What follows belongs to an exercise in optimizing a design on an open flow for small area; a production flow would make more cautious choices.
Only simulation tests tie the RTL to the original design; equivalence was not proved.
Not every run is shown, and edits may drop behaviour that the tests do not exercise.

==> flow/design.v <==
module CicInterpM5(
    input clock,
    input rst,                   
    output reg req,              
    input signed [IBITS-1:0] x_real,     
    input signed [IBITS-1:0] x_imag,
    output signed [OBITS-1:0] y_real,    
    output signed [OBITS-1:0] y_imag
    );
    parameter RRRR = 320;        
    parameter IBITS = 20;        
    parameter OBITS = 16;        
    parameter GBITS = 34;        
    localparam CBITS = IBITS + GBITS;    
    reg [8:0] counter;       
    reg signed [CBITS-1:0] x0, x1, x2, x3, x4, x5, dx0, dx1, dx2, dx3, dx4;      
    reg signed [CBITS-1:0] y1, y2, y3, y4, y5;   
    reg signed [CBITS-1:0] q0, q1, q2, q3, q4, q5, dq0, dq1, dq2, dq3, dq4;      
    reg signed [CBITS-1:0] s1, s2, s3, s4, s5;   
    wire signed [CBITS-1:0] sxtxr, sxtxi;
    assign sxtxr = {{(CBITS - IBITS){x_real[IBITS-1]}}, x_real};     
    assign sxtxi = {{(CBITS - IBITS){x_imag[IBITS-1]}}, x_imag};
    assign y_real = y5[CBITS-1 -:OBITS] + y5[(CBITS-1)-OBITS];       
    assign y_imag = s5[CBITS-1 -:OBITS] + s5[(CBITS-1)-OBITS];
    always @(posedge clock)
    begin
        if (rst)
        begin
            counter <= 0;
            req <= 0;
            x0 <= 0;
            x1 <= 0;
            x2 <= 0;
            x3 <= 0;
            x4 <= 0;
            x5 <= 0;
            q0 <= 0;
            q1 <= 0;
            q2 <= 0;
            q3 <= 0;
            q4 <= 0;
            q5 <= 0;
            y1 <= 0;
            y2 <= 0;
            y3 <= 0;
            y4 <= 0;
            y5 <= 0;
            s1 <= 0;
            s2 <= 0;
            s3 <= 0;
            s4 <= 0;
            s5 <= 0;
            dx0 <= 0;
            dx1 <= 0;
            dx2 <= 0;
            dx3 <= 0;
            dx4 <= 0;
            dq0 <= 0;
            dq1 <= 0;
            dq2 <= 0;
            dq3 <= 0;
            dq4 <= 0;
        end
        else
        begin
            if (counter == RRRR - 1)
            begin    
                counter <= 1'd0;
                x0 <= sxtxr;
                q0 <= sxtxi;
                req <= 1'd1;
                x1 <= x0 - dx0;
                x2 <= x1 - dx1;         
                x3 <= x2 - dx2;             
                x4 <= x3 - dx3;             
                x5 <= x4 - dx4;         
                dx0 <= x0;
                dx1 <= x1;
                dx2 <= x2;
                dx3 <= x3;
                dx4 <= x4;
                q1 <= q0 - dq0;
                q2 <= q1 - dq1;
                q3 <= q2 - dq2;
                q4 <= q3 - dq3;
                q5 <= q4 - dq4;
                dq0 <= q0;
                dq1 <= q1;
                dq2 <= q2;
                dq3 <= q3;
                dq4 <= q4;
            end
            else
            begin
                counter <= counter + 1'd1;
                x5 <= 0;     
                q5 <= 0;
                req <= 1'd0;
            end
            y1 <= y1 + x5;
            y2 <= y2 + y1;
            y3 <= y3 + y2;
            y4 <= y4 + y3;
            y5 <= y5 + y4;
            s1 <= s1 + q5;
            s2 <= s2 + s1;
            s3 <= s3 + s2;
            s4 <= s4 + s3;
            s5 <= s5 + s4;
        end
    end
endmodule
module cpl_cordic(
  input clock,
  input signed [WF-1:0] frequency,
  input signed [IN_WIDTH-1:0] in_data_I,
  input signed [IN_WIDTH-1:0] in_data_Q,
  output signed [WO-1:0] out_data_I,
  output signed [WO-1:0] out_data_Q
  );
parameter IN_WIDTH   = 16;  
parameter EXTRA_BITS = 5;   
parameter OUT_WIDTH = WR;   
localparam WR =  IN_WIDTH + EXTRA_BITS + 2;  
localparam WZ =  IN_WIDTH + EXTRA_BITS - 1;  
localparam STG = IN_WIDTH + EXTRA_BITS - 2;  
localparam WO = OUT_WIDTH;
localparam WF = 32;  
localparam WP = 32;  
localparam WT = 32;
wire signed [WT-1:0] atan_table [1:WT-1];
assign atan_table[01] = 32'b00100101110010000000101000111011;  
assign atan_table[02] = 32'b00010011111101100111000010110111;  
assign atan_table[03] = 32'b00001010001000100010001110101000;  
assign atan_table[04] = 32'b00000101000101100001101010000110;  
assign atan_table[05] = 32'b00000010100010111010111111000011;  
assign atan_table[06] = 32'b00000001010001011110110000111101;  
assign atan_table[07] = 32'b00000000101000101111100010101010;  
assign atan_table[08] = 32'b00000000010100010111110010100111;  
assign atan_table[09] = 32'b00000000001010001011111001011101;  
assign atan_table[10] = 32'b00000000000101000101111100110000;  
assign atan_table[11] = 32'b00000000000010100010111110011000;  
assign atan_table[12] = 32'b00000000000001010001011111001100;  
assign atan_table[13] = 32'b00000000000000101000101111100110;  
assign atan_table[14] = 32'b00000000000000010100010111110011;  
assign atan_table[15] = 32'b00000000000000001010001011111010;  
assign atan_table[16] = 32'b00000000000000000101000101111101;  
assign atan_table[17] = 32'b00000000000000000010100010111110;  
assign atan_table[18] = 32'b00000000000000000001010001011111;  
assign atan_table[19] = 32'b00000000000000000000101000110000;  
assign atan_table[20] = 32'b00000000000000000000010100011000;  
assign atan_table[21] = 32'b00000000000000000000001010001100;  
assign atan_table[22] = 32'b00000000000000000000000101000110;  
assign atan_table[23] = 32'b00000000000000000000000010100011;  
assign atan_table[24] = 32'b00000000000000000000000001010001;  
assign atan_table[25] = 32'b00000000000000000000000000101001;  
assign atan_table[26] = 32'b00000000000000000000000000010100;  
assign atan_table[27] = 32'b00000000000000000000000000001010;  
assign atan_table[28] = 32'b00000000000000000000000000000101;  
assign atan_table[29] = 32'b00000000000000000000000000000011;  
assign atan_table[30] = 32'b00000000000000000000000000000001;  
assign atan_table[31] = 32'b00000000000000000000000000000001;  
reg [WP-1:0] phase;
wire [1:0] quadrant = phase[WP-1:WP-2];
reg signed [WR-1:0] X [0:STG-1];
reg signed [WR-1:0] Y [0:STG-1];
reg signed [WZ-1:0] Z [0:STG-1];
wire signed [WR-1:0] in_data_I_ext = {{2{in_data_I[IN_WIDTH-1]}}, in_data_I, {EXTRA_BITS{1'b0}}};
wire signed [WR-1:0] in_data_Q_ext = {{2{in_data_Q[IN_WIDTH-1]}}, in_data_Q, {EXTRA_BITS{1'b0}}};
always @(posedge clock)
  begin
  case (quadrant)
    0: begin X[0] <=  in_data_I_ext - in_data_Q_ext;   Y[0] <=  in_data_I_ext + in_data_Q_ext; end
    1: begin X[0] <= -in_data_I_ext - in_data_Q_ext;   Y[0] <=  in_data_I_ext - in_data_Q_ext; end
    2: begin X[0] <= -in_data_I_ext + in_data_Q_ext;   Y[0] <= -in_data_I_ext - in_data_Q_ext; end
    3: begin X[0] <=  in_data_I_ext + in_data_Q_ext;   Y[0] <= -in_data_I_ext + in_data_Q_ext; end
  endcase
  Z[0] <= {~phase[WP-3], ~phase[WP-3], phase[WP-4:WP-WZ-1]};
  if (frequency == 1'b0)
    phase <= 1'b0;
  else
    phase <= phase + frequency;
  end
genvar n;
generate
  for (n=0; n<=(STG-2); n=n+1)
    begin : stages
    wire signed [WR-1:0] X_shr = {{(n+1){X[n][WR-1]}}, X[n][WR-1:n+1]};
    wire signed [WR-1:0] Y_shr = {{(n+1){Y[n][WR-1]}}, Y[n][WR-1:n+1]};
    wire [WZ-2-n:0] atan = atan_table[n+1][WT-2-n:WT-WZ] + atan_table[n+1][WT-WZ-1];
    wire Z_sign = Z[n][WZ-1-n];
    always @(posedge clock)
      begin
      X[n+1] <= Z_sign ? X[n] + Y_shr + Y[n][n] : X[n] - Y_shr - Y[n][n];
      Y[n+1] <= Z_sign ? Y[n] - X_shr - X[n][n] : Y[n] + X_shr + X[n][n];
      if (n < STG-2)
        begin : angles
        Z[n+1][WZ-2-n:0] <= Z_sign ? Z[n][WZ-2-n:0] + atan : Z[n][WZ-2-n:0] - atan;
        end
      end
    end
endgenerate
generate
  if (OUT_WIDTH == WR)
    begin
    assign out_data_I = X[STG-1];
    assign out_data_Q = Y[STG-1];
    end
  else
    begin
    reg signed [WO-1:0] rounded_I;
    reg signed [WO-1:0] rounded_Q;
    always @(posedge clock)
      begin
      rounded_I <= X[STG-1][WR-1 : WR-WO] + X[STG-1][WR-1-WO];
      rounded_Q <= Y[STG-1][WR-1 : WR-WO] + Y[STG-1][WR-1-WO];
      end
    assign out_data_I = rounded_I;
    assign out_data_Q = rounded_Q;
    end
endgenerate
endmodule
module tx_upconverter(
  input clk,
  input rst,
  input [31:0] frequency,
  input signed [19:0] x_real,
  input signed [19:0] x_imag,
  output req,
  output signed [15:0] out_I,
  output signed [15:0] out_Q
  );
  localparam GBITS = 31;
  localparam RRRR = 200;
  wire signed [15:0] y2_r, y2_i;
  CicInterpM5 #(.RRRR(RRRR), .IBITS(20), .OBITS(16), .GBITS(GBITS)) in2 (
    .clock(clk),
    .rst(rst),
    .req(req),
    .x_real(x_real),
    .x_imag(x_imag),
    .y_real(y2_r),
    .y_imag(y2_i)
    );
  cpl_cordic #(.OUT_WIDTH(16)) cordic_inst (
    .clock(clk),
    .frequency(frequency),
    .in_data_I(y2_i),
    .in_data_Q(y2_r),
    .out_data_I(out_I),
    .out_data_Q(out_Q)
    );
endmodule
==> flow/run.sh <==
#!/bin/bash
# synth_recipe.tcl (not shown) runs the flow's synth.tcl, then flattens the netlist and writes it again
# the make line also repeats each setting of config.mk as NAME=value (left out here)
make -C /OpenROAD-flow-scripts/flow DESIGN_CONFIG=/design/flow/config.mk WORK_HOME=/design/flow/orfs CLKGATE_MAP_FILE= SYNTH_SCRIPT=/design/flow/synth_recipe.tcl finish
==> flow/config.mk <==
export PLATFORM = sky130hd
export DESIGN_NAME = tx_upconverter
export DESIGN_NICKNAME = tx_upconverter
export VERILOG_FILES = /design/flow/design.v
export SDC_FILE = /design/flow/constraint.sdc
export NUM_CORES = 4
export LEC_CHECK = 0
export CAP_MARGIN = 20
export CORE_MARGIN = 2
export CORE_UTILIZATION = 40
export SLEW_MARGIN = 20
==> flow/constraint.sdc <==
create_clock -name core_clock -period 6.0 [get_ports {clk}]
set_input_delay 1.2000 -clock core_clock [delete_from_list [all_inputs] [get_ports {clk}]]
set_output_delay 1.2000 -clock core_clock [all_outputs]
set_load 0.01 [all_outputs]
==> impl_metrics.py, run 1 <==
metrics = {
    "detailed_routing": {
        "met2_wirelength_mm": 238,
        "drt-total-wl_mm": 523,
        "number_of_design_rule_violations_left_by_the_first_detailed_router_iteration": 9826,
        "drt-vias-per-instance": 5.22,
        "drt-met1-wl_mm": 254,
        "drt_first_pass_iters": 6,
        "route.vias.total": 174882,
    },
    "sta": {
        "relSlewSlack_pct": 27.3,
        "unrepaired_setup_endpoints_after_global_routing": "false",
        "finalHoldViolations": 0,
        "timing_worst_slew_pin_value_ns": 1.09,
        "finalSetupViolCount": 0,
        "fin_crit_ns": 5.07,
        "fmax_ghz": 0.197,
    },
    "setup_path": {
        "start_kind": "register",
        "regToRegEndpoint": "cordic_inst.X[0][21]$_DFF_P_",
        "rr_worst_depth": 18,
        "crit_arrival_ns": 5.87,
        "crit_path_max_fanout": 8,
        "worst_r2r_startpoint": "in2.s5[34]$_SDFF_PP0_",
        "worst-endpoint-required_ns": 6.79,
        "cp-startpoint": "in2.s5[34]$_SDFF_PP0_",
        "worst_setup_path_end_kind": "register",
    },
    "placement": {
        "dp.cells": 32923,
        "globalplace.congestion": 0.892,
        "port_buffers": 106,
        "detailedPlacementHpwl_mm": 414,
        "detailedPlace.worstSlack_ns": 0.999,
    },
    "global_route": {
        "global_router_s_overall_resource_usage_pct": 19.0,
        "grt_start_max_net_pins": 213,
        "grt_pass1_wl_mm": 851,
        "antenna_found_initial": 4,
    },
    "finish": {
        "synthToLayoutAreaGrowth_pct": 9.25,
        "final_layout_size_suffix_gt1_share_pct": 3.23,
        "fillers": 52326,
        "largest_registers_in_the_final_layout": "cordic_inst.X: 419 flops, cordic_inst.Y: 418 flops, cordic_inst.Z: 204 flops",
        "fin_cells": 33491,
        "finish.utilization_pct": 43.9,
        "largest_register_ffs": 419,
        "num-nets-final": 29895,
        "largest_register": "cordic_inst.X",
    },
    "synthesis": {
        "synth_async_sr_flop_share_pct": 0,
        "number_of_warnings_issued_by_yosys": 5,
        "synth.ff_latch_count": 2503,
        "syn_inst": 26366,
        "dominantRegCellSynth": "sky130_fd_sc_hd__dfxtp_1",
        "syn_area_per_cell_um2": 7.93,
        "mappedNetlistNets": 29965,
    },
    "floorplanning": {
        "top_level_ports": 107,
        "design.core.area_mm2": 0.521,
        "die_x_um": 727,
        "die-area_mm2": 0.528,
    },
    "clocking": {
        "postCtsHoldBufs": 0,
        "post_cts_resized": 0,
        "path_clk_slew_ns": 0.06,
    },
    "run": {
        "cap_violations": 0,
    },
    "status": {
        "status": "complete, no violations",
    },
    "min_path": {
        "holdCritPathClass": "reg2reg",
    },
}
==> run 1: synthesized netlist by cell type (73+ instances only) <==
cell	number	area, um2
sky130_fd_sc_hd__dfxtp_1	2503	50100
sky130_fd_sc_hd__nand4_1	185	1160
sky130_fd_sc_hd__a211oi_1	190	1430
sky130_fd_sc_hd__nand3_1	396	1980
sky130_fd_sc_hd__nor2_1	2058	7720
sky130_fd_sc_hd__and3_1	173	1080
sky130_fd_sc_hd__a21o_1	993	7450
sky130_fd_sc_hd__mux2i_1	101	1010
sky130_fd_sc_hd__xnor2_1	1514	13300
sky130_fd_sc_hd__a22o_1	75	657
sky130_fd_sc_hd__nand2b_1	345	2160
sky130_fd_sc_hd__nor3_1	460	2300
sky130_fd_sc_hd__a21boi_0	128	961
sky130_fd_sc_hd__o21bai_1	342	2570
sky130_fd_sc_hd__o22ai_1	73	457
sky130_fd_sc_hd__a21oi_1	2147	10700
sky130_fd_sc_hd__clkbuf_1	520	1950
sky130_fd_sc_hd__nand2_1	1931	7250
sky130_fd_sc_hd__and2_1	92	576
sky130_fd_sc_hd__a31oi_1	233	1460
sky130_fd_sc_hd__o21a_1	242	1820
sky130_fd_sc_hd__o31ai_1	184	1380
sky130_fd_sc_hd__ha_1	3364	42100
sky130_fd_sc_hd__nor2b_1	301	1880
sky130_fd_sc_hd__o21ai_0	2016	10100
sky130_fd_sc_hd__xor2_1	726	6360
sky130_fd_sc_hd__or2_2	81	507
sky130_fd_sc_hd__inv_1	3255	12200
sky130_fd_sc_hd__fa_1	161	3220
sky130_fd_sc_hd__a211o_1	74	648
sky130_fd_sc_hd__or3_1	234	1460
sky130_fd_sc_hd__o211ai_1	131	983
sky130_fd_sc_hd__nor4_1	78	488
==> run 1: final cells by class <==
class	count	area, um2	area share [%]
Multi-Input combinational cell	20023	145000	63.3
Sequential cell	2503	50100	22.0
Inverter	3265	12300	5.37
Clock buffer	407	8720	3.82
Tap cell	6942	8690	3.80
Clock inverter	157	2200	0.962
Timing Repair Buffer	190	1820	0.798
Antenna cell	4	10.0	0.00438
==> run 1: how the worst min path moves through the flow <==
| stage | slack (ns) | cells after the start | startpoint | to |
|---|---|---|---|---|
| detailed placement | 0.31 | 0 | cordic_inst.Z[7][2]$_DFF_P_ | cordic_inst.Z[8][2]$_DFF_P_ |
| floorplan | 0.31 | 0 | cordic_inst.Z[9][0]$_DFF_P_ | cordic_inst.Z[10][0]$_DFF_P_ |
| CTS | 0.33 | 0 | cordic_inst.Z[7][2]$_DFF_P_ | cordic_inst.Z[8][2]$_DFF_P_ |
| global placement | 0.32 | 0 | cordic_inst.Z[13][1]$_DFF_P_ | cordic_inst.Z[14][1]$_DFF_P_ |
| global route | 0.33 | 0 | cordic_inst.Z[7][2]$_DFF_P_ | cordic_inst.Z[8][2]$_DFF_P_ |
| finish | 0.32 | 0 | cordic_inst.Z[7][2]$_DFF_P_ | cordic_inst.Z[8][2]$_DFF_P_ |
==> run 1: critical path, stage by stage (launching register included) <==
cell and delay (ns):
sky130_fd_sc_hd__dfxtp_1 0.33, sky130_fd_sc_hd__ha_1 0.27, sky130_fd_sc_hd__ha_1 0.36, sky130_fd_sc_hd__inv_1 0.17, sky130_fd_sc_hd__ha_1 0.22, sky130_fd_sc_hd__o21ai_0 0.14, sky130_fd_sc_hd__nor3_1 0.71, sky130_fd_sc_hd__nand3_1 0.18
sky130_fd_sc_hd__xor2_1 0.21, sky130_fd_sc_hd__ha_1 0.43, sky130_fd_sc_hd__nor3_1 0.30, sky130_fd_sc_hd__a31oi_1 0.16, sky130_fd_sc_hd__a21oi_1 0.29, sky130_fd_sc_hd__a221o_1 0.25, sky130_fd_sc_hd__nand2_1 0.11, sky130_fd_sc_hd__or3_1 0.32
sky130_fd_sc_hd__a31oi_1 0.14, sky130_fd_sc_hd__a211oi_1 0.07, sky130_fd_sc_hd__a211o_1 0.30
==> run 1: logic make-up (layout without fill, tap and decap cells) <==
group           count (synthesis)  in the layout  share of synthesized area [%]
mux                           162            162                          0.931
simple gates                 6544           6544                           14.5
xor+xnor                     2240           2240                           9.39
compound gates               7552           7552                           22.6
other cells                     0              4                              0
fa+ha+maj                    3525           3525                           21.7
buf+inv                      3840           4019                           6.90
flops                        2503           2503                           24.0
### Clock tree branches, run 1

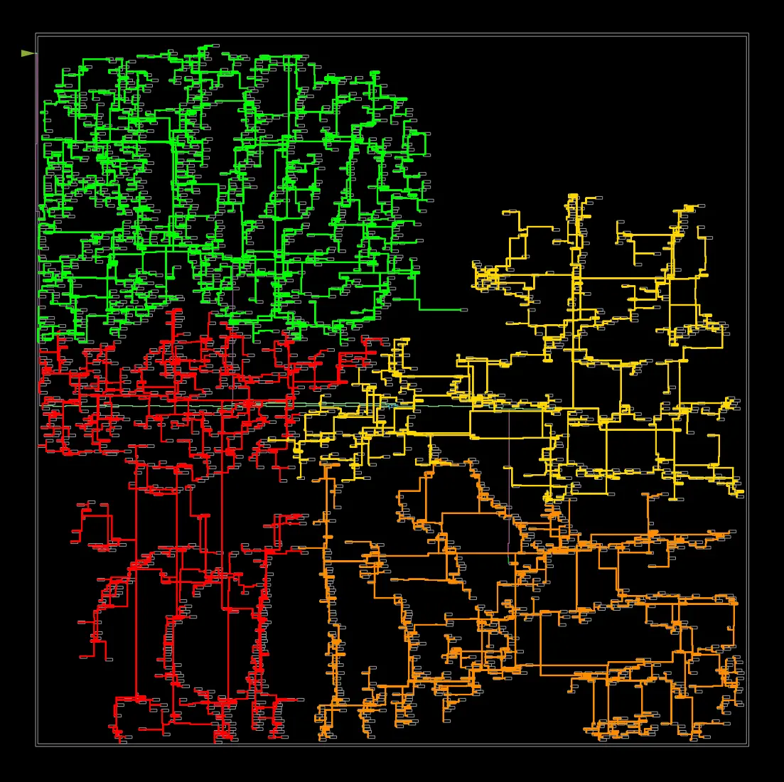
total clock buffers created by CTS: 313
buffer cell driving the clock tree root: sky130_fd_sc_hd__clkbuf_16

### Congestion heat map, run 1

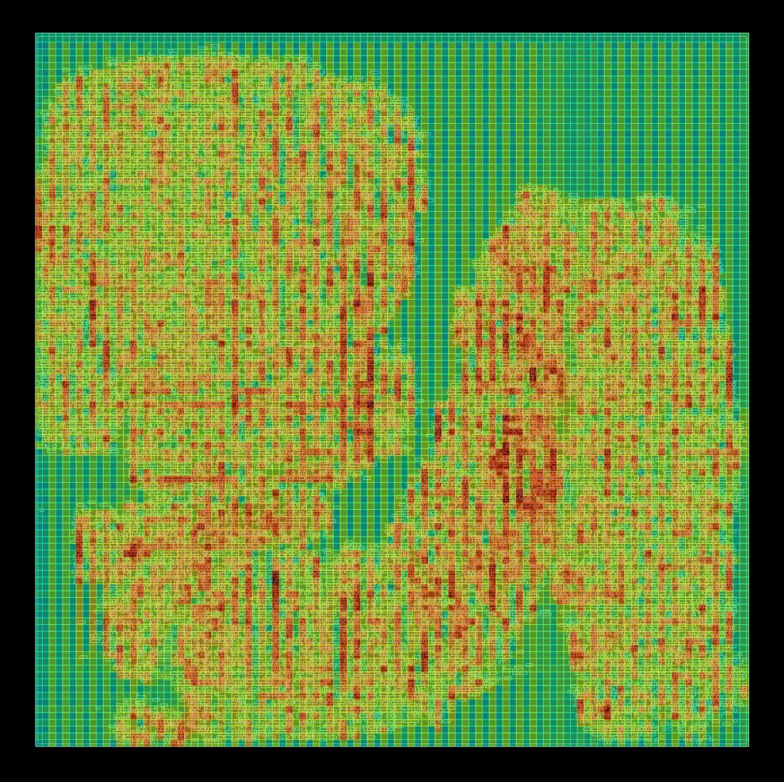
global-route track usage on met1: 25.9%
most heavily used metal layer in global routing: met2

### Clock network drawn from the DEF, run 1

Scale bar: 200 um.
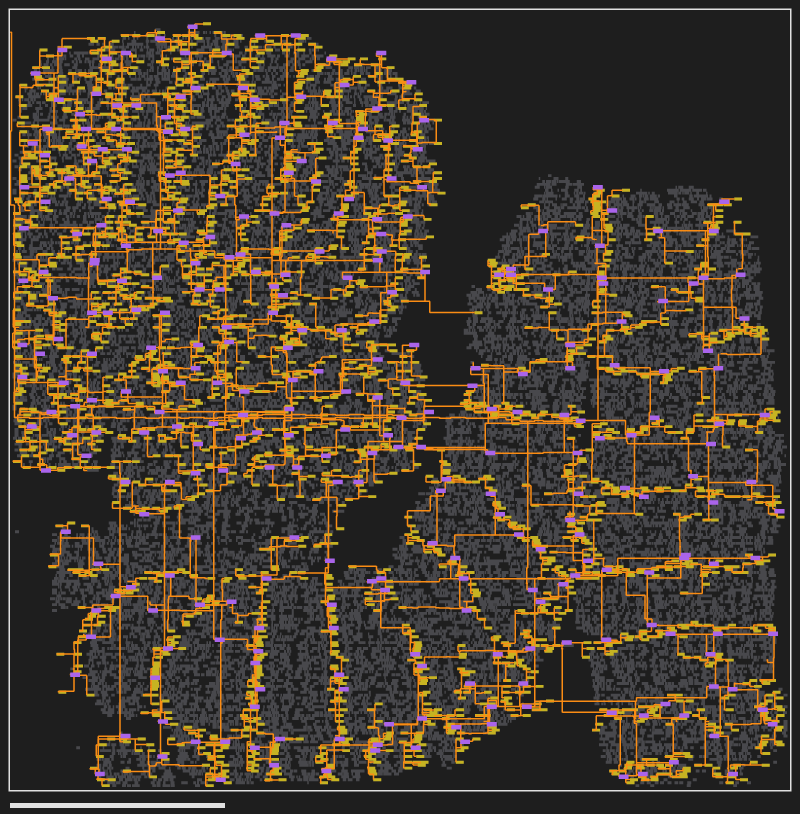
purple -> clock drivers  # count 313
yellow -> flip-flops  # count 2503
orange -> clock wires  # length 38.7 mm
routed clock nets = 314
Post-Route Skew: 0.110 ns
clock insertion delay at the later pin of the skew report: 0.99 ns

## Run 2: files that changed since run 1, shown whole
==> flow/design.v <==
module CicInterpM5(
    input clock,
    input rst,                   
    output reg req,              
    input signed [19:0] x_real,  
    input signed [19:0] x_imag,
    output reg signed [16:0] p_out,    
    output reg signed [16:0] m_out     
    );
    reg [7:0] counter;
    reg [3:0] ev;            
    always @(posedge clock)
    begin
        if (rst)
        begin
            counter <= 0;
            req <= 0;
            ev <= 0;
        end
        else
        begin
            if (counter == 8'd199)
            begin
                counter <= 0;
                req <= 1'b1;
                if (ev != 4'd9) ev <= ev + 1'd1;
            end
            else
            begin
                counter <= counter + 1'd1;
                req <= 1'b0;
            end
        end
    end
    wire wr_new  = (counter >= 8'd171) && (counter <= 8'd190);    
    wire ser_b0  = (counter == 8'd171);                           
    wire ser_b1  = (counter == 8'd172);
    wire ser_b19 = (counter == 8'd190);                           
    wire ser_ext = (counter >= 8'd191) && (counter <= 8'd194);    
    wire [4:0] bidx = counter[4:0] - 5'd11;                       
    wire [3:0] ld;
    assign ld[0] = (counter == 8'd195);
    assign ld[1] = (counter == 8'd196);
    assign ld[2] = (counter == 8'd197);
    assign ld[3] = (counter == 8'd198);
    wire [4:0] mv = {ev >= 4'd9, ev >= 4'd8, ev >= 4'd7, ev >= 4'd6, ev >= 4'd5};
    wire [15:0] yr, yi;        
    cic_chan ch_r (.clk(clock), .rst(rst), .x(x_real), .wr_new(wr_new), .bidx(bidx),
                   .ser_b0(ser_b0), .ser_b1(ser_b1), .ser_b19(ser_b19), .ser_ext(ser_ext),
                   .ld(ld), .mv(mv), .y(yr));
    cic_chan ch_i (.clk(clock), .rst(rst), .x(x_imag), .wr_new(wr_new), .bidx(bidx),
                   .ser_b0(ser_b0), .ser_b1(ser_b1), .ser_b19(ser_b19), .ser_ext(ser_ext),
                   .ld(ld), .mv(mv), .y(yi));
    wire [16:0] yi17 = {yi[15], yi};
    wire [16:0] yr17 = {yr[15], yr};
    wire [16:0] psum, msum;
    cadd #(.W(17), .B0(8), .B(9)) padd (.a(yi17), .b(yr17), .ci(1'b0), .s(psum));
    cadd #(.W(17), .B0(8), .B(9)) madd (.a(yi17), .b(~yr17), .ci(1'b1), .s(msum));
    always @(posedge clock)
    begin
        p_out <= psum;
        m_out <= msum;
    end
endmodule
module cic_chan(
    input clk,
    input rst,
    input [19:0] x,
    input wr_new,
    input [4:0] bidx,
    input ser_b0, ser_b1, ser_b19, ser_ext,
    input [3:0] ld,
    input [4:0] mv,
    output [15:0] y
    );
    reg [179:0] sr;
    wire lin = wr_new ? x[bidx] : sr[179];
    always @(posedge clk) sr <= {sr[178:0], lin};
    wire [4:0] tap = {sr[179], sr[159], sr[139], sr[119], sr[99]} & mv;
    reg [4:0] sgn;
    always @(posedge clk) if (ser_b19) sgn <= tap;
    wire [4:0] op = ser_ext ? sgn : tap;
    wire a0 = op[0], a1 = op[1], a2 = op[2], a3 = op[3], a4 = op[4];
    reg cp, cu, cv, cw, cr, a2d, ud1, ud2;
    wire cp_i = ser_b0 ? 1'b1 : cp;
    wire cu_i = ser_b0 ? 1'b1 : cu;
    wire cv_i = ser_b0 ? 1'b0 : cv;
    wire cw_i = ser_b0 ? 1'b0 : cw;
    wire cr_i = ser_b0 ? 1'b0 : cr;
    wire p = a2 ^ ~a1 ^ cp_i;
    wire u = p ^ ~a3 ^ cu_i;
    wire v = a0 ^ a4 ^ cv_i;
    wire a2s = ser_b0 ? 1'b0 : a2d;
    wire w = v ^ a2s ^ cw_i;
    wire u4 = (ser_b0 | ser_b1) ? 1'b0 : ud2;
    wire r = w ^ u4 ^ cr_i;
    always @(posedge clk)
    begin
        cp <= (a2 & ~a1) | (cp_i & (a2 ^ ~a1));
        cu <= (p & ~a3) | (cu_i & (p ^ ~a3));
        cv <= (a0 & a4) | (cv_i & (a0 ^ a4));
        cw <= (v & a2s) | (cw_i & (v ^ a2s));
        cr <= (w & u4) | (cr_i & (w ^ u4));
        a2d <= a2;
        ud1 <= u;
        ud2 <= ud1;
    end
    reg [23:0] d;
    always @(posedge clk) d <= {d[22:0], r};
    reg [9:0] y1s0;
    reg [9:0] y1s1;
    reg [3:0] y1s2;
    reg y1g3;    
    always @(posedge clk)
    begin
        if (rst)
        begin
            y1s0 <= 0;
            y1s1 <= 0;
            y1s2 <= 0;
            y1g3 <= 0;
        end
        else
        begin
            if (ld[0]) y1s0 <= {d[14], d[15], d[16], d[17], d[18], d[19], d[20], d[21], d[22], d[23]};
            if (ld[1]) y1s1 <= {d[5], d[6], d[7], d[8], d[9], d[10], d[11], d[12], d[13], d[14]};
            if (ld[2]) y1s2 <= {d[2], d[3], d[4], d[5]};
            if (ld[3]) y1g3 <= d[3];
        end
    end
    reg [9:0] y2s0;
    wire [9:0] n2s0;
    wire o2s0;
    reg [9:0] y2s1;
    wire [9:0] n2s1;
    wire o2s1;
    reg c2s1;
    reg [9:0] y2s2;
    wire [9:0] n2s2;
    wire o2s2;
    reg c2s2;
    reg [0:0] y2s3;
    wire [0:0] n2s3;
    wire o2s3;
    reg c2s3;
    reg [9:0] y3s0;
    wire [9:0] n3s0;
    wire o3s0;
    reg [9:0] y3s1;
    wire [9:0] n3s1;
    wire o3s1;
    reg c3s1;
    reg [9:0] y3s2;
    wire [9:0] n3s2;
    wire o3s2;
    reg c3s2;
    reg [6:0] y3s3;
    wire [6:0] n3s3;
    wire o3s3;
    reg c3s3;
    reg y3sd1;
    reg [9:0] y4s0;
    wire [9:0] n4s0;
    wire o4s0;
    reg [9:0] y4s1;
    wire [9:0] n4s1;
    wire o4s1;
    reg c4s1;
    reg [9:0] y4s2;
    wire [9:0] n4s2;
    wire o4s2;
    reg c4s2;
    reg [9:0] y4s3;
    wire [9:0] n4s3;
    wire o4s3;
    reg c4s3;
    reg [3:0] y4s4;
    wire [3:0] n4s4;
    wire o4s4;
    reg c4s4;
    reg [9:0] y5s0;
    wire [9:0] n5s0;
    wire o5s0;
    reg [9:0] y5s1;
    wire [9:0] n5s1;
    wire o5s1;
    reg c5s1;
    reg [9:0] y5s2;
    wire [9:0] n5s2;
    wire o5s2;
    reg c5s2;
    reg [9:0] y5s3;
    wire [9:0] n5s3;
    wire o5s3;
    reg c5s3;
    reg [10:0] y5s4;
    wire [10:0] n5s4;
    wire o5s4;
    reg c5s4;
    radd #(10) a2s0 (.a(y2s0), .b({y1s0[9], y1s0[8], y1s0[7], y1s0[6], y1s0[5], y1s0[4], y1s0[3], y1s0[2], y1s0[1], y1s0[0]}), .ci(1'b0), .s(n2s0), .co(o2s0));
    radd #(10) a2s1 (.a(y2s1), .b({y1s1[9], y1s1[8], y1s1[7], y1s1[6], y1s1[5], y1s1[4], y1s1[3], y1s1[2], y1s1[1], y1s1[0]}), .ci(c2s1), .s(n2s1), .co(o2s1));
    radd #(10) a2s2 (.a(y2s2), .b({y1s2[3], y1s2[3], y1s2[3], y1s2[3], y1s2[3], y1s2[3], y1s2[3], y1s2[2], y1s2[1], y1s2[0]}), .ci(c2s2), .s(n2s2), .co(o2s2));
    radd #(1) a2s3 (.a(y2s3), .b({y1g3}), .ci(c2s3), .s(n2s3), .co(o2s3));
    radd #(10) a3s0 (.a(y3s0), .b({y2s0[9], y2s0[8], y2s0[7], y2s0[6], y2s0[5], y2s0[4], y2s0[3], y2s0[2], y2s0[1], y2s0[0]}), .ci(1'b0), .s(n3s0), .co(o3s0));
    radd #(10) a3s1 (.a(y3s1), .b({y2s1[9], y2s1[8], y2s1[7], y2s1[6], y2s1[5], y2s1[4], y2s1[3], y2s1[2], y2s1[1], y2s1[0]}), .ci(c3s1), .s(n3s1), .co(o3s1));
    radd #(10) a3s2 (.a(y3s2), .b({y2s2[9], y2s2[8], y2s2[7], y2s2[6], y2s2[5], y2s2[4], y2s2[3], y2s2[2], y2s2[1], y2s2[0]}), .ci(c3s2), .s(n3s2), .co(o3s2));
    radd #(7) a3s3 (.a(y3s3), .b({y2s3[0], y2s3[0], y2s3[0], y2s3[0], y2s3[0], y2s3[0], y2s3[0]}), .ci(c3s3), .s(n3s3), .co(o3s3));
    radd #(10) a4s0 (.a(y4s0), .b({y3s0[9], y3s0[8], y3s0[7], y3s0[6], y3s0[5], y3s0[4], y3s0[3], y3s0[2], y3s0[1], y3s0[0]}), .ci(1'b0), .s(n4s0), .co(o4s0));
    radd #(10) a4s1 (.a(y4s1), .b({y3s1[9], y3s1[8], y3s1[7], y3s1[6], y3s1[5], y3s1[4], y3s1[3], y3s1[2], y3s1[1], y3s1[0]}), .ci(c4s1), .s(n4s1), .co(o4s1));
    radd #(10) a4s2 (.a(y4s2), .b({y3s2[9], y3s2[8], y3s2[7], y3s2[6], y3s2[5], y3s2[4], y3s2[3], y3s2[2], y3s2[1], y3s2[0]}), .ci(c4s2), .s(n4s2), .co(o4s2));
    radd #(10) a4s3 (.a(y4s3), .b({y3s3[6], y3s3[6], y3s3[6], y3s3[6], y3s3[5], y3s3[4], y3s3[3], y3s3[2], y3s3[1], y3s3[0]}), .ci(c4s3), .s(n4s3), .co(o4s3));
    radd #(4) a4s4 (.a(y4s4), .b({y3sd1, y3sd1, y3sd1, y3sd1}), .ci(c4s4), .s(n4s4), .co(o4s4));
    radd #(10) a5s0 (.a(y5s0), .b({y4s0[9], y4s0[8], y4s0[7], y4s0[6], y4s0[5], y4s0[4], y4s0[3], y4s0[2], y4s0[1], y4s0[0]}), .ci(1'b0), .s(n5s0), .co(o5s0));
    radd #(10) a5s1 (.a(y5s1), .b({y4s1[9], y4s1[8], y4s1[7], y4s1[6], y4s1[5], y4s1[4], y4s1[3], y4s1[2], y4s1[1], y4s1[0]}), .ci(c5s1), .s(n5s1), .co(o5s1));
    radd #(10) a5s2 (.a(y5s2), .b({y4s2[9], y4s2[8], y4s2[7], y4s2[6], y4s2[5], y4s2[4], y4s2[3], y4s2[2], y4s2[1], y4s2[0]}), .ci(c5s2), .s(n5s2), .co(o5s2));
    radd #(10) a5s3 (.a(y5s3), .b({y4s3[9], y4s3[8], y4s3[7], y4s3[6], y4s3[5], y4s3[4], y4s3[3], y4s3[2], y4s3[1], y4s3[0]}), .ci(c5s3), .s(n5s3), .co(o5s3));
    radd #(11) a5s4 (.a(y5s4), .b({y4s4[3], y4s4[3], y4s4[3], y4s4[3], y4s4[3], y4s4[3], y4s4[3], y4s4[3], y4s4[2], y4s4[1], y4s4[0]}), .ci(c5s4), .s(n5s4), .co(o5s4));
    always @(posedge clk)
    begin
        if (rst)
        begin
            y2s0 <= 10'd0;
            c2s1 <= 0;
            y2s1 <= 10'd0;
            c2s2 <= 0;
            y2s2 <= 10'd0;
            c2s3 <= 0;
            y2s3 <= 1'd0;
            y3s0 <= 10'd0;
            c3s1 <= 0;
            y3s1 <= 10'd0;
            c3s2 <= 0;
            y3s2 <= 10'd0;
            c3s3 <= 0;
            y3s3 <= 7'd0;
            y3sd1 <= 0;
            y4s0 <= 10'd0;
            c4s1 <= 0;
            y4s1 <= 10'd0;
            c4s2 <= 0;
            y4s2 <= 10'd0;
            c4s3 <= 0;
            y4s3 <= 10'd0;
            c4s4 <= 0;
            y4s4 <= 4'd0;
            y5s0 <= 10'd0;
            c5s1 <= 0;
            y5s1 <= 10'd0;
            c5s2 <= 0;
            y5s2 <= 10'd0;
            c5s3 <= 0;
            y5s3 <= 10'd16;
            c5s4 <= 0;
            y5s4 <= 11'd0;
        end
        else
        begin
            y2s0 <= n2s0;
            c2s1 <= o2s0;
            y2s1 <= n2s1;
            c2s2 <= o2s1;
            y2s2 <= n2s2;
            c2s3 <= o2s2;
            y2s3 <= n2s3;
            y3s0 <= n3s0;
            c3s1 <= o3s0;
            y3s1 <= n3s1;
            c3s2 <= o3s1;
            y3s2 <= n3s2;
            c3s3 <= o3s2;
            y3s3 <= n3s3;
            y3sd1 <= y3s3[6];
            y4s0 <= n4s0;
            c4s1 <= o4s0;
            y4s1 <= n4s1;
            c4s2 <= o4s1;
            y4s2 <= n4s2;
            c4s3 <= o4s2;
            y4s3 <= n4s3;
            c4s4 <= o4s3;
            y4s4 <= n4s4;
            y5s0 <= n5s0;
            c5s1 <= o5s0;
            y5s1 <= n5s1;
            c5s2 <= o5s1;
            y5s2 <= n5s2;
            c5s3 <= o5s2;
            y5s3 <= n5s3;
            c5s4 <= o5s3;
            y5s4 <= n5s4;
        end
    end
    reg ob39d1;
    reg ob38d1;
    reg ob37d1;
    reg ob36d1;
    reg ob35d1;
    always @(posedge clk)
    begin
        ob39d1 <= y5s3[9];
        ob38d1 <= y5s3[8];
        ob37d1 <= y5s3[7];
        ob36d1 <= y5s3[6];
        ob35d1 <= y5s3[5];
    end
    assign y = {y5s4[10], y5s4[9], y5s4[8], y5s4[7], y5s4[6], y5s4[5], y5s4[4], y5s4[3], y5s4[2], y5s4[1], y5s4[0], ob39d1, ob38d1, ob37d1, ob36d1, ob35d1};
endmodule
module cpl_cordic(
  input clock,
  input [31:0] frequency,
  input signed [16:0] in_p,
  input signed [16:0] in_m,
  output reg signed [15:0] out_data_I,
  output reg signed [15:0] out_data_Q
  );
localparam WR = 23;    
localparam WZ = 20;    
localparam STG = 19;   
localparam WT = 32;
wire [WT-1:0] atan_table [1:WT-1];
assign atan_table[01] = 32'b00100101110010000000101000111011;  
assign atan_table[02] = 32'b00010011111101100111000010110111;  
assign atan_table[03] = 32'b00001010001000100010001110101000;  
assign atan_table[04] = 32'b00000101000101100001101010000110;  
assign atan_table[05] = 32'b00000010100010111010111111000011;  
assign atan_table[06] = 32'b00000001010001011110110000111101;  
assign atan_table[07] = 32'b00000000101000101111100010101010;  
assign atan_table[08] = 32'b00000000010100010111110010100111;  
assign atan_table[09] = 32'b00000000001010001011111001011101;  
assign atan_table[10] = 32'b00000000000101000101111100110000;  
assign atan_table[11] = 32'b00000000000010100010111110011000;  
assign atan_table[12] = 32'b00000000000001010001011111001100;  
assign atan_table[13] = 32'b00000000000000101000101111100110;  
assign atan_table[14] = 32'b00000000000000010100010111110011;  
assign atan_table[15] = 32'b00000000000000001010001011111010;  
assign atan_table[16] = 32'b00000000000000000101000101111101;  
assign atan_table[17] = 32'b00000000000000000010100010111110;  
assign atan_table[18] = 32'b00000000000000000001010001011111;  
assign atan_table[19] = 32'b00000000000000000000101000110000;  
assign atan_table[20] = 32'b00000000000000000000010100011000;  
assign atan_table[21] = 32'b00000000000000000000001010001100;  
assign atan_table[22] = 32'b00000000000000000000000101000110;  
assign atan_table[23] = 32'b00000000000000000000000010100011;  
assign atan_table[24] = 32'b00000000000000000000000001010001;  
assign atan_table[25] = 32'b00000000000000000000000000101001;  
assign atan_table[26] = 32'b00000000000000000000000000010100;  
assign atan_table[27] = 32'b00000000000000000000000000001010;  
assign atan_table[28] = 32'b00000000000000000000000000000101;  
assign atan_table[29] = 32'b00000000000000000000000000000011;  
assign atan_table[30] = 32'b00000000000000000000000000000001;  
assign atan_table[31] = 32'b00000000000000000000000000000001;  
reg [31:0] phase;
wire [31:0] phase_sum;
cadd #(.W(32), .B0(7), .B(7)) nco_add (.a(phase), .b(frequency), .ci(1'b0), .s(phase_sum));
always @(posedge clock)
  if (frequency == 32'd0)
    phase <= 32'd0;      
  else
    phase <= phase_sum;
wire [1:0] quadrant = phase[31:30];
wire [17:0] p18 = {in_p[16], in_p};
wire [17:0] m18 = {in_m[16], in_m};
wire [17:0] xv = quadrant[0] ? p18 : m18;
wire [17:0] yv = quadrant[0] ? m18 : p18;
wire xneg = quadrant[1] ^ quadrant[0];
wire yneg = quadrant[1];
wire [17:0] xlow, ylow;      
assign xlow[0] = 1'b0;
assign ylow[0] = 1'b0;
genvar j;
generate
  for (j = 1; j < 18; j = j + 1) begin : neg
    assign xlow[j] = xlow[j-1] | xv[j-1];
    assign ylow[j] = ylow[j-1] | yv[j-1];
  end
endgenerate
reg [WR-1:0] X [0:STG-1];
reg [WR-1:0] Y [0:STG-1];
reg [WZ-1:0] Z [0:STG-1];
always @(posedge clock)
  begin
  X[0] <= {xv ^ ({18{xneg}} & xlow), 5'b0};
  Y[0] <= {yv ^ ({18{yneg}} & ylow), 5'b0};
  Z[0] <= {~phase[29], ~phase[29], phase[28:11]};
  end
genvar n;
generate
  for (n = 0; n <= STG-2; n = n + 1)
    begin : stages
    wire [WR-1:0] X_shr = {{(n+1){X[n][WR-1]}}, X[n][WR-1:n+1]};
    wire [WR-1:0] Y_shr = {{(n+1){Y[n][WR-1]}}, Y[n][WR-1:n+1]};
    wire [WZ-2-n:0] atan = atan_table[n+1][WT-2-n:WT-WZ] + atan_table[n+1][WT-WZ-1];
    wire zs = Z[n][WZ-1-n];
    wire [WR-1:0] xn, yn;
    cadd #(.W(WR), .B0(8), .B(8)) ax (.a(X[n]), .b(Y_shr ^ {WR{~zs}}), .ci(Y[n][n] ^ ~zs), .s(xn));
    cadd #(.W(WR), .B0(8), .B(8)) ay (.a(Y[n]), .b(X_shr ^ {WR{zs}}),  .ci(X[n][n] ^ zs),  .s(yn));
    always @(posedge clock)
      begin
      X[n+1] <= xn;
      Y[n+1] <= yn;
      end
    if (n < STG-2)
      begin : angles
      wire [WZ-2-n:0] zn;
      cadd #(.W(WZ-1-n), .B0(8), .B(8)) az (.a(Z[n][WZ-2-n:0]), .b(atan ^ {(WZ-1-n){~zs}}), .ci(~zs), .s(zn));
      always @(posedge clock)
        Z[n+1][WZ-2-n:0] <= zn;
      end
    end
endgenerate
wire [15:0] xr, yr;
cinc #(16) ix (.a(X[STG-1][WR-1 : WR-16]), .ci(X[STG-1][WR-1-16]), .s(xr));
cinc #(16) iy (.a(Y[STG-1][WR-1 : WR-16]), .ci(Y[STG-1][WR-1-16]), .s(yr));
always @(posedge clock)
  begin
  out_data_I <= xr;
  out_data_Q <= yr;
  end
endmodule
module tx_upconverter(
  input clk,
  input rst,
  input [31:0] frequency,
  input signed [19:0] x_real,
  input signed [19:0] x_imag,
  output req,
  output signed [15:0] out_I,
  output signed [15:0] out_Q
  );
  wire signed [16:0] sum_p, sum_m;    
  CicInterpM5 in2 (
    .clock(clk),
    .rst(rst),
    .req(req),
    .x_real(x_real),
    .x_imag(x_imag),
    .p_out(sum_p),
    .m_out(sum_m)
    );
  cpl_cordic cordic_inst (
    .clock(clk),
    .frequency(frequency),
    .in_p(sum_p),
    .in_m(sum_m),
    .out_data_I(out_I),
    .out_data_Q(out_Q)
    );
endmodule
module cadd #(parameter W = 23, parameter B0 = 12, parameter B = 11) (
  input  [W-1:0] a,
  input  [W-1:0] b,
  input          ci,
  output [W-1:0] s
  );
  wire [W:0] c;       
  wire [W-1:0] s0;    
  wire [W-1:0] ones;  
  wire [W-1:0] bc;    
  assign c[0] = ci;
  genvar i;
  generate
    for (i = 0; i < W; i = i + 1) begin : g
      if (i < B0) begin : lo
        assign s0[i] = a[i] ^ b[i] ^ c[i];
        assign c[i+1] = (a[i] & b[i]) | (c[i] & (a[i] ^ b[i]));
        assign ones[i] = 1'b0;
        assign bc[i] = 1'b0;
        assign s[i] = s0[i];
      end else if (((i - B0) % B) == 0) begin : st
        assign s0[i] = a[i] ^ b[i];
        assign c[i+1] = a[i] & b[i];
        assign ones[i] = 1'b1;
        if (i == B0) begin : f
          assign bc[i] = c[i];
        end else begin : n
          assign bc[i] = c[i] | (bc[i-1] & ones[i-1] & s0[i-1]);
        end
        assign s[i] = s0[i] ^ bc[i];
      end else begin : md
        assign s0[i] = a[i] ^ b[i] ^ c[i];
        assign c[i+1] = (a[i] & b[i]) | (c[i] & (a[i] ^ b[i]));
        assign ones[i] = ones[i-1] & s0[i-1];
        assign bc[i] = bc[i-1];
        assign s[i] = s0[i] ^ (bc[i] & ones[i]);
      end
    end
  endgenerate
endmodule
module radd #(parameter W = 13) (
  input  [W-1:0] a,
  input  [W-1:0] b,
  input          ci,
  output [W-1:0] s,
  output         co
  );
  wire [W:0] c;
  assign c[0] = ci;
  genvar i;
  generate
    for (i = 0; i < W; i = i + 1) begin : g
      assign s[i] = a[i] ^ b[i] ^ c[i];
      assign c[i+1] = (a[i] & b[i]) | (c[i] & (a[i] ^ b[i]));
    end
  endgenerate
  assign co = c[W];
endmodule
module cinc #(parameter W = 16) (
  input  [W-1:0] a,
  input          ci,
  output [W-1:0] s
  );
  wire [W:0] c;
  assign c[0] = ci;
  genvar i;
  generate
    for (i = 0; i < W; i = i + 1) begin : g
      assign s[i] = a[i] ^ c[i];
      assign c[i+1] = a[i] & c[i];
    end
  endgenerate
endmodule
==> flow/config.mk <==
export PLATFORM = sky130hd
export DESIGN_NAME = tx_upconverter
export DESIGN_NICKNAME = tx_upconverter
export VERILOG_FILES = /design/flow/design.v
export SDC_FILE = /design/flow/constraint.sdc
export NUM_CORES = 4
export LEC_CHECK = 0
export CAP_MARGIN = 20
export CORE_MARGIN = 2
export CORE_UTILIZATION = 40
export CTS_BUF_LIST = sky130_fd_sc_hd__clkbuf_4
export SLEW_MARGIN = 20
### Flops by top-level scope, run 2

Scale bar: 100 um. Other cells in grey.
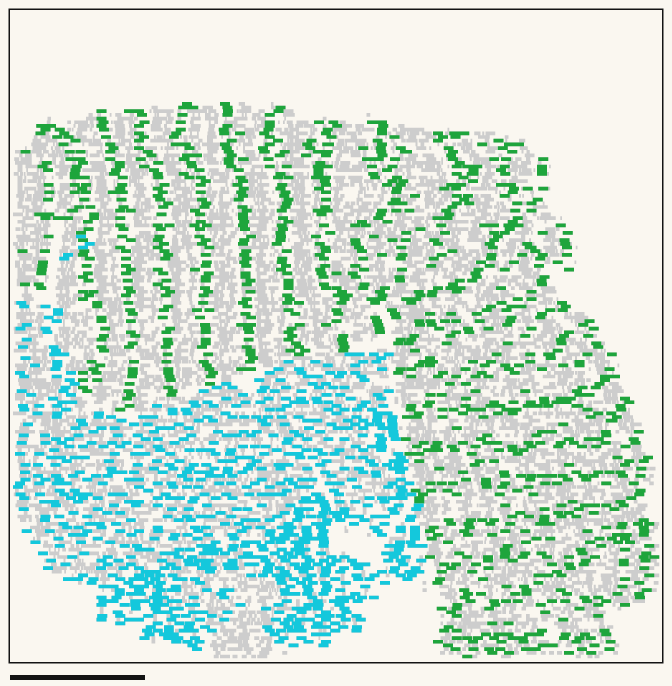
green -> `cordic_inst`  # sequential cells 1105, where all over the die
cyan -> `in2`  # sequential cells 896

### Wiring by layer, run 2

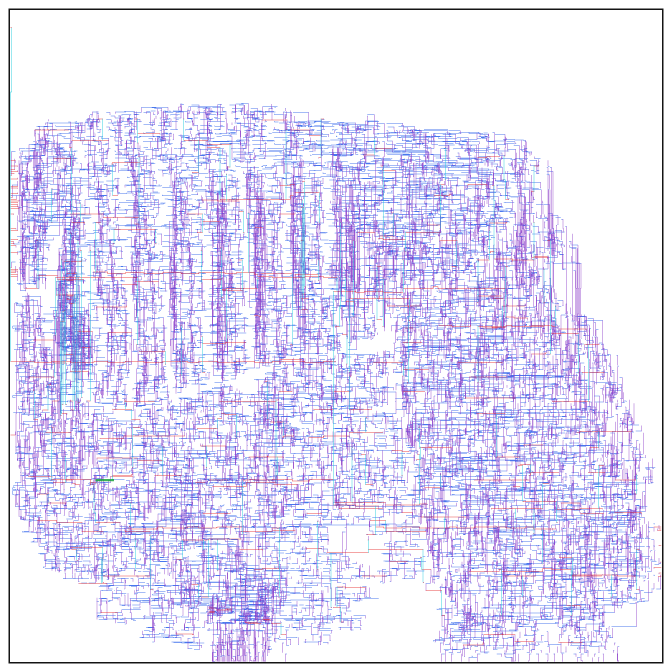
purple -> metal 2  # wire length 69.8 mm
cyan -> metal 4  # wire length 5150 um
blue -> metal 1  # wire length 60.7 mm
green -> metal 5  # wire length 12.0 um
red -> metal 3  # wire length 5070 um
routed length per instance: 12.4 um
global router's overall resource usage: 12.7%
total vias in the final route: 47446
wire length after detailed routing: 141 mm

### Clock tree branches, run 2

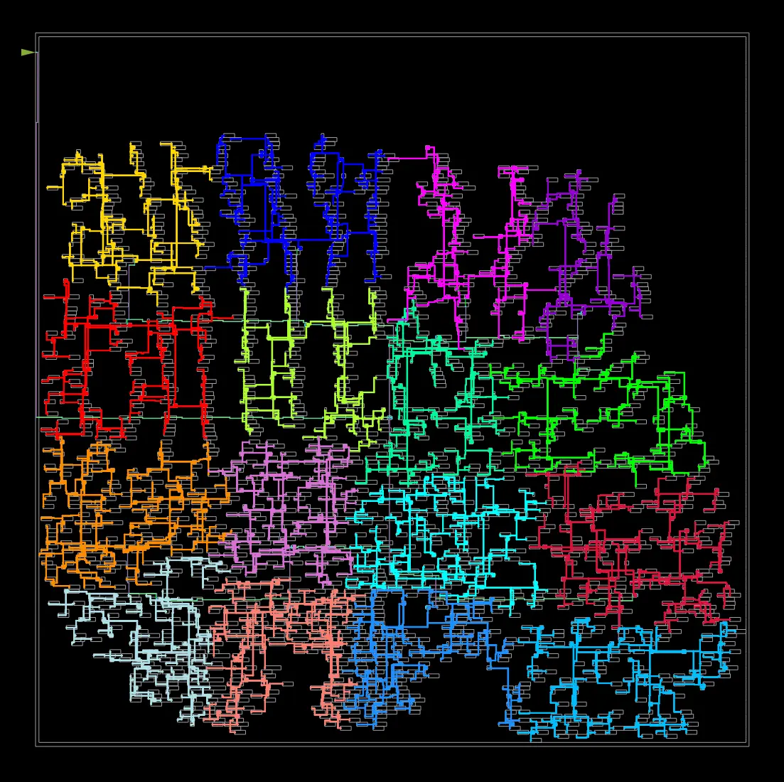
total clock buffers created by CTS: 536
Clock Sink Count: 2001

==> run 2 against run 1 <==
Compared with the run above: still clean on timing, DRC and antenna; cell count is 66% lower; cell area is 55% lower; setup slack worse by 0.66 ns; utilization is 1.5 points higher; worst hold slack worse by 0.027 ns; fmax is 11% lower; highest routed layer is now met5.
==> impl_metrics.py, run 2 <==
metrics = {
    "status": {
        "status": "complete, no violations",
    },
    "finish": {
        "synthToLayoutAreaGrowth_pct": 12.9,
        "finish.utilization_pct": 45.3,
        "largest_registers_in_the_final_layout": "cordic_inst.X: 419 flops, cordic_inst.Y: 418 flops, cordic_inst.Z: 204 flops",
        "layout.cells.most_common_list": "sky130_fd_sc_hd__dfxtp_1, sky130_fd_sc_hd__fa_1, sky130_fd_sc_hd__inv_1, sky130_fd_sc_hd__clkbuf_4, sky130_fd_sc_hd__xnor2_1",
        "layout.cells.most_common": "sky130_fd_sc_hd__dfxtp_1",
        "largest_register": "cordic_inst.X",
        "final_layout_size_suffix_gt1_share_pct": 12.8,
        "num-nets-final": 9566,
        "fillers": 20862,
        "largest_register_ffs": 419,
    },
    "sta": {
        "timing.clock.skew_ns": 0.0806,
        "relSlewSlack_pct": 42.2,
        "finalHoldViolations": 0,
        "fmax_ghz": 0.175,
        "final_period_util_pct": 95.4,
        "finalSetupViolCount": 0,
        "timing_worst_slew_pin_value_ns": 0.867,
        "fin_crit_ns": 5.73,
        "final_max_slew_viol_count": 0,
        "hold-worst-slack_ns": 0.298,
    },
    "clocking": {
        "clk_path_buf_depth": 4,
        "path_clk_slew_ns": 0.06,
        "postCtsHoldBufs": 0,
        "clock-root-buffer": "sky130_fd_sc_hd__clkbuf_4",
        "cts_tree": "yes",
        "clk_latency_ns": 1.28,
        "htreeDepth": 6,
    },
    "floorplanning": {
        "die_height_um": 481,
        "die-area_mm2": 0.232,
        "top_level_ports": 107,
        "fp-row-count": 175,
        "floorplan.initialDensity_pct": 40.1,
        "die_x_um": 481,
        "design.core.area_mm2": 0.227,
    },
    "placement": {
        "detailedPlacementHpwl_mm": 108,
        "globalplace.congestion": 0.813,
        "port_buffers": 106,
    },
    "min_path": {
        "hold-path-endpoint": "in2.ch_r.sr[75]$_DFF_P_",
        "worst_hold_startpoint": "in2.ch_r.sr[74]$_DFF_P_",
        "whs_path_depth": 0,
        "holdCritPathClass": "reg2reg",
    },
    "global_route": {
        "number_of_global_route_vias_before_repair": 52926,
        "grt_pass1_wl_mm": 246,
        "grt_start_max_net_pins": 167,
        "total_congestion_overflow_after_global_routing": 0,
        "antenna_found_initial": 3,
    },
    "setup_path": {
        "reg2reg_setup_slack_ns": 0.27,
        "worst_path_dominant_cell_family": "adder cells",
        "rr_worst_depth": 20,
        "crit_path_max_fanout": 10,
        "crit_arrival_ns": 6.90,
        "worst-endpoint-required_ns": 7.17,
        "critPathBufInv": 1,
        "worst_setup_path_end_kind": "register",
        "crit_path_frequent_cell": "sky130_fd_sc_hd__fa_1",
        "path_class": "reg2reg",
        "start_kind": "register",
        "worst_r2r_startpoint": "cordic_inst.Z[11][8]$_DFF_P_",
        "cp_slowest_stage_delay_ns": 0.45,
        "regToRegEndpoint": "cordic_inst.X[12][22]$_DFF_P_",
        "path_cells": "xor2_1, fa_1, fa_1, fa_1, fa_1, fa_1, fa_1, fa_1, inv_1, fa_2, and3_4, and3_1, nand3_1, nor2_1, ha_1, or2_2, and3b_1, and3_1, nand3_1, xnor2_1",
        "cp_slowest_cell": "sky130_fd_sc_hd__fa_1",
    },
    "synthesis": {
        "syn_area_per_cell_um2": 12.4,
        "post-synth-top-count-cell": "sky130_fd_sc_hd__dfxtp_1",
        "yosysTopAreaCell": "sky130_fd_sc_hd__dfxtp_1",
        "synth.lib_cells_used.distinct": 66,
        "synth-edff-count": 10,
        "synth.cell_area_mm2": 0.0911,
        "synth.ff_latch_count": 2001,
        "syn_inst": 7372,
        "synth.top_cell.area_share_pct": 43.7,
        "synth_async_sr_flop_share_pct": 0,
        "post_synth_main_area_contributors": "sky130_fd_sc_hd__dfxtp_1, sky130_fd_sc_hd__fa_1, sky130_fd_sc_hd__xnor2_1",
        "synth_sequential_area_ratio_pct": 44.1,
        "number_of_warnings_issued_by_yosys": 9,
        "synth_common_cells": "sky130_fd_sc_hd__dfxtp_1, sky130_fd_sc_hd__fa_1, sky130_fd_sc_hd__inv_1",
        "dominantRegCellSynth": "sky130_fd_sc_hd__dfxtp_1",
        "mappedNetlistNets": 8966,
    },
    "detailed_routing": {
        "drt-vias-per-instance": 4.19,
        "route.antenna.remaining_nets": 0,
        "drt_first_pass_iters": 5,
        "number_of_design_rule_violations_left_by_the_first_detailed_router_iteration": 1226,
        "drc_errors": 0,
    },
    "run": {
        "cap_violations": 0,
    },
}
[run 2: cells by family (layout without fill, tap and decap cells)]
group / count (synthesis) / after routing / share of synthesized area (%)
other: 0 / 12 / 0
DFF: 2001 / 2001 / 44.1
buffers and inverters: 1322 / 2249 / 5.50
xor gates and xnor gates: 1162 / 1162 / 11.2
adders and majority gates: 1520 / 1520 / 30.8
muxes: 56 / 56 / 0.771
and+or+nand+nor: 1172 / 1172 / 6.76
AOI/OAI and AO/OA: 139 / 139 / 0.975
[run 2: repair_timing]
action	in CTS	in global routing
gates resized for setup	0	47
setup endpoints to repair	0	55
setup buffers	0	2
[run 2: cell type report]
| class | count | area [um2] | share of cell area, % |
|---|---|---|---|
| well taps | 3009 | 3760 | 3.66 |
| multi-input cells | 4049 | 46300 | 45.0 |
| clock inverters | 119 | 741 | 0.720 |
| diodes | 12 | 30.0 | 0.0292 |
| clock buffers | 746 | 5600 | 5.44 |
| inverters | 1174 | 4410 | 4.28 |
| repair buffers | 210 | 1890 | 1.84 |
| flip-flops and latches | 2001 | 40200 | 39.1 |
[run 2: how the worst max path moves through the flow]
| stage | to | cells after the start | start |
|---|---|---|---|
| finish | cordic_inst.X[12][22]$_DFF_P_ | 20 | cordic_inst.Z[11][8]$_DFF_P_ |
| global placement | cordic_inst.phase[30]$_SDFF_PN0_ | 25 | frequency[7] |
| floorplan | cordic_inst.X[4][22]$_DFF_P_ | 22 | cordic_inst.Z[3][16]$_DFF_P_ |
| global route | cordic_inst.X[14][22]$_DFF_P_ | 21 | cordic_inst.Z[13][6]$_DFF_P_ |
| detailed placement | cordic_inst.phase[30]$_SDFF_PN0_ | 24 | frequency[7] |
| CTS | cordic_inst.Y[15][22]$_DFF_P_ | 20 | cordic_inst.Z[14][5]$_DFF_P_ |
[run 2: worst register-to-register path: cells and delay by family, from the launching register on]
family        cells  cell delay, ns
fa+ha+maj         9            3.44
xor+xnor          2            0.33
flops             1            0.41
simple gates      8            1.36
buf+inv           1            0.10
[run 2: routing by layer]
layer  global-route usage, %  vias to the layer above  share of wire (%)
li1                        -                    23589                  -
met1                    15.4                    22851                 43
met2                    21.4                      653                 50
met3                    2.93                      351                3.6
met4                    6.26                        2                3.7
met5                       0                        -             0.0078
[run 2: per-stage QoR]
step           worst slack [ns]  cells  TNS (ns)  instance area (um2)
2_1_floorplan           0.00114   7372         0                91300
3_3_place_gp             -0.797  10441     -3.73                96400
3_5_place_dp             -0.815  10441     -4.17                96400
4_1_cts                  0.0303  11306         0               103000
5_1_grt                 -0.0191  11319   -0.0191               103000
6_report                  0.274  11320         0               103000
## Run 3: what changed since run 2
--- a/flow/config.mk
+++ b/flow/config.mk
@@ -8,5 +8,4 @@
 export CAP_MARGIN = 20
 export CORE_MARGIN = 2
 export CORE_UTILIZATION = 40
-export CTS_BUF_LIST = sky130_fd_sc_hd__clkbuf_4
 export SLEW_MARGIN = 20
### Wiring by layer, run 3

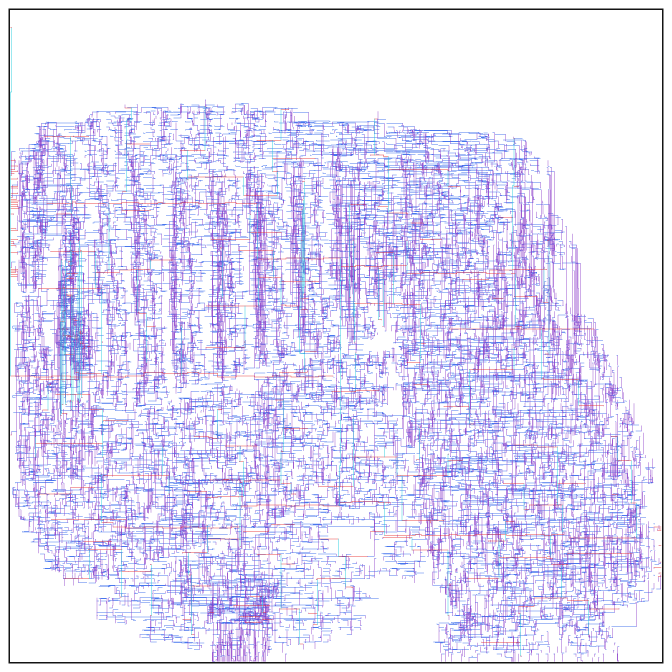
cyan -> metal 4  # wire length 4380 um
red -> metal 3  # wire length 3950 um
blue -> metal 1  # wire length 60.9 mm
purple -> metal 2  # wire length 68.2 mm
routed length per instance: 12.7 um
global router's overall resource usage: 12.4%
wire length after detailed routing: 137 mm
total vias in the final route: 45398

### Flops by top-level scope, run 3

Scale bar: 100 um. Other cells in grey.
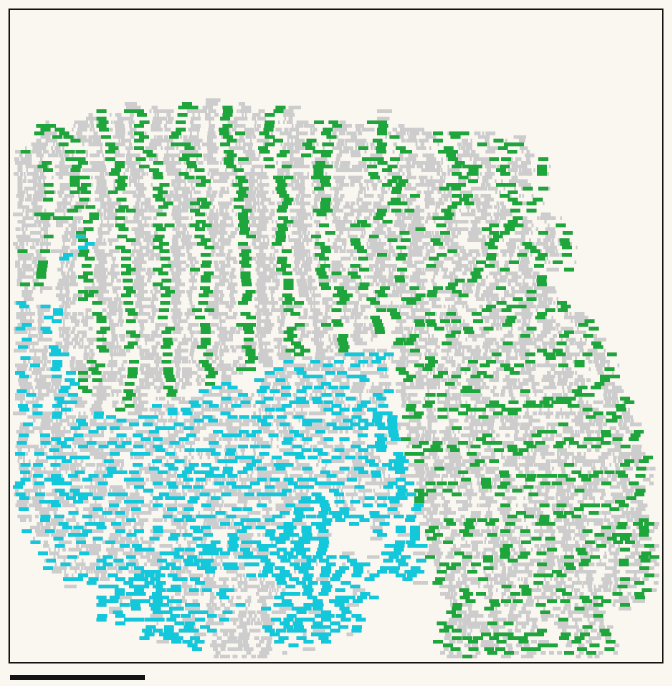
green -> `cordic_inst`  # sequential cells 1105, where all over the die
cyan -> `in2`  # sequential cells 896
final core utilization: 45.6%
area of the die: 0.232 mm2
post-route non-filler standard cell count: 10816

### Clock network drawn from the DEF, run 3

Scale bar: 100 um.
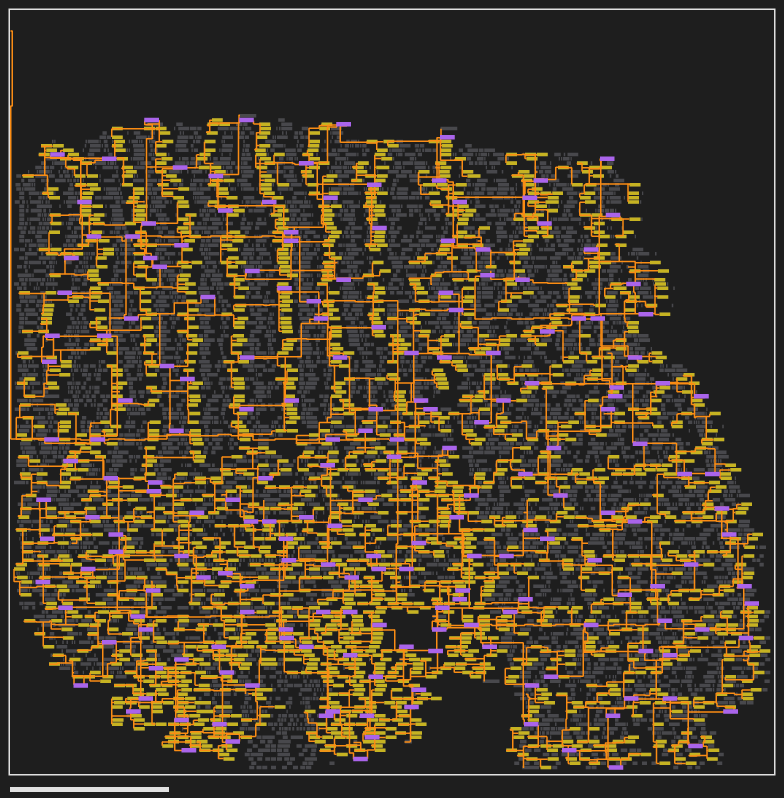
yellow -> flip-flops  # count 2001
orange -> clock wires  # length 23.5 mm
purple -> clock drivers  # count 199
routed clock nets = 200
flops lie = all over the die
clock insertion delay at the later pin of the skew report: 0.82 ns
Post-Route Skew: 0.0319 ns

==> run 3 against run 2 <==
Compared with the run above: worst hold slack better by 0.018 ns; die area unchanged; flip-flop and latch count unchanged; register-to-register slack better by 0.02 ns; clock skew down 0.049 ns; first-iteration DRC count up 13%; critical path type is now in2reg; setup slack worse by 0.069 ns.
==> impl_metrics.py, run 3 <==
metrics = {
    "synthesis": {
        "synth_xor_xnor_area_share_pct": 11.2,
        "synth_sequential_area_ratio_pct": 44.1,
        "synth.cell_area_mm2": 0.0911,
        "syn_area_per_cell_um2": 12.4,
        "post_synth_main_area_contributors": "sky130_fd_sc_hd__dfxtp_1, sky130_fd_sc_hd__fa_1, sky130_fd_sc_hd__xnor2_1",
        "synth-edff-count": 10,
        "synth.top_cell.area_share_pct": 43.7,
        "dominantRegCellSynth": "sky130_fd_sc_hd__dfxtp_1",
        "syn_inst": 7372,
        "synth.ff_latch_count": 2001,
        "synth_async_sr_flop_share_pct": 0,
        "mappedNetlistNets": 8966,
        "main_combinational_cell_family_by_area_after_synthesis": "adder cells",
        "synth_simple_gate_area_share_pct": 6.76,
        "synth_common_cells": "sky130_fd_sc_hd__dfxtp_1, sky130_fd_sc_hd__fa_1, sky130_fd_sc_hd__inv_1",
        "number_of_warnings_issued_by_yosys": 9,
        "synth-adder-area-share_pct": 30.8,
        "synth_mux_area_share_pct": 0.771,
        "synth.lib_cells_used.distinct": 66,
        "yosysTopAreaCell": "sky130_fd_sc_hd__dfxtp_1",
        "synth_compound_gate_area_share_pct": 0.975,
        "post-synth-top-count-cell": "sky130_fd_sc_hd__dfxtp_1",
    },
    "sta": {
        "fmax_ghz": 0.173,
        "finalHoldViolations": 0,
        "final_max_slew_viol_count": 0,
        "fin_crit_ns": 5.79,
        "final_period_util_pct": 96.6,
        "tns_ns": 0,
        "timing_worst_slew_pin_value_ns": 0.874,
        "finalSetupViolCount": 0,
        "hold-worst-slack_ns": 0.317,
        "relSlewSlack_pct": 41.7,
    },
    "finish": {
        "num-nets-final": 9234,
        "sequential_cell_area_mm2": 0.0402,
        "layout.cells.most_common_list": "sky130_fd_sc_hd__dfxtp_1, sky130_fd_sc_hd__fa_1, sky130_fd_sc_hd__inv_1, sky130_fd_sc_hd__xnor2_1, sky130_fd_sc_hd__xor2_1",
        "synthToLayoutAreaGrowth_pct": 13.6,
        "layout.cells.most_common": "sky130_fd_sc_hd__dfxtp_1",
        "largest_register": "cordic_inst.X",
        "fillers": 20512,
        "largest_registers_in_the_final_layout": "cordic_inst.X: 419 flops, cordic_inst.Y: 418 flops, cordic_inst.Z: 204 flops",
        "multiInputGateArea_mm2": 0.0463,
        "final_layout_size_suffix_gt1_share_pct": 7.74,
        "largest_register_ffs": 419,
    },
    "min_path": {
        "holdCritPathClass": "reg2reg",
        "worst_hold_startpoint": "in2.ch_i.sr[131]$_DFF_P_",
    },
    "setup_path": {
        "worst_setup_path_end_kind": "register",
        "worst-endpoint-required_ns": 6.73,
        "worst_r2r_startpoint": "cordic_inst.Z[11][8]$_DFF_P_",
        "critPathBufInv": 3,
        "path_class": "in2reg",
        "crit_path_max_fanout": 3,
        "crit_arrival_ns": 6.52,
        "cp_slowest_cell": "sky130_fd_sc_hd__clkdlybuf4s50_1",
        "cp_slowest_stage_delay_ns": 0.49,
        "cp-startpoint": "frequency[0]",
        "start_kind": "input pin",
        "worst_path_dominant_cell_family": "simple AND/OR/NAND/NOR gates",
    },
    "placement": {
        "dp.cells": 10441,
        "dpl_cell_area_mm2": 0.0964,
        "globalplace.congestion": 0.813,
        "detailedPlacementHpwl_mm": 108,
        "port_buffers": 106,
    },
    "global_route": {
        "number_of_global_route_vias_before_repair": 49837,
        "grt-busiest-layer": "met2",
        "grtUsageMet1_pct": 15.7,
        "grt_start_max_net_pins": 167,
        "gr-usage-met2_pct": 21.4,
        "total_congestion_overflow_after_global_routing": 0,
        "grt_pass1_wl_mm": 240,
        "grt.met3_usage_pct": 2.14,
    },
    "run": {
        "cap_violations": 0,
    },
    "clocking": {
        "clk_path_buf_depth": 3,
        "clock_sink_count": 2001,
        "clock-root-buffer": "sky130_fd_sc_hd__clkbuf_16",
        "htreeDepth": 4,
        "cts_tree": "yes",
        "cts_buffers": 199,
        "path_clk_slew_ns": 0.06,
    },
    "detailed_routing": {
        "route.antenna.remaining_nets": 0,
        "drt_first_pass_iters": 5,
        "number_of_design_rule_violations_left_by_the_first_detailed_router_iteration": 1384,
        "drt-vias-per-instance": 4.20,
        "drc_errors": 0,
    },
    "floorplanning": {
        "top_level_ports": 107,
        "die_x_um": 481,
        "die_height_um": 481,
        "fp-row-count": 175,
        "floorplan.initialDensity_pct": 40.1,
        "design.core.area_mm2": 0.227,
    },
    "status": {
        "status": "complete, no violations",
    },
}
[run 3: changes by cell type in the layout (fill, tap and decap cells not counted), sizes merged]
| cell | delta |
|---|---|
| buf | +4 |
| bufinv | +17 |
| clkbuf | -472 |
| clkinv | -44 |
| clkinvlp | +7 |
| diode | -9 |
| inv | -7 |
[run 3: metal layers]
layer	wire, um	vias up
met1	60900	22098
li1	-	22632
met4	4380	0
met3	3950	270
met5	0	-
met2	68200	398
[run 3: worst paths after layout]
| check | end | slack (ns) | cells after the start |
|---|---|---|---|
| setup / recovery | cordic_inst.phase[30]$_SDFF_PN0_ | 0.21 | 26 |
| hold / removal | in2.ch_i.sr[132]$_DFF_P_ | 0.32 | 0 |
| setup reg to reg | cordic_inst.X[12][22]$_DFF_P_ | 0.29 | 20 |
| hold reg to reg | in2.ch_i.sr[132]$_DFF_P_ | 0.32 | 0 |
[run 3: cells by family (layout without fill, tap and decap cells)]
family | Yosys count | count (layout)
and+or+nand+nor | 1172 | 1172
DFF | 2001 | 2001
xor gates and xnor gates | 1162 | 1162
buffers and inverters | 1322 | 1754
muxes | 56 | 56
adders and majority gates | 1520 | 1520
other | 0 | 3
AOI/OAI and AO/OA | 139 | 139
[run 3: worst reg2reg max path, delay by kind of cell (launching register included)]
kind	cells	cell delay [ns]
adders and majority gates	9	3.44
and+or+nand+nor	8	1.34
DFF	1	0.40
xor gates and xnor gates	2	0.32
buffers and inverters	1	0.09
[run 3: final cells by class]
type / instances / share of cell area, %
repair buffers: 215 / 1.86
inverters: 1174 / 4.25
diodes: 3 / 0.00725
flip-flops and latches: 2001 / 38.8
multi-input cells: 4049 / 44.7
well taps: 3009 / 3.63
clock buffers: 273 / 5.44
clock inverters: 92 / 1.28
[run 3: what timing repair did]
item / 4_1_cts / 5_1_grt
gates resized for setup: 0 / 53
setup buffers: 0 / 7
setup endpoints to repair: 0 / 55
hold buffers: 0 / 0
[run 3: per-stage QoR]
| stage | setup WS, ns |
|---|---|
| after floorplan | 0.00114 |
| after global placement | -0.797 |
| after detailed placement | -0.815 |
| after CTS | 0.0498 |
| after global routing | -0.00163 |
| final | 0.205 |
## Run 4: what changed since run 3
--- a/flow/config.mk
+++ b/flow/config.mk
@@ -7,5 +7,7 @@
 export LEC_CHECK = 0
 export CAP_MARGIN = 20
 export CORE_MARGIN = 2
-export CORE_UTILIZATION = 40
+export CORE_UTILIZATION = 55
+export CTS_BUF_LIST = sky130_fd_sc_hd__clkbuf_4 sky130_fd_sc_hd__clkbuf_8
+export CTS_CLUSTER_SIZE = 20
 export SLEW_MARGIN = 20
### Clock tree branches, run 4

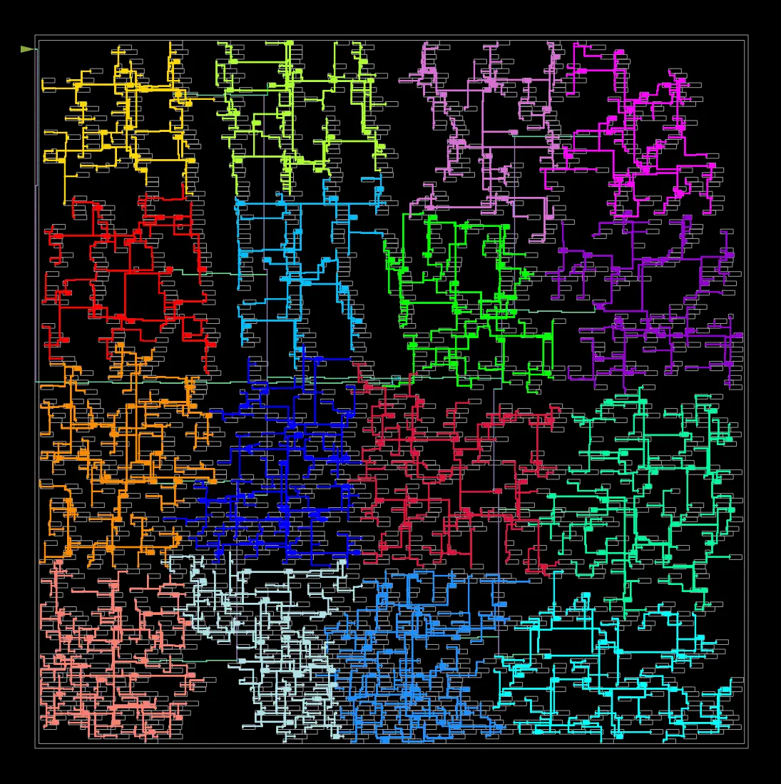
buffer cell driving the clock tree root: sky130_fd_sc_hd__clkbuf_8
total clock buffers created by CTS: 344
flip-flop and latch count: 2001

### Flops by top-level scope, run 4

Scale bar: 100 um. Other cells in grey.
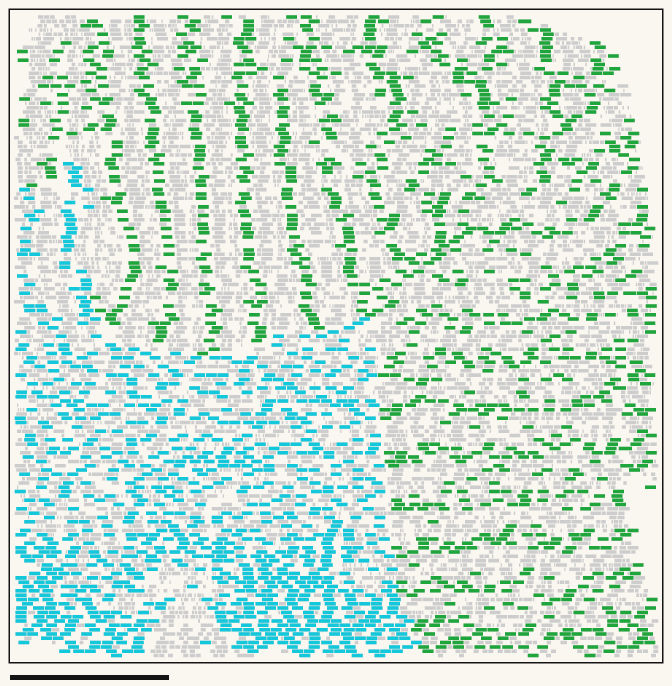
cyan -> `in2`  # sequential cells 896
green -> `cordic_inst`  # sequential cells 1105, where all over the die
post-route non-filler standard cell count: 10209
final core utilization: 62.4%
area of the die: 0.169 mm2

### Congestion heat map, run 4

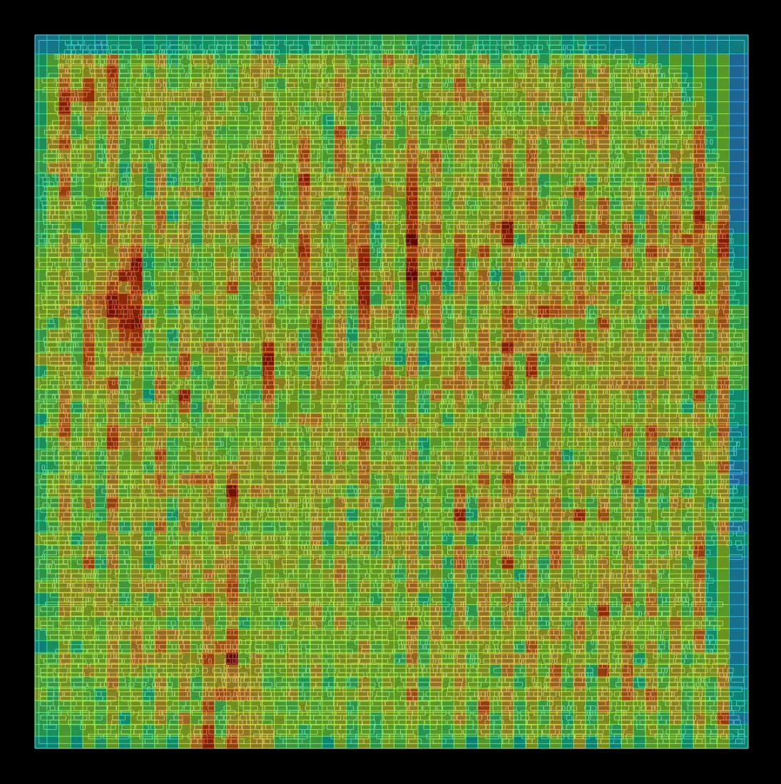
routed length per instance: 13.8 um
global router's overall resource usage: 17.7%
global-route track usage on met1: 23.0%

==> run 4 against run 3 <==
Compared with the run above: still clean on timing, DRC and antenna; fmax is 1.1% higher; cell count down 5.6%; synthesized cell count unchanged.
==> impl_metrics.py, run 4 <==
metrics = {
    "floorplanning": {
        "fp-row-count": 149,
        "top_level_ports": 107,
        "die_height_um": 411,
        "die_x_um": 411,
        "floorplan.initialDensity_pct": 55.3,
        "design.core.area_mm2": 0.165,
    },
    "clocking": {
        "clk_latency_ns": 1.03,
        "postCtsHoldBufs": 0,
        "cts_tree": "yes",
        "clock_sink_count": 2001,
        "path_clk_slew_ns": 0.06,
        "htreeDepth": 5,
        "clk_path_buf_depth": 4,
    },
    "sta": {
        "timing.clock.skew_ns": 0.0784,
        "finalSetupViolCount": 0,
        "fin_crit_ns": 5.73,
        "final_period_util_pct": 95.6,
        "fmax_ghz": 0.174,
        "postLayoutSetupSlackWorst_ns": 0.267,
        "relSlewSlack_pct": 37.8,
        "finalHoldViolations": 0,
        "timing_worst_slew_pin_value_ns": 0.930,
        "final_max_slew_viol_count": 0,
    },
    "detailed_routing": {
        "route.antenna.remaining_nets": 0,
        "route.vias.total": 46022,
        "number_of_design_rule_violations_left_by_the_first_detailed_router_iteration": 1473,
        "drt-vias-per-instance": 4.51,
        "drc_errors": 0,
        "drt-total-wl_mm": 141,
        "drt_first_pass_iters": 4,
    },
    "placement": {
        "port_buffers": 106,
        "dp.cells": 9618,
        "detailedPlace.worstSlack_ns": -0.678,
        "globalplace.congestion": 0.828,
        "detailedPlacementHpwl_mm": 108,
    },
    "global_route": {
        "grt_pass1_wl_mm": 245,
        "total_congestion_overflow_after_global_routing": 0,
        "grt_start_max_net_pins": 119,
        "number_of_global_route_vias_before_repair": 50773,
        "antenna_found_initial": 1,
    },
    "synthesis": {
        "synth.cell_area_mm2": 0.0911,
        "synth.ff_latch_count": 2001,
        "post-synth-top-count-cell": "sky130_fd_sc_hd__dfxtp_1",
        "post_synth_main_area_contributors": "sky130_fd_sc_hd__dfxtp_1, sky130_fd_sc_hd__fa_1, sky130_fd_sc_hd__xnor2_1",
        "syn_area_per_cell_um2": 12.4,
        "synth.lib_cells_used.distinct": 66,
        "synth_sequential_area_ratio_pct": 44.1,
        "number_of_warnings_issued_by_yosys": 9,
        "synth_common_cells": "sky130_fd_sc_hd__dfxtp_1, sky130_fd_sc_hd__fa_1, sky130_fd_sc_hd__inv_1",
        "dominantRegCellSynth": "sky130_fd_sc_hd__dfxtp_1",
        "synth-edff-count": 10,
        "synth.top_cell.area_share_pct": 43.7,
        "mappedNetlistNets": 8966,
        "synth_async_sr_flop_share_pct": 0,
        "yosysTopAreaCell": "sky130_fd_sc_hd__dfxtp_1",
        "syn_inst": 7372,
    },
    "setup_path": {
        "cp_slowest_cell": "sky130_fd_sc_hd__fa_1",
        "crit_path_frequent_cell": "sky130_fd_sc_hd__fa_1",
        "worst-endpoint-required_ns": 6.92,
        "start_kind": "register",
        "cp_slowest_stage_delay_ns": 0.46,
        "path_cells": "xor2_1, fa_1, fa_1, fa_1, fa_1, fa_1, fa_1, fa_1, inv_1, fa_2, and3_4, and3_4, nand3_1, nor2_1, ha_1, or2_2, and3b_1, and3_2, nand3_1, xnor2_1",
        "crit_path_max_fanout": 9,
        "worst_setup_path_end_kind": "register",
        "worst_r2r_startpoint": "cordic_inst.Z[11][8]$_DFF_P_",
        "cp-startpoint": "cordic_inst.Z[11][8]$_DFF_P_",
        "path_class": "reg2reg",
        "crit_arrival_ns": 6.65,
    },
    "finish": {
        "layout.cells.most_common_list": "sky130_fd_sc_hd__dfxtp_1, sky130_fd_sc_hd__fa_1, sky130_fd_sc_hd__inv_1, sky130_fd_sc_hd__xnor2_1, sky130_fd_sc_hd__xor2_1",
        "largest_register_ffs": 419,
        "layout.cells.most_common": "sky130_fd_sc_hd__dfxtp_1",
        "largest_register": "cordic_inst.X",
        "largest_registers_in_the_final_layout": "cordic_inst.X: 419 flops, cordic_inst.Y: 418 flops, cordic_inst.Z: 204 flops",
        "final_layout_size_suffix_gt1_share_pct": 10.7,
        "synthToLayoutAreaGrowth_pct": 12.8,
        "num-nets-final": 9369,
    },
    "min_path": {
        "holdCritPathClass": "reg2reg",
        "worst_hold_startpoint": "in2.ch_r.sr[29]$_DFF_P_",
    },
    "status": {
        "status": "complete, no violations",
    },
    "run": {
        "cap_violations": 0,
    },
}
run 4: final timing paths:
check                                                endpoint  slack, ns  cells past startpoint
worst max-delay path            cordic_inst.X[12][22]$_DFF_P_       0.27                     20
worst min-delay path                  in2.ch_r.sr[30]$_DFF_P_       0.28                      0
worst max register to register  cordic_inst.X[12][22]$_DFF_P_       0.27                     20
worst min register to register        in2.ch_r.sr[30]$_DFF_P_       0.28                      0
run 4: metrics by stage:
| step | setup TNS [ns] | hold WS [ns] | instance area (um2) |
|---|---|---|---|
| 2_1_floorplan | 0 | 0.310 | 91300 |
| 3_3_place_gp | -3.13 | 0.310 | 95300 |
| 3_5_place_dp | -3.28 | 0.312 | 95300 |
| 4_1_cts | 0 | 0.281 | 103000 |
| 5_1_grt | -0.00429 | 0.271 | 103000 |
| 6_report | 0 | 0.282 | 103000 |
run 4: worst max-delay path: cells and delay by family, from the launching register on:
family,cells,cell delay (ns)
fa+ha+maj,9,3.46
simple gates,8,1.33
flops,1,0.41
xor+xnor,2,0.34
buf+inv,1,0.10
run 4: layout make-up:
cell class	count	area (um2)
repair buffers	205	1830
fillers	13293	62000
flip-flops and latches	2001	40200
clock buffers	526	6710
well taps	2189	2740
diodes	2	5.00
clock inverters	63	596
inverters	1174	4410
multi-input cells	4049	46300
run 4: cell families (layout without fill, tap and decap cells):
logic type,count (synthesis),in the layout,synth area share [%]
flip-flops,2001,2001,44.1
adder cells (fa/ha/maj),1520,1520,30.8
AO/OA/AOI/OAI,139,139,0.975
other,0,2,0
multiplexers,56,56,0.771
buffers and inverters,1322,1968,5.50
XOR/XNOR,1162,1162,11.2
AND/OR/NAND/NOR,1172,1172,6.76
run 4: what timing repair did:
| action | in CTS | in global routing |
|---|---|---|
| endpoints found under the setup margin | 0 | 52 |
| setup buffers | 0 | 0 |
| resized for setup | 0 | 45 |
| hold endpoints to repair | 0 | 0 |
run 4: metal layers:
layer | global-route usage (%) | vias to the layer above | part of all wire, %
met2 | 29.6 | 488 | 49
li1 | - | 22956 | -
met5 | 0 | - | 0
met4 | 6.02 | 0 | 2.6
met3 | 3.53 | 284 | 3.4
met1 | 23.0 | 22294 | 45
## Run 5: what changed since run 4
--- a/flow/design.v
+++ b/flow/design.v
@@ -32,17 +32,17 @@
             end
         end
     end
-    wire wr_new  = (counter >= 8'd171) && (counter <= 8'd190);    
-    wire ser_b0  = (counter == 8'd171);                           
-    wire ser_b1  = (counter == 8'd172);
-    wire ser_b19 = (counter == 8'd190);                           
-    wire ser_ext = (counter >= 8'd191) && (counter <= 8'd194);    
-    wire [4:0] bidx = counter[4:0] - 5'd11;                       
+    wire wr_new  = (counter >= 8'd172) && (counter <= 8'd191);    
+    wire ser_b0  = (counter == 8'd172);                           
+    wire ser_b1  = (counter == 8'd173);
+    wire ser_b19 = (counter == 8'd191);                           
+    wire ser_ext = (counter >= 8'd192) && (counter <= 8'd195);    
+    wire [4:0] bidx = counter[4:0] - 5'd12;                       
     wire [3:0] ld;
-    assign ld[0] = (counter == 8'd195);
-    assign ld[1] = (counter == 8'd196);
-    assign ld[2] = (counter == 8'd197);
-    assign ld[3] = (counter == 8'd198);
+    assign ld[0] = (counter == 8'd196);
+    assign ld[1] = (counter == 8'd197);
+    assign ld[2] = (counter == 8'd198);
+    assign ld[3] = (counter == 8'd199);
     wire [4:0] mv = {ev >= 4'd9, ev >= 4'd8, ev >= 4'd7, ev >= 4'd6, ev >= 4'd5};
     wire [15:0] yr, yi;        
     cic_chan ch_r (.clk(clock), .rst(rst), .x(x_real), .wr_new(wr_new), .bidx(bidx),
@@ -357,7 +357,10 @@
     phase <= 32'd0;      
   else
     phase <= phase_sum;
-wire [1:0] quadrant = phase[31:30];
+reg [20:0] pd;
+always @(posedge clock)
+  pd <= phase[31:11];
+wire [1:0] quadrant = pd[20:19];
 wire [17:0] p18 = {in_p[16], in_p};
 wire [17:0] m18 = {in_m[16], in_m};
 wire [17:0] xv = quadrant[0] ? p18 : m18;
@@ -381,19 +384,25 @@
   begin
   X[0] <= {xv ^ ({18{xneg}} & xlow), 5'b0};
   Y[0] <= {yv ^ ({18{yneg}} & ylow), 5'b0};
-  Z[0] <= {~phase[29], ~phase[29], phase[28:11]};
+  Z[0] <= {~pd[18], ~pd[18], pd[17:0]};
   end
 genvar n;
 generate
-  for (n = 0; n <= STG-2; n = n + 1)
+  for (n = 0; n <= STG-3; n = n + 1)
     begin : stages
     wire [WR-1:0] X_shr = {{(n+1){X[n][WR-1]}}, X[n][WR-1:n+1]};
     wire [WR-1:0] Y_shr = {{(n+1){Y[n][WR-1]}}, Y[n][WR-1:n+1]};
     wire [WZ-2-n:0] atan = atan_table[n+1][WT-2-n:WT-WZ] + atan_table[n+1][WT-WZ-1];
     wire zs = Z[n][WZ-1-n];
+    localparam LZ = (n == 0) ? 4 : (n == 1) ? 2 : 0;
     wire [WR-1:0] xn, yn;
-    cadd #(.W(WR), .B0(8), .B(8)) ax (.a(X[n]), .b(Y_shr ^ {WR{~zs}}), .ci(Y[n][n] ^ ~zs), .s(xn));
-    cadd #(.W(WR), .B0(8), .B(8)) ay (.a(Y[n]), .b(X_shr ^ {WR{zs}}),  .ci(X[n][n] ^ zs),  .s(yn));
+    cadd #(.W(WR-LZ), .B0(7), .B(8)) ax (.a(X[n][WR-1:LZ]), .b(Y_shr[WR-1:LZ] ^ {(WR-LZ){~zs}}), .ci(Y[n][n] ^ ~zs), .s(xn[WR-1:LZ]));
+    cadd #(.W(WR-LZ), .B0(7), .B(8)) ay (.a(Y[n][WR-1:LZ]), .b(X_shr[WR-1:LZ] ^ {(WR-LZ){zs}}),  .ci(X[n][n] ^ zs),  .s(yn[WR-1:LZ]));
+    if (LZ > 0)
+      begin : lz
+      assign xn[LZ-1:0] = {LZ{1'b0}};
+      assign yn[LZ-1:0] = {LZ{1'b0}};
+      end
     always @(posedge clock)
       begin
       X[n+1] <= xn;
@@ -402,15 +411,24 @@
     if (n < STG-2)
       begin : angles
       wire [WZ-2-n:0] zn;
-      cadd #(.W(WZ-1-n), .B0(8), .B(8)) az (.a(Z[n][WZ-2-n:0]), .b(atan ^ {(WZ-1-n){~zs}}), .ci(~zs), .s(zn));
+      cadd #(.W(WZ-1-n), .B0(7), .B(8)) az (.a(Z[n][WZ-2-n:0]), .b(atan ^ {(WZ-1-n){~zs}}), .ci(~zs), .s(zn));
       always @(posedge clock)
         Z[n+1][WZ-2-n:0] <= zn;
       end
     end
 endgenerate
+wire zs17 = Z[STG-2][WZ-1-(STG-2)];
+wire [4:0] ux = Y[STG-2][WR-1:WR-5] ^ {5{~zs17}};
+wire sux = Y[STG-2][WR-1] ^ ~zs17;
+wire [4:0] uy = X[STG-2][WR-1:WR-5] ^ {5{zs17}};
+wire suy = X[STG-2][WR-1] ^ zs17;
+wire [6:0] lox, loy;
+wire cox, coy;
+radd #(7) lx (.a(X[STG-2][6:0]), .b({~sux, sux, ux}), .ci(Y[STG-2][STG-2] ^ ~zs17), .s(lox), .co(cox));
+radd #(7) ly (.a(Y[STG-2][6:0]), .b({~suy, suy, uy}), .ci(X[STG-2][STG-2] ^ zs17),  .s(loy), .co(coy));
 wire [15:0] xr, yr;
-cinc #(16) ix (.a(X[STG-1][WR-1 : WR-16]), .ci(X[STG-1][WR-1-16]), .s(xr));
-cinc #(16) iy (.a(Y[STG-1][WR-1 : WR-16]), .ci(Y[STG-1][WR-1-16]), .s(yr));
+cinc #(16) ix (.a(X[STG-2][WR-1:7]), .ci(cox), .s(xr));
+cinc #(16) iy (.a(Y[STG-2][WR-1:7]), .ci(coy), .s(yr));
 always @(posedge clock)
   begin
   out_data_I <= xr;
@@ -509,13 +527,13 @@
   input          ci,
   output [W-1:0] s
   );
-  wire [W:0] c;
-  assign c[0] = ci;
+  wire [W:0] p;
+  assign p[0] = 1'b1;
   genvar i;
   generate
     for (i = 0; i < W; i = i + 1) begin : g
-      assign s[i] = a[i] ^ c[i];
-      assign c[i+1] = a[i] & c[i];
+      assign s[i] = a[i] ^ (ci & p[i]);
+      assign p[i+1] = p[i] & a[i];
     end
   endgenerate
 endmodule
--- a/flow/config.mk
+++ b/flow/config.mk
@@ -7,7 +7,7 @@
 export LEC_CHECK = 0
 export CAP_MARGIN = 20
 export CORE_MARGIN = 2
-export CORE_UTILIZATION = 55
-export CTS_BUF_LIST = sky130_fd_sc_hd__clkbuf_4 sky130_fd_sc_hd__clkbuf_8
-export CTS_CLUSTER_SIZE = 20
+export CORE_UTILIZATION = 40
+export CTS_CLUSTER_DIAMETER = 80
+export CTS_CLUSTER_SIZE = 25
 export SLEW_MARGIN = 20
### Congestion heat map, run 5

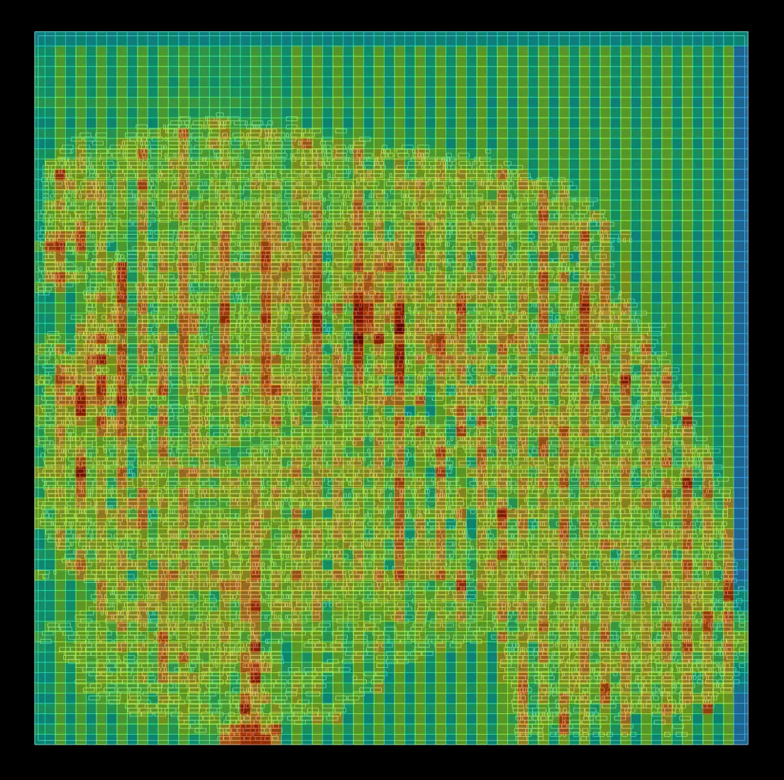
final core utilization: 44.0%
global router's overall resource usage: 12.1%
M3 GR Usage: 1.72%
global routing met2 resource utilization: 21.5%

### Flops by top-level scope, run 5

Scale bar: 100 um. Other cells in grey.
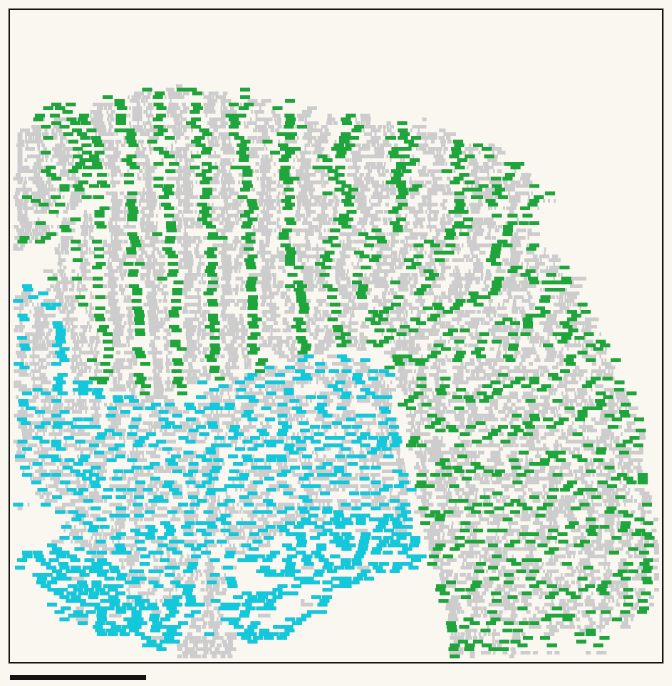
green -> `cordic_inst`  # sequential cells 1092, where all over the die
cyan -> `in2`  # sequential cells 896

### Clock tree branches, run 5

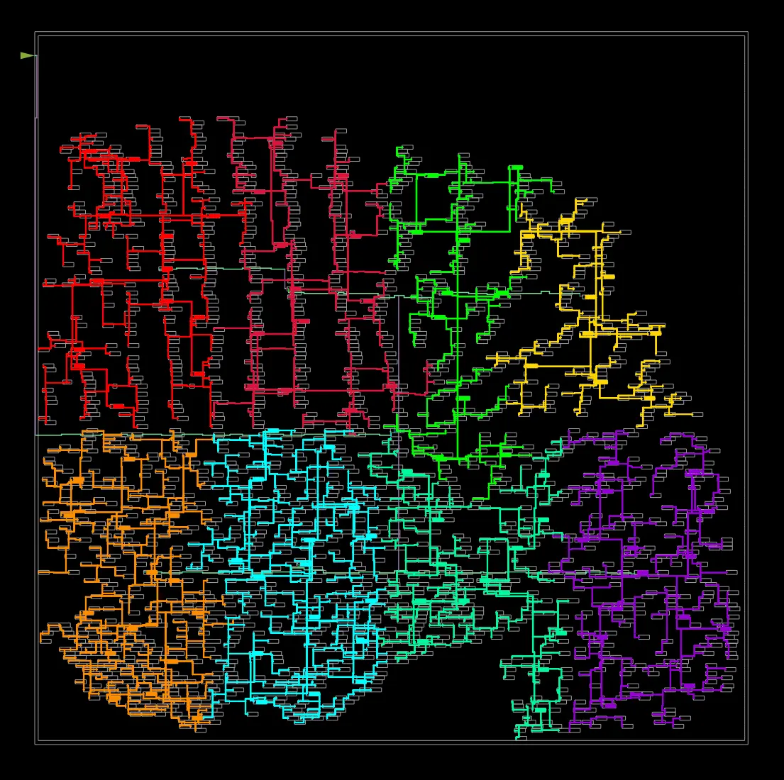
buffer cell driving the clock tree root: sky130_fd_sc_hd__clkbuf_16
number of H-tree branching levels: 3
flip-flop and latch count: 1988

==> run 5 against run 4 <==
Compared with the run above: still clean on timing, DRC and antenna; register-to-register slack gained 0.09 ns; flip-flop and latch count fell by 13; synthesized cell count fell by 0.39%; fmax is 0.86% lower; clock-buffer cell count fell by 412; worst hold slack improved by 0.038 ns; critical endpoint is now cordic_inst.phase[28]$_SDFF_PN0_.
==> impl_metrics.py, run 5 <==
metrics = {
    "status": {
        "status": "complete, no violations",
    },
    "floorplanning": {
        "floorplan.initialDensity_pct": 40.2,
        "die_x_um": 479,
        "die-area_mm2": 0.229,
        "top_level_ports": 107,
        "fp-row-count": 174,
        "die_height_um": 479,
    },
    "synthesis": {
        "synth.cell_area_mm2": 0.0902,
        "synth.ff_latch_count": 1988,
        "yosysTopAreaCell": "sky130_fd_sc_hd__dfxtp_1",
        "synth_common_cells": "sky130_fd_sc_hd__dfxtp_1, sky130_fd_sc_hd__fa_1, sky130_fd_sc_hd__inv_1",
        "synth.top_cell.area_share_pct": 43.9,
        "syn_inst": 7343,
        "syn_area_per_cell_um2": 12.3,
        "synth_async_sr_flop_share_pct": 0,
        "post_synth_main_area_contributors": "sky130_fd_sc_hd__dfxtp_1, sky130_fd_sc_hd__fa_1, sky130_fd_sc_hd__xnor2_1",
        "number_of_warnings_issued_by_yosys": 9,
        "post-synth-top-count-cell": "sky130_fd_sc_hd__dfxtp_1",
        "synth_sequential_area_ratio_pct": 44.3,
    },
    "setup_path": {
        "start_kind": "input pin",
        "crit_arrival_ns": 6.44,
        "worst_setup_path_end_kind": "register",
        "path_class": "in2reg",
    },
    "finish": {
        "largest_register_ffs": 402,
        "fillers": 20601,
        "fin_cells": 10551,
        "synthToLayoutAreaGrowth_pct": 9.61,
        "multiInputGateArea_mm2": 0.0458,
        "layout.cells.most_common": "sky130_fd_sc_hd__dfxtp_1",
        "final_layout_size_suffix_gt1_share_pct": 4.91,
        "num-nets-final": 9034,
    },
    "clocking": {
        "cts_buffers": 107,
        "clk_latency_ns": 0.76,
        "postCtsHoldBufs": 0,
    },
    "detailed_routing": {
        "drt-total-wl_mm": 132,
        "route.antenna.remaining_nets": 0,
        "route.vias.total": 44420,
        "drt_first_pass_iters": 5,
        "number_of_design_rule_violations_left_by_the_first_detailed_router_iteration": 1448,
        "wire_per_inst_um": 12.5,
    },
    "placement": {
        "port_buffers": 106,
        "globalplace.congestion": 0.783,
        "dp.cells": 10378,
    },
    "sta": {
        "timing.clock.skew_ns": 0.0557,
        "tns_ns": 0,
        "fin_crit_ns": 5.78,
        "finalSetupViolCount": 0,
        "hold-worst-slack_ns": 0.320,
        "fmax_ghz": 0.173,
        "timing_worst_slew_pin_value_ns": 1.07,
        "unrepaired_setup_endpoints_after_global_routing": "true",
    },
    "min_path": {
        "holdCritPathClass": "reg2reg",
    },
    "global_route": {
        "grt_pass1_wl_mm": 233,
        "number_of_global_route_vias_before_repair": 48689,
        "antenna_found_initial": 1,
        "grt_start_max_net_pins": 147,
    },
    "run": {
        "cap_violations": 0,
    },
}
==> run 5: changes by cell type after synthesis, sizes merged, moves of 18 or more <==
cell / previous run / this run
fa: 1202 / 1172
ha: 318 / 291
buf: 48 / 30
xor2: 502 / 542
nand2: 215 / 287
o21ai: 14 / 36
inv: 1174 / 1093
==> run 5: logic make-up after synthesis <==
group	synth area share, %
flops	44.3
fa+ha+maj	30.1
simple gates	7.18
buf+inv	5.19
xor+xnor	11.6
compound gates	1.08
mux	0.659
==> run 5: per-stage QoR <==
stage	instance area, um2	setup WS (ns)
finish	98800	0.217
global route	98800	-0.0215
CTS	98800	0.0332
detailed placement	95300	-0.824
global placement	95300	-0.917
floorplan	90300	-0.0223
==> run 5: cell type report <==
| type | instances | area share, % |
|---|---|---|
| flip-flops and latches | 1988 | 40.4 |
| repair buffers | 192 | 1.82 |
| well taps | 2992 | 3.79 |
| clock buffers | 114 | 2.75 |
| multi-input cells | 4115 | 46.3 |
| inverters | 1093 | 4.15 |
| clock inverters | 56 | 0.753 |
| diodes | 1 | 0.00253 |
==> run 5: routing by layer <==
| metal | vias to the layer above | global-route usage [%] | part of all wire, % |
|---|---|---|---|
| met5 | - | 0 | 0 |
| met2 | 294 | 21.5 | 51 |
| met1 | 21677 | 15.4 | 45 |
| li1 | 22276 | - | - |
| met3 | 173 | 1.72 | 2.2 |
| met4 | 0 | 3.07 | 2.4 |
==> run 5: path summary, 6_finish.rpt <==
check / startpoint / end / slack [ns] / cells after the start
hold / removal: in2.ch_r.sr[35]$_DFF_P_ / in2.ch_r.sr[36]$_DFF_P_ / 0.32 / 0
setup / recovery: frequency[0] / cordic_inst.phase[28]$_SDFF_PN0_ / 0.22 / 28
setup reg to reg: cordic_inst.Z[14][5]$_DFF_P_ / cordic_inst.X[15][22]$_DFF_P_ / 0.36 / 20
hold reg to reg: in2.ch_r.sr[35]$_DFF_P_ / in2.ch_r.sr[36]$_DFF_P_ / 0.32 / 0
==> run 5: critical path, stage by stage <==
cell	delay (ns)
sky130_fd_sc_hd__clkdlybuf4s50_1	0.43
sky130_fd_sc_hd__ha_2	0.20
sky130_fd_sc_hd__fa_2	0.39
sky130_fd_sc_hd__fa_2	0.36
sky130_fd_sc_hd__fa_2	0.39
sky130_fd_sc_hd__fa_2	0.35
sky130_fd_sc_hd__fa_2	0.35
sky130_fd_sc_hd__inv_2	0.06
sky130_fd_sc_hd__fa_2	0.19
sky130_fd_sc_hd__nor2_1	0.05
sky130_fd_sc_hd__nand2_1	0.09
sky130_fd_sc_hd__or2_4	0.14
sky130_fd_sc_hd__nor4_4	0.04
sky130_fd_sc_hd__ha_2	0.16
sky130_fd_sc_hd__nand2b_4	0.13
sky130_fd_sc_hd__and3b_1	0.17
sky130_fd_sc_hd__nand2b_1	0.12
sky130_fd_sc_hd__nor4_2	0.05
sky130_fd_sc_hd__ha_1	0.17
sky130_fd_sc_hd__nand2b_4	0.13
sky130_fd_sc_hd__and3b_1	0.18
sky130_fd_sc_hd__nand2b_1	0.11
sky130_fd_sc_hd__nor4_2	0.06
sky130_fd_sc_hd__ha_1	0.18
sky130_fd_sc_hd__or2_4	0.25
sky130_fd_sc_hd__buf_4	0.14
sky130_fd_sc_hd__ha_4	0.22
sky130_fd_sc_hd__nor2b_1	0.12
==> run 5: what timing repair did <==
item	4_1_cts	5_1_grt
endpoints found under the setup margin	0	11
gates resized for setup	0	7
setup buffers	0	2
## Run 6: what changed since run 5
--- a/flow/config.mk
+++ b/flow/config.mk
@@ -8,6 +8,4 @@
 export CAP_MARGIN = 20
 export CORE_MARGIN = 2
 export CORE_UTILIZATION = 40
-export CTS_CLUSTER_DIAMETER = 80
-export CTS_CLUSTER_SIZE = 25
 export SLEW_MARGIN = 20
### Wiring by layer, run 6

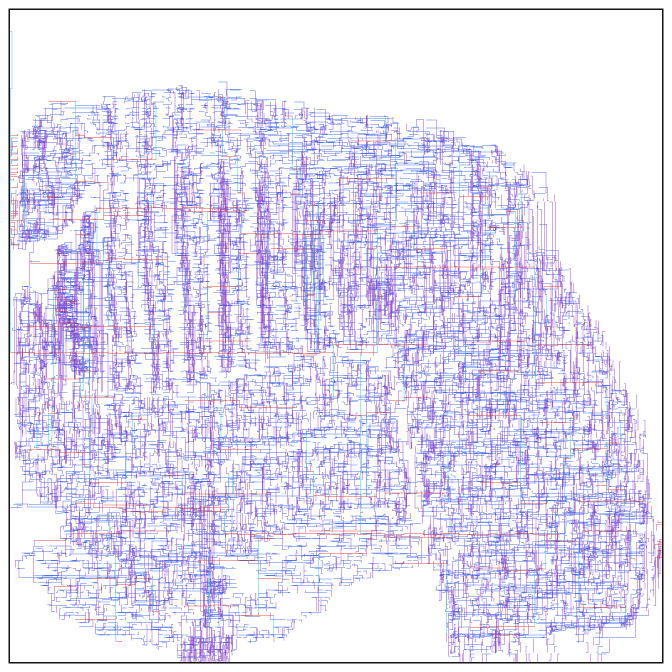
blue -> metal 1  # wire length 59.9 mm
cyan -> metal 4  # wire length 3590 um
red -> metal 3  # wire length 3990 um
purple -> metal 2  # wire length 68.0 mm
global router's overall resource usage: 12.4%
wire length after detailed routing: 135 mm

### Clock tree branches, run 6

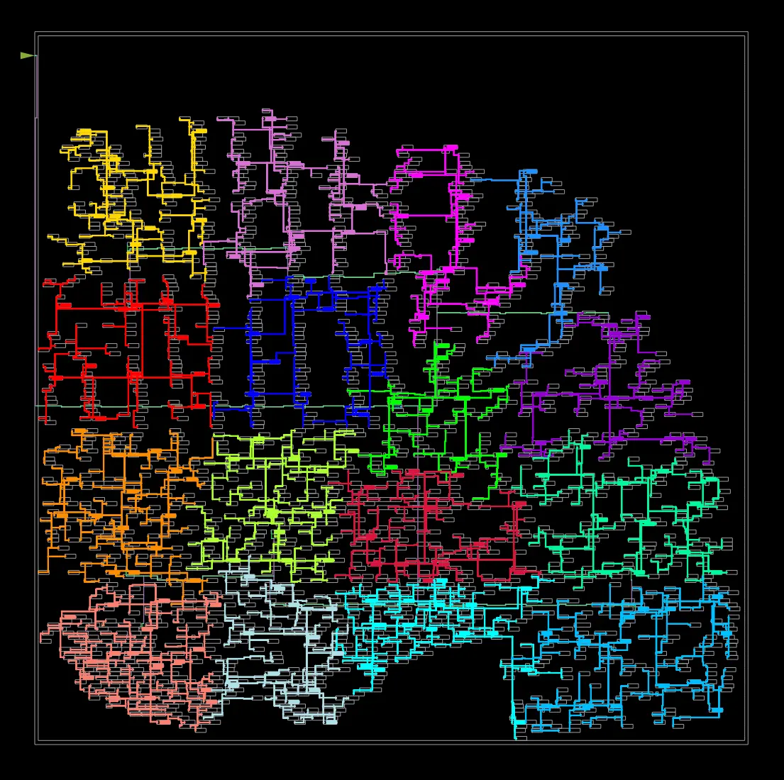
number of H-tree branching levels: 4
total clock buffers created by CTS: 201
Clock Sink Count: 1988

### Clock network drawn from the DEF, run 6

Scale bar: 100 um.
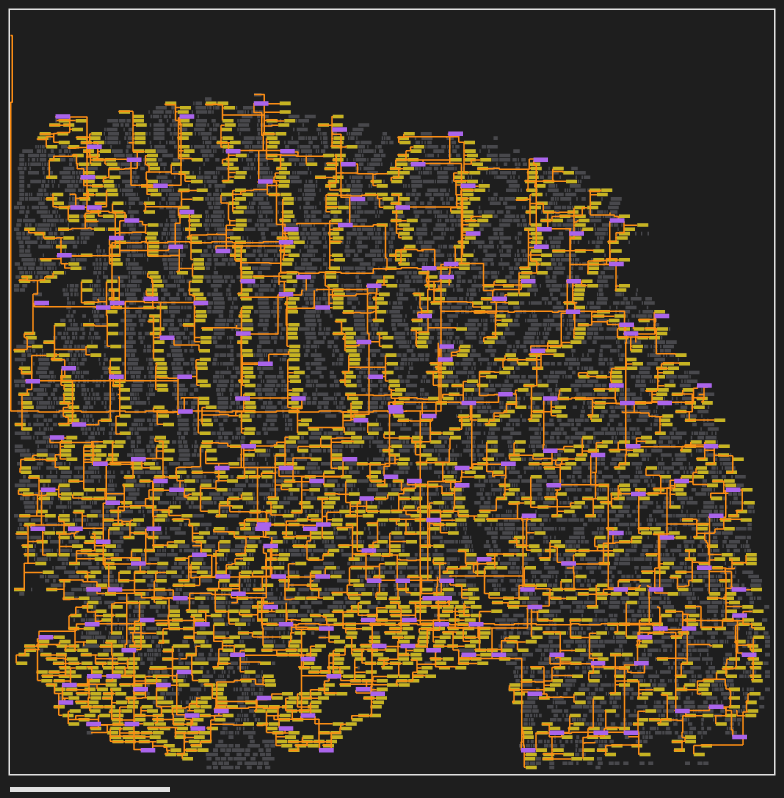
orange -> clock wires  # length 23.2 mm
purple -> clock drivers  # count 201
yellow -> flip-flops  # count 1988
routed clock nets = 202
flops lie = all over the die

==> run 6 against run 5 <==
Compared with the run above: clock skew up 0.0098 ns; still clean; utilization up 1.6 points.
==> impl_metrics.py, run 6 <==
metrics = {
    "synthesis": {
        "number_of_warnings_issued_by_yosys": 9,
        "synth-edff-count": 10,
        "post_synth_main_area_contributors": "sky130_fd_sc_hd__dfxtp_1, sky130_fd_sc_hd__fa_1, sky130_fd_sc_hd__xnor2_1",
        "yosysTopAreaCell": "sky130_fd_sc_hd__dfxtp_1",
        "mappedNetlistNets": 8880,
        "dominantRegCellSynth": "sky130_fd_sc_hd__dfxtp_1",
        "syn_area_per_cell_um2": 12.3,
        "synth.ff_latch_count": 1988,
        "synth.top_cell.area_share_pct": 43.9,
        "synth_sequential_area_ratio_pct": 44.3,
        "post-synth-top-count-cell": "sky130_fd_sc_hd__dfxtp_1",
    },
    "global_route": {
        "antenna_found_initial": 1,
        "number_of_global_route_vias_before_repair": 49951,
        "grt_start_max_net_pins": 147,
        "total_congestion_overflow_after_global_routing": 0,
    },
    "sta": {
        "finalSetupViolCount": 0,
        "tns_ns": 0,
        "finalHoldViolations": 0,
        "final_period_util_pct": 96.6,
        "unrepaired_setup_endpoints_after_global_routing": "false",
        "final_max_slew_viol_count": 0,
        "timing_worst_slew_pin_value_ns": 1.07,
    },
    "clocking": {
        "postCtsHoldBufs": 0,
        "cts_tree": "yes",
        "path_clk_slew_ns": 0.06,
    },
    "run": {
        "cap_violations": 0,
    },
    "placement": {
        "detailedPlace.worstSlack_ns": -0.824,
        "dp.cells": 10378,
        "globalplace.congestion": 0.783,
        "detailedPlacementHpwl_mm": 106,
    },
    "floorplanning": {
        "die-area_mm2": 0.229,
        "die_height_um": 479,
        "floorplan.initialDensity_pct": 40.2,
    },
    "setup_path": {
        "worst_setup_path_end_kind": "register",
        "start_kind": "input pin",
        "crit_arrival_ns": 6.51,
        "cp_slowest_cell": "sky130_fd_sc_hd__clkdlybuf4s50_1",
        "crit_path_max_fanout": 2,
        "crit_path_frequent_cell": "sky130_fd_sc_hd__fa_2",
        "reg2reg_setup_slack_ns": 0.37,
        "path_class": "in2reg",
    },
    "detailed_routing": {
        "drt-vias-per-instance": 4.21,
        "route.vias.total": 45199,
        "number_of_design_rule_violations_left_by_the_first_detailed_router_iteration": 1465,
        "drt_first_pass_iters": 4,
    },
    "finish": {
        "finish.utilization_pct": 45.6,
        "final_layout_size_suffix_gt1_share_pct": 6.94,
        "layout.cells.most_common": "sky130_fd_sc_hd__dfxtp_1",
        "num-nets-final": 9128,
        "largest_register_ffs": 402,
        "largest_registers_in_the_final_layout": "cordic_inst.Y: 402 flops, cordic_inst.X: 401 flops, cordic_inst.Z: 204 flops",
        "fin_cells": 10746,
    },
    "status": {
        "status": "complete, no violations",
    },
}
run 6: final timing paths:
| check | cells past startpoint | from | end |
|---|---|---|---|
| worst max register to register | 20 | cordic_inst.Z[14][5]$_DFF_P_ | cordic_inst.X[15][22]$_DFF_P_ |
| worst min-delay path | 0 | in2.ch_i.sr[102]$_DFF_P_ | in2.ch_i.sr[103]$_DFF_P_ |
| worst min register to register | 0 | in2.ch_i.sr[102]$_DFF_P_ | in2.ch_i.sr[103]$_DFF_P_ |
| worst max-delay path | 28 | frequency[0] | cordic_inst.phase[28]$_SDFF_PN0_ |
run 6: cell families after synthesis:
kind of cell | count (synthesis) | synth area share (%)
xor gates and xnor gates | 1190 | 11.6
AOI/OAI and AO/OA | 163 | 1.08
muxes | 43 | 0.659
DFF | 1988 | 44.3
buffers and inverters | 1240 | 5.19
adders and majority gates | 1465 | 30.1
and+or+nand+nor | 1254 | 7.18
run 6: routing by layer:
| layer | wire length [um] | part of all wire, % | GRT usage [%] | vias to the layer above |
|---|---|---|---|---|
| met4 | 3590 | 2.7 | 3.74 | 0 |
| met3 | 3990 | 2.9 | 2.29 | 237 |
| li1 | - | - | - | 22558 |
| met1 | 59900 | 44 | 15.5 | 22019 |
| met2 | 68000 | 50 | 21.8 | 385 |
| met5 | 0 | 0 | 0 | - |
run 6: area by class of cell:
cell class | count | area (um2) | share of cell area (%)
Sequential cell | 1988 | 39900 | 39.0
Timing Repair Buffer | 192 | 1800 | 1.76
Clock inverter | 85 | 1250 | 1.23
Clock buffer | 280 | 5780 | 5.64
Antenna cell | 1 | 2.50 | 0.00244
Inverter | 1093 | 4100 | 4.01
Multi-Input combinational cell | 4115 | 45800 | 44.7
Tap cell | 2992 | 3740 | 3.66
run 6: what timing repair did:
item / 4_1_cts / 5_1_grt
setup buffers: 0 / 2
gates resized for setup: 0 / 7
endpoints found under the setup margin: 0 / 9
run 6: stage by stage:
| step | hold WS (ns) |
|---|---|
| 2_1_floorplan | 0.310 |
| 3_3_place_gp | 0.310 |
| 6_report | 0.320 |
| 5_1_grt | 0.319 |
| 4_1_cts | 0.321 |
| 3_5_place_dp | 0.312 |
## Run 7: what changed since run 6
--- a/flow/config.mk
+++ b/flow/config.mk
@@ -8,4 +8,6 @@
 export CAP_MARGIN = 20
 export CORE_MARGIN = 2
 export CORE_UTILIZATION = 40
+export CTS_CLUSTER_DIAMETER = 90
+export CTS_CLUSTER_SIZE = 28
 export SLEW_MARGIN = 20
### Congestion heat map, run 7

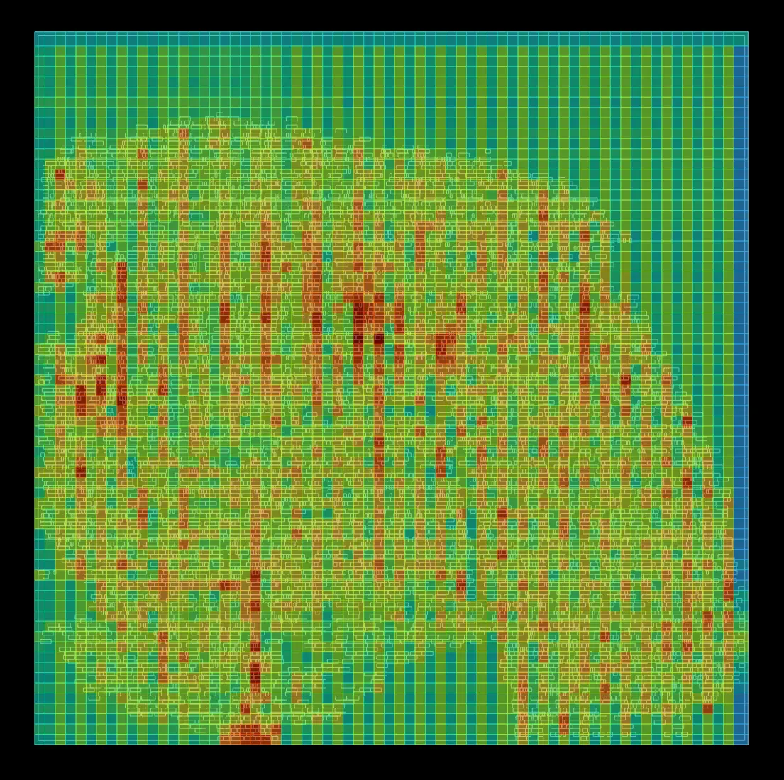
global router's overall resource usage: 12.1%
M3 GR Usage: 1.72%
global-route track usage on met1: 15.4%

### Clock tree branches, run 7

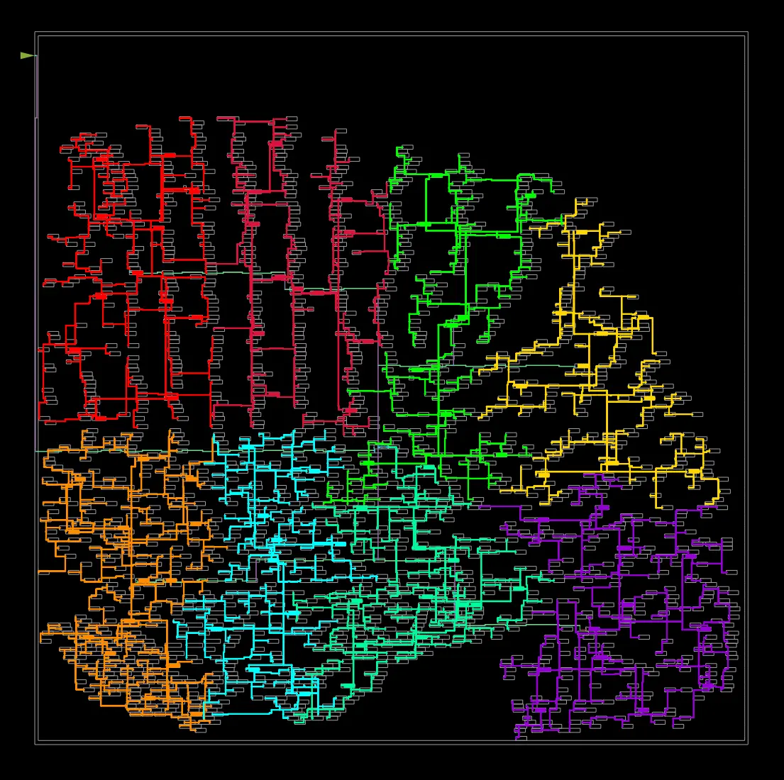
number of H-tree branching levels: 3
total clock buffers created by CTS: 93

### Flops by top-level scope, run 7

Scale bar: 100 um. Other cells in grey.
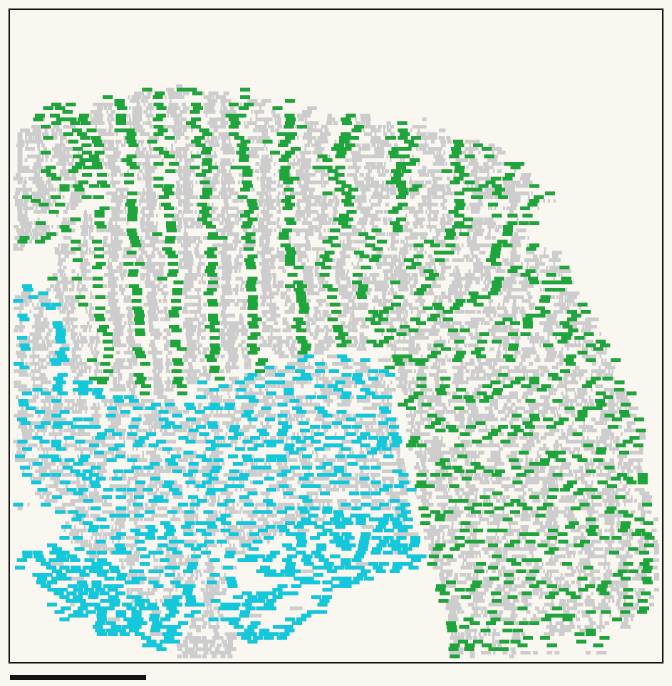
green -> `cordic_inst`  # sequential cells 1092, where all over the die
cyan -> `in2`  # sequential cells 896
area of the die: 0.229 mm2
final core utilization: 43.8%
post-route non-filler standard cell count: 10525

==> run 7 against run 6 <==
Compared with the run above: largest cell class unchanged; cell area down 4.0%; global-route usage down 0.33 points; die area unchanged; fmax up 0.26%; still clean.
==> impl_metrics.py, run 7 <==
metrics = {
    "status": {
        "status": "complete, no violations",
    },
    "setup_path": {
        "worst_path_dominant_cell_family": "adder cells",
        "regToRegEndpoint": "cordic_inst.X[15][22]$_DFF_P_",
        "worst_r2r_startpoint": "cordic_inst.Z[14][5]$_DFF_P_",
        "start_kind": "input pin",
        "crit_arrival_ns": 6.44,
        "cp_slowest_cell": "sky130_fd_sc_hd__clkdlybuf4s50_1",
        "critPathBufInv": 3,
    },
    "min_path": {
        "holdCritPathClass": "reg2reg",
    },
    "floorplanning": {
        "top_level_ports": 107,
        "floorplan.initialDensity_pct": 40.2,
        "fp-row-count": 174,
        "design.core.area_mm2": 0.224,
    },
    "global_route": {
        "number_of_global_route_vias_before_repair": 48602,
        "antenna_found_initial": 1,
        "grt_start_max_net_pins": 147,
    },
    "clocking": {
        "path_clk_slew_ns": 0.10,
        "clock-root-buffer": "sky130_fd_sc_hd__clkbuf_16",
        "postCtsHoldBufs": 0,
        "clk_latency_ns": 0.76,
        "cts_tree": "yes",
    },
    "finish": {
        "largest_register_ffs": 402,
        "largest_registers_in_the_final_layout": "cordic_inst.Y: 402 flops, cordic_inst.X: 401 flops, cordic_inst.Z: 204 flops",
        "sequential_cell_area_mm2": 0.0399,
        "layout.cells.most_common": "sky130_fd_sc_hd__dfxtp_1",
    },
    "synthesis": {
        "synth-edff-count": 10,
        "yosysTopAreaCell": "sky130_fd_sc_hd__dfxtp_1",
        "synth_common_cells": "sky130_fd_sc_hd__dfxtp_1, sky130_fd_sc_hd__fa_1, sky130_fd_sc_hd__inv_1",
        "synth.cell_area_mm2": 0.0902,
        "mappedNetlistNets": 8880,
    },
    "placement": {
        "detailedPlacementHpwl_mm": 106,
        "port_buffers": 106,
        "globalplace.congestion": 0.783,
    },
    "sta": {
        "relSlewSlack_pct": 29.0,
        "hold-worst-slack_ns": 0.324,
        "fin_crit_ns": 5.78,
        "unrepaired_setup_endpoints_after_global_routing": "true",
        "timing.clock.skew_ns": 0.0283,
    },
    "detailed_routing": {
        "drt-vias-per-instance": 4.21,
        "wire_per_inst_um": 12.6,
        "drc_errors": 0,
        "number_of_design_rule_violations_left_by_the_first_detailed_router_iteration": 1474,
        "route.vias.total": 44315,
        "drt_first_pass_iters": 5,
    },
}
==> run 7: cell types whose count changed in the layout (fill, tap and decap cells not counted), sizes merged <==
| cell | previous run | this run |
|---|---|---|
| clkinv | 43 | 16 |
| clkbuf | 280 | 98 |
| clkinvlp | 11 | 1 |
| bufinv | 19 | 2 |
| inv | 1105 | 1120 |
==> run 7: area by class of cell <==
cell class	instances	share of cell area, %
Clock inverter	46	0.599
Inverter	1093	4.17
Sequential cell	1988	40.6
Antenna cell	1	0.00254
Tap cell	2992	3.81
Timing Repair Buffer	192	1.83
Multi-Input combinational cell	4115	46.6
Clock buffer	98	2.42
==> run 7: logic make-up (layout without fill, tap and decap cells) <==
kind of cell / after synthesis / after routing / synth area share [%]
flops: 1988 / 1988 / 44.3
fa+ha+maj: 1465 / 1465 / 30.1
simple gates: 1254 / 1254 / 7.18
buf+inv: 1240 / 1429 / 5.19
xor+xnor: 1190 / 1190 / 11.6
compound gates: 163 / 163 / 1.08
mux: 43 / 43 / 0.659
other cells: 0 / 1 / 0
==> run 7: worst min path at each step <==
stage                              startpoint                           to  slack [ns]  cells after the start
detailed placement   in2.ch_i.sr[140]$_DFF_P_     in2.ch_i.sr[141]$_DFF_P_        0.31                      0
floorplan           cordic_inst.pd[0]$_DFF_P_  cordic_inst.Z[0][0]$_DFF_P_        0.31                      0
global route         in2.ch_r.sr[137]$_DFF_P_     in2.ch_r.sr[138]$_DFF_P_        0.33                      0
finish               in2.ch_r.sr[165]$_DFF_P_     in2.ch_r.sr[166]$_DFF_P_        0.32                      0
global placement     in2.ch_r.sr[168]$_DFF_P_     in2.ch_r.sr[169]$_DFF_P_        0.31                      0
CTS                  in2.ch_i.sr[107]$_DFF_P_     in2.ch_i.sr[108]$_DFF_P_        0.33                      0
==> run 7: through the flow <==
step	worst slack [ns]	setup TNS (ns)	instances	area, um2
floorplan	-0.0223	-0.0233	7343	90300
global route	-0.0250	-0.0250	10525	98300
global placement	-0.917	-5.04	10378	95300
CTS	0.0326	0	10522	98300
finish	0.218	0	10525	98300
detailed placement	-0.824	-4.27	10378	95300
==> run 7: repair_timing <==
item,4_1_cts,5_1_grt
endpoints found under the setup margin,0,15
setup buffers,0,2
resized for setup,0,9
==> run 7: layer usage <==
layer | vias up | part of all wire [%] | track usage, %
li1 | 22217 | - | -
met1 | 21670 | 45 | 15.4
met2 | 258 | 50 | 21.4
met3 | 170 | 2.2 | 1.72
met4 | 0 | 2.4 | 3.16
met5 | - | 0 | 0

==> notes/layouts.md <==
Pictures saved along the way, in no particular order.

Wiring by layer.
panel A
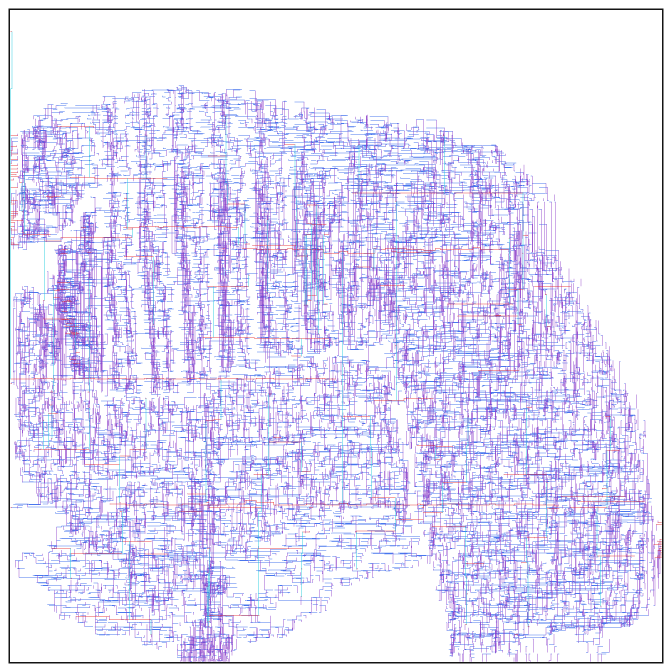
panel B
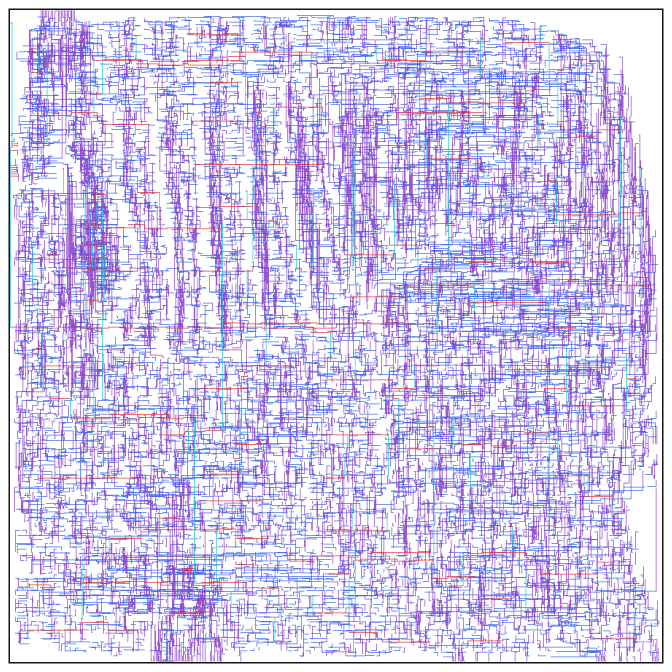
panel C
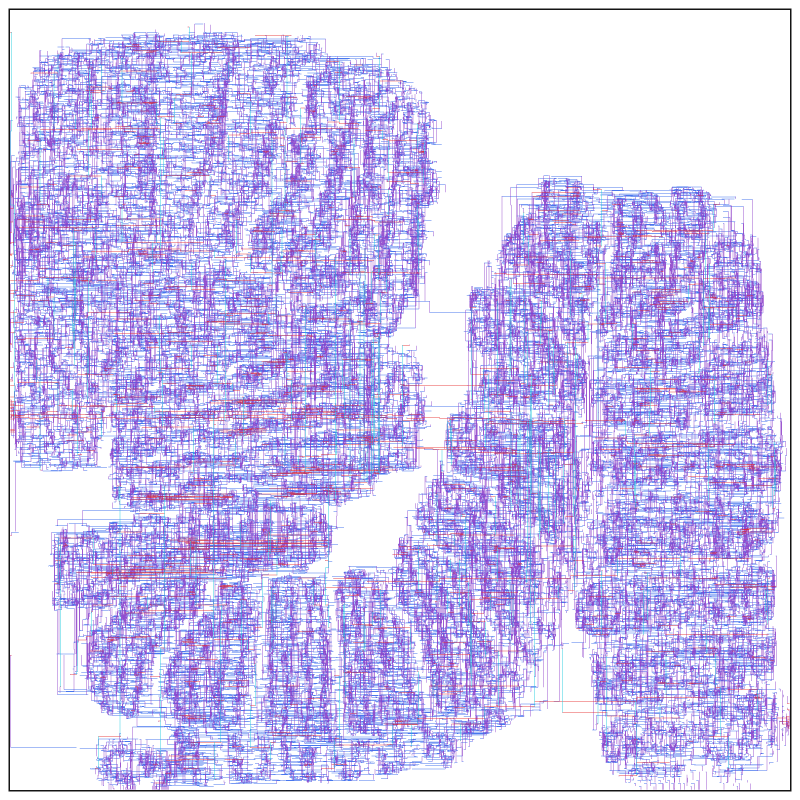
panel A: run 5
panel B: run 4
panel C: run 1

## port drivers added, routing unchanged
Ports are ideal in the flow. The routed layouts listed here were re-timed in OpenROAD.
Step 1 sets driving cells, clkbuf_16 on the clock port and buf_2 on the other inputs (assumed; they add their load-dependent delay and slew).
Step 2 moves the port delays by t, midway between the first and last clock arrival at a register: inputs arrive t later, outputs are due t later. That takes back most of the time a late clock gives input paths.
a / b / c = ideal / step 1 / step 2; a / b = the first two.
run | shift t [ns] | setup WS [ns] | worst hold slack (ns) | slew at the worst register clock pin (ns) | pins driven straight from the clock port
run 1 | 1.075 | 0.929 / 0.929 / 0.929 | 0.325 / 0.325 / 0.325 | 0.07 / 0.07 | 1
run 2 | 1.339 | 0.274 / 0.274 / -0.819 | 0.298 / 0.293 / 0.298 | 0.07 / 0.07 | 1
run 3 | 0.892 | 0.205 / 0.267 / -0.625 | 0.317 / 0.317 / 0.317 | 0.06 / 0.06 | 1
run 4 | 1.073 | 0.267 / 0.267 / -0.747 | 0.282 / 0.282 / 0.282 | 0.07 / 0.07 | 1
run 5 | 0.829 | 0.217 / 0.284 / -0.544 | 0.320 / 0.320 / 0.320 | 0.10 / 0.10 | 1
run 6 | 0.894 | 0.203 / 0.267 / -0.627 | 0.320 / 0.320 / 0.320 | 0.07 / 0.07 | 1
run 7 | 0.832 | 0.218 / 0.282 / -0.550 | 0.324 / 0.324 / 0.324 | 0.11 / 0.11 | 1
With both steps, setup timing fails in 6 of these runs, where it was met with ideal ports. The setup slack of run 2, which loses most, moves by 0.000 ns with the drivers and by -1.093 ns with both steps.
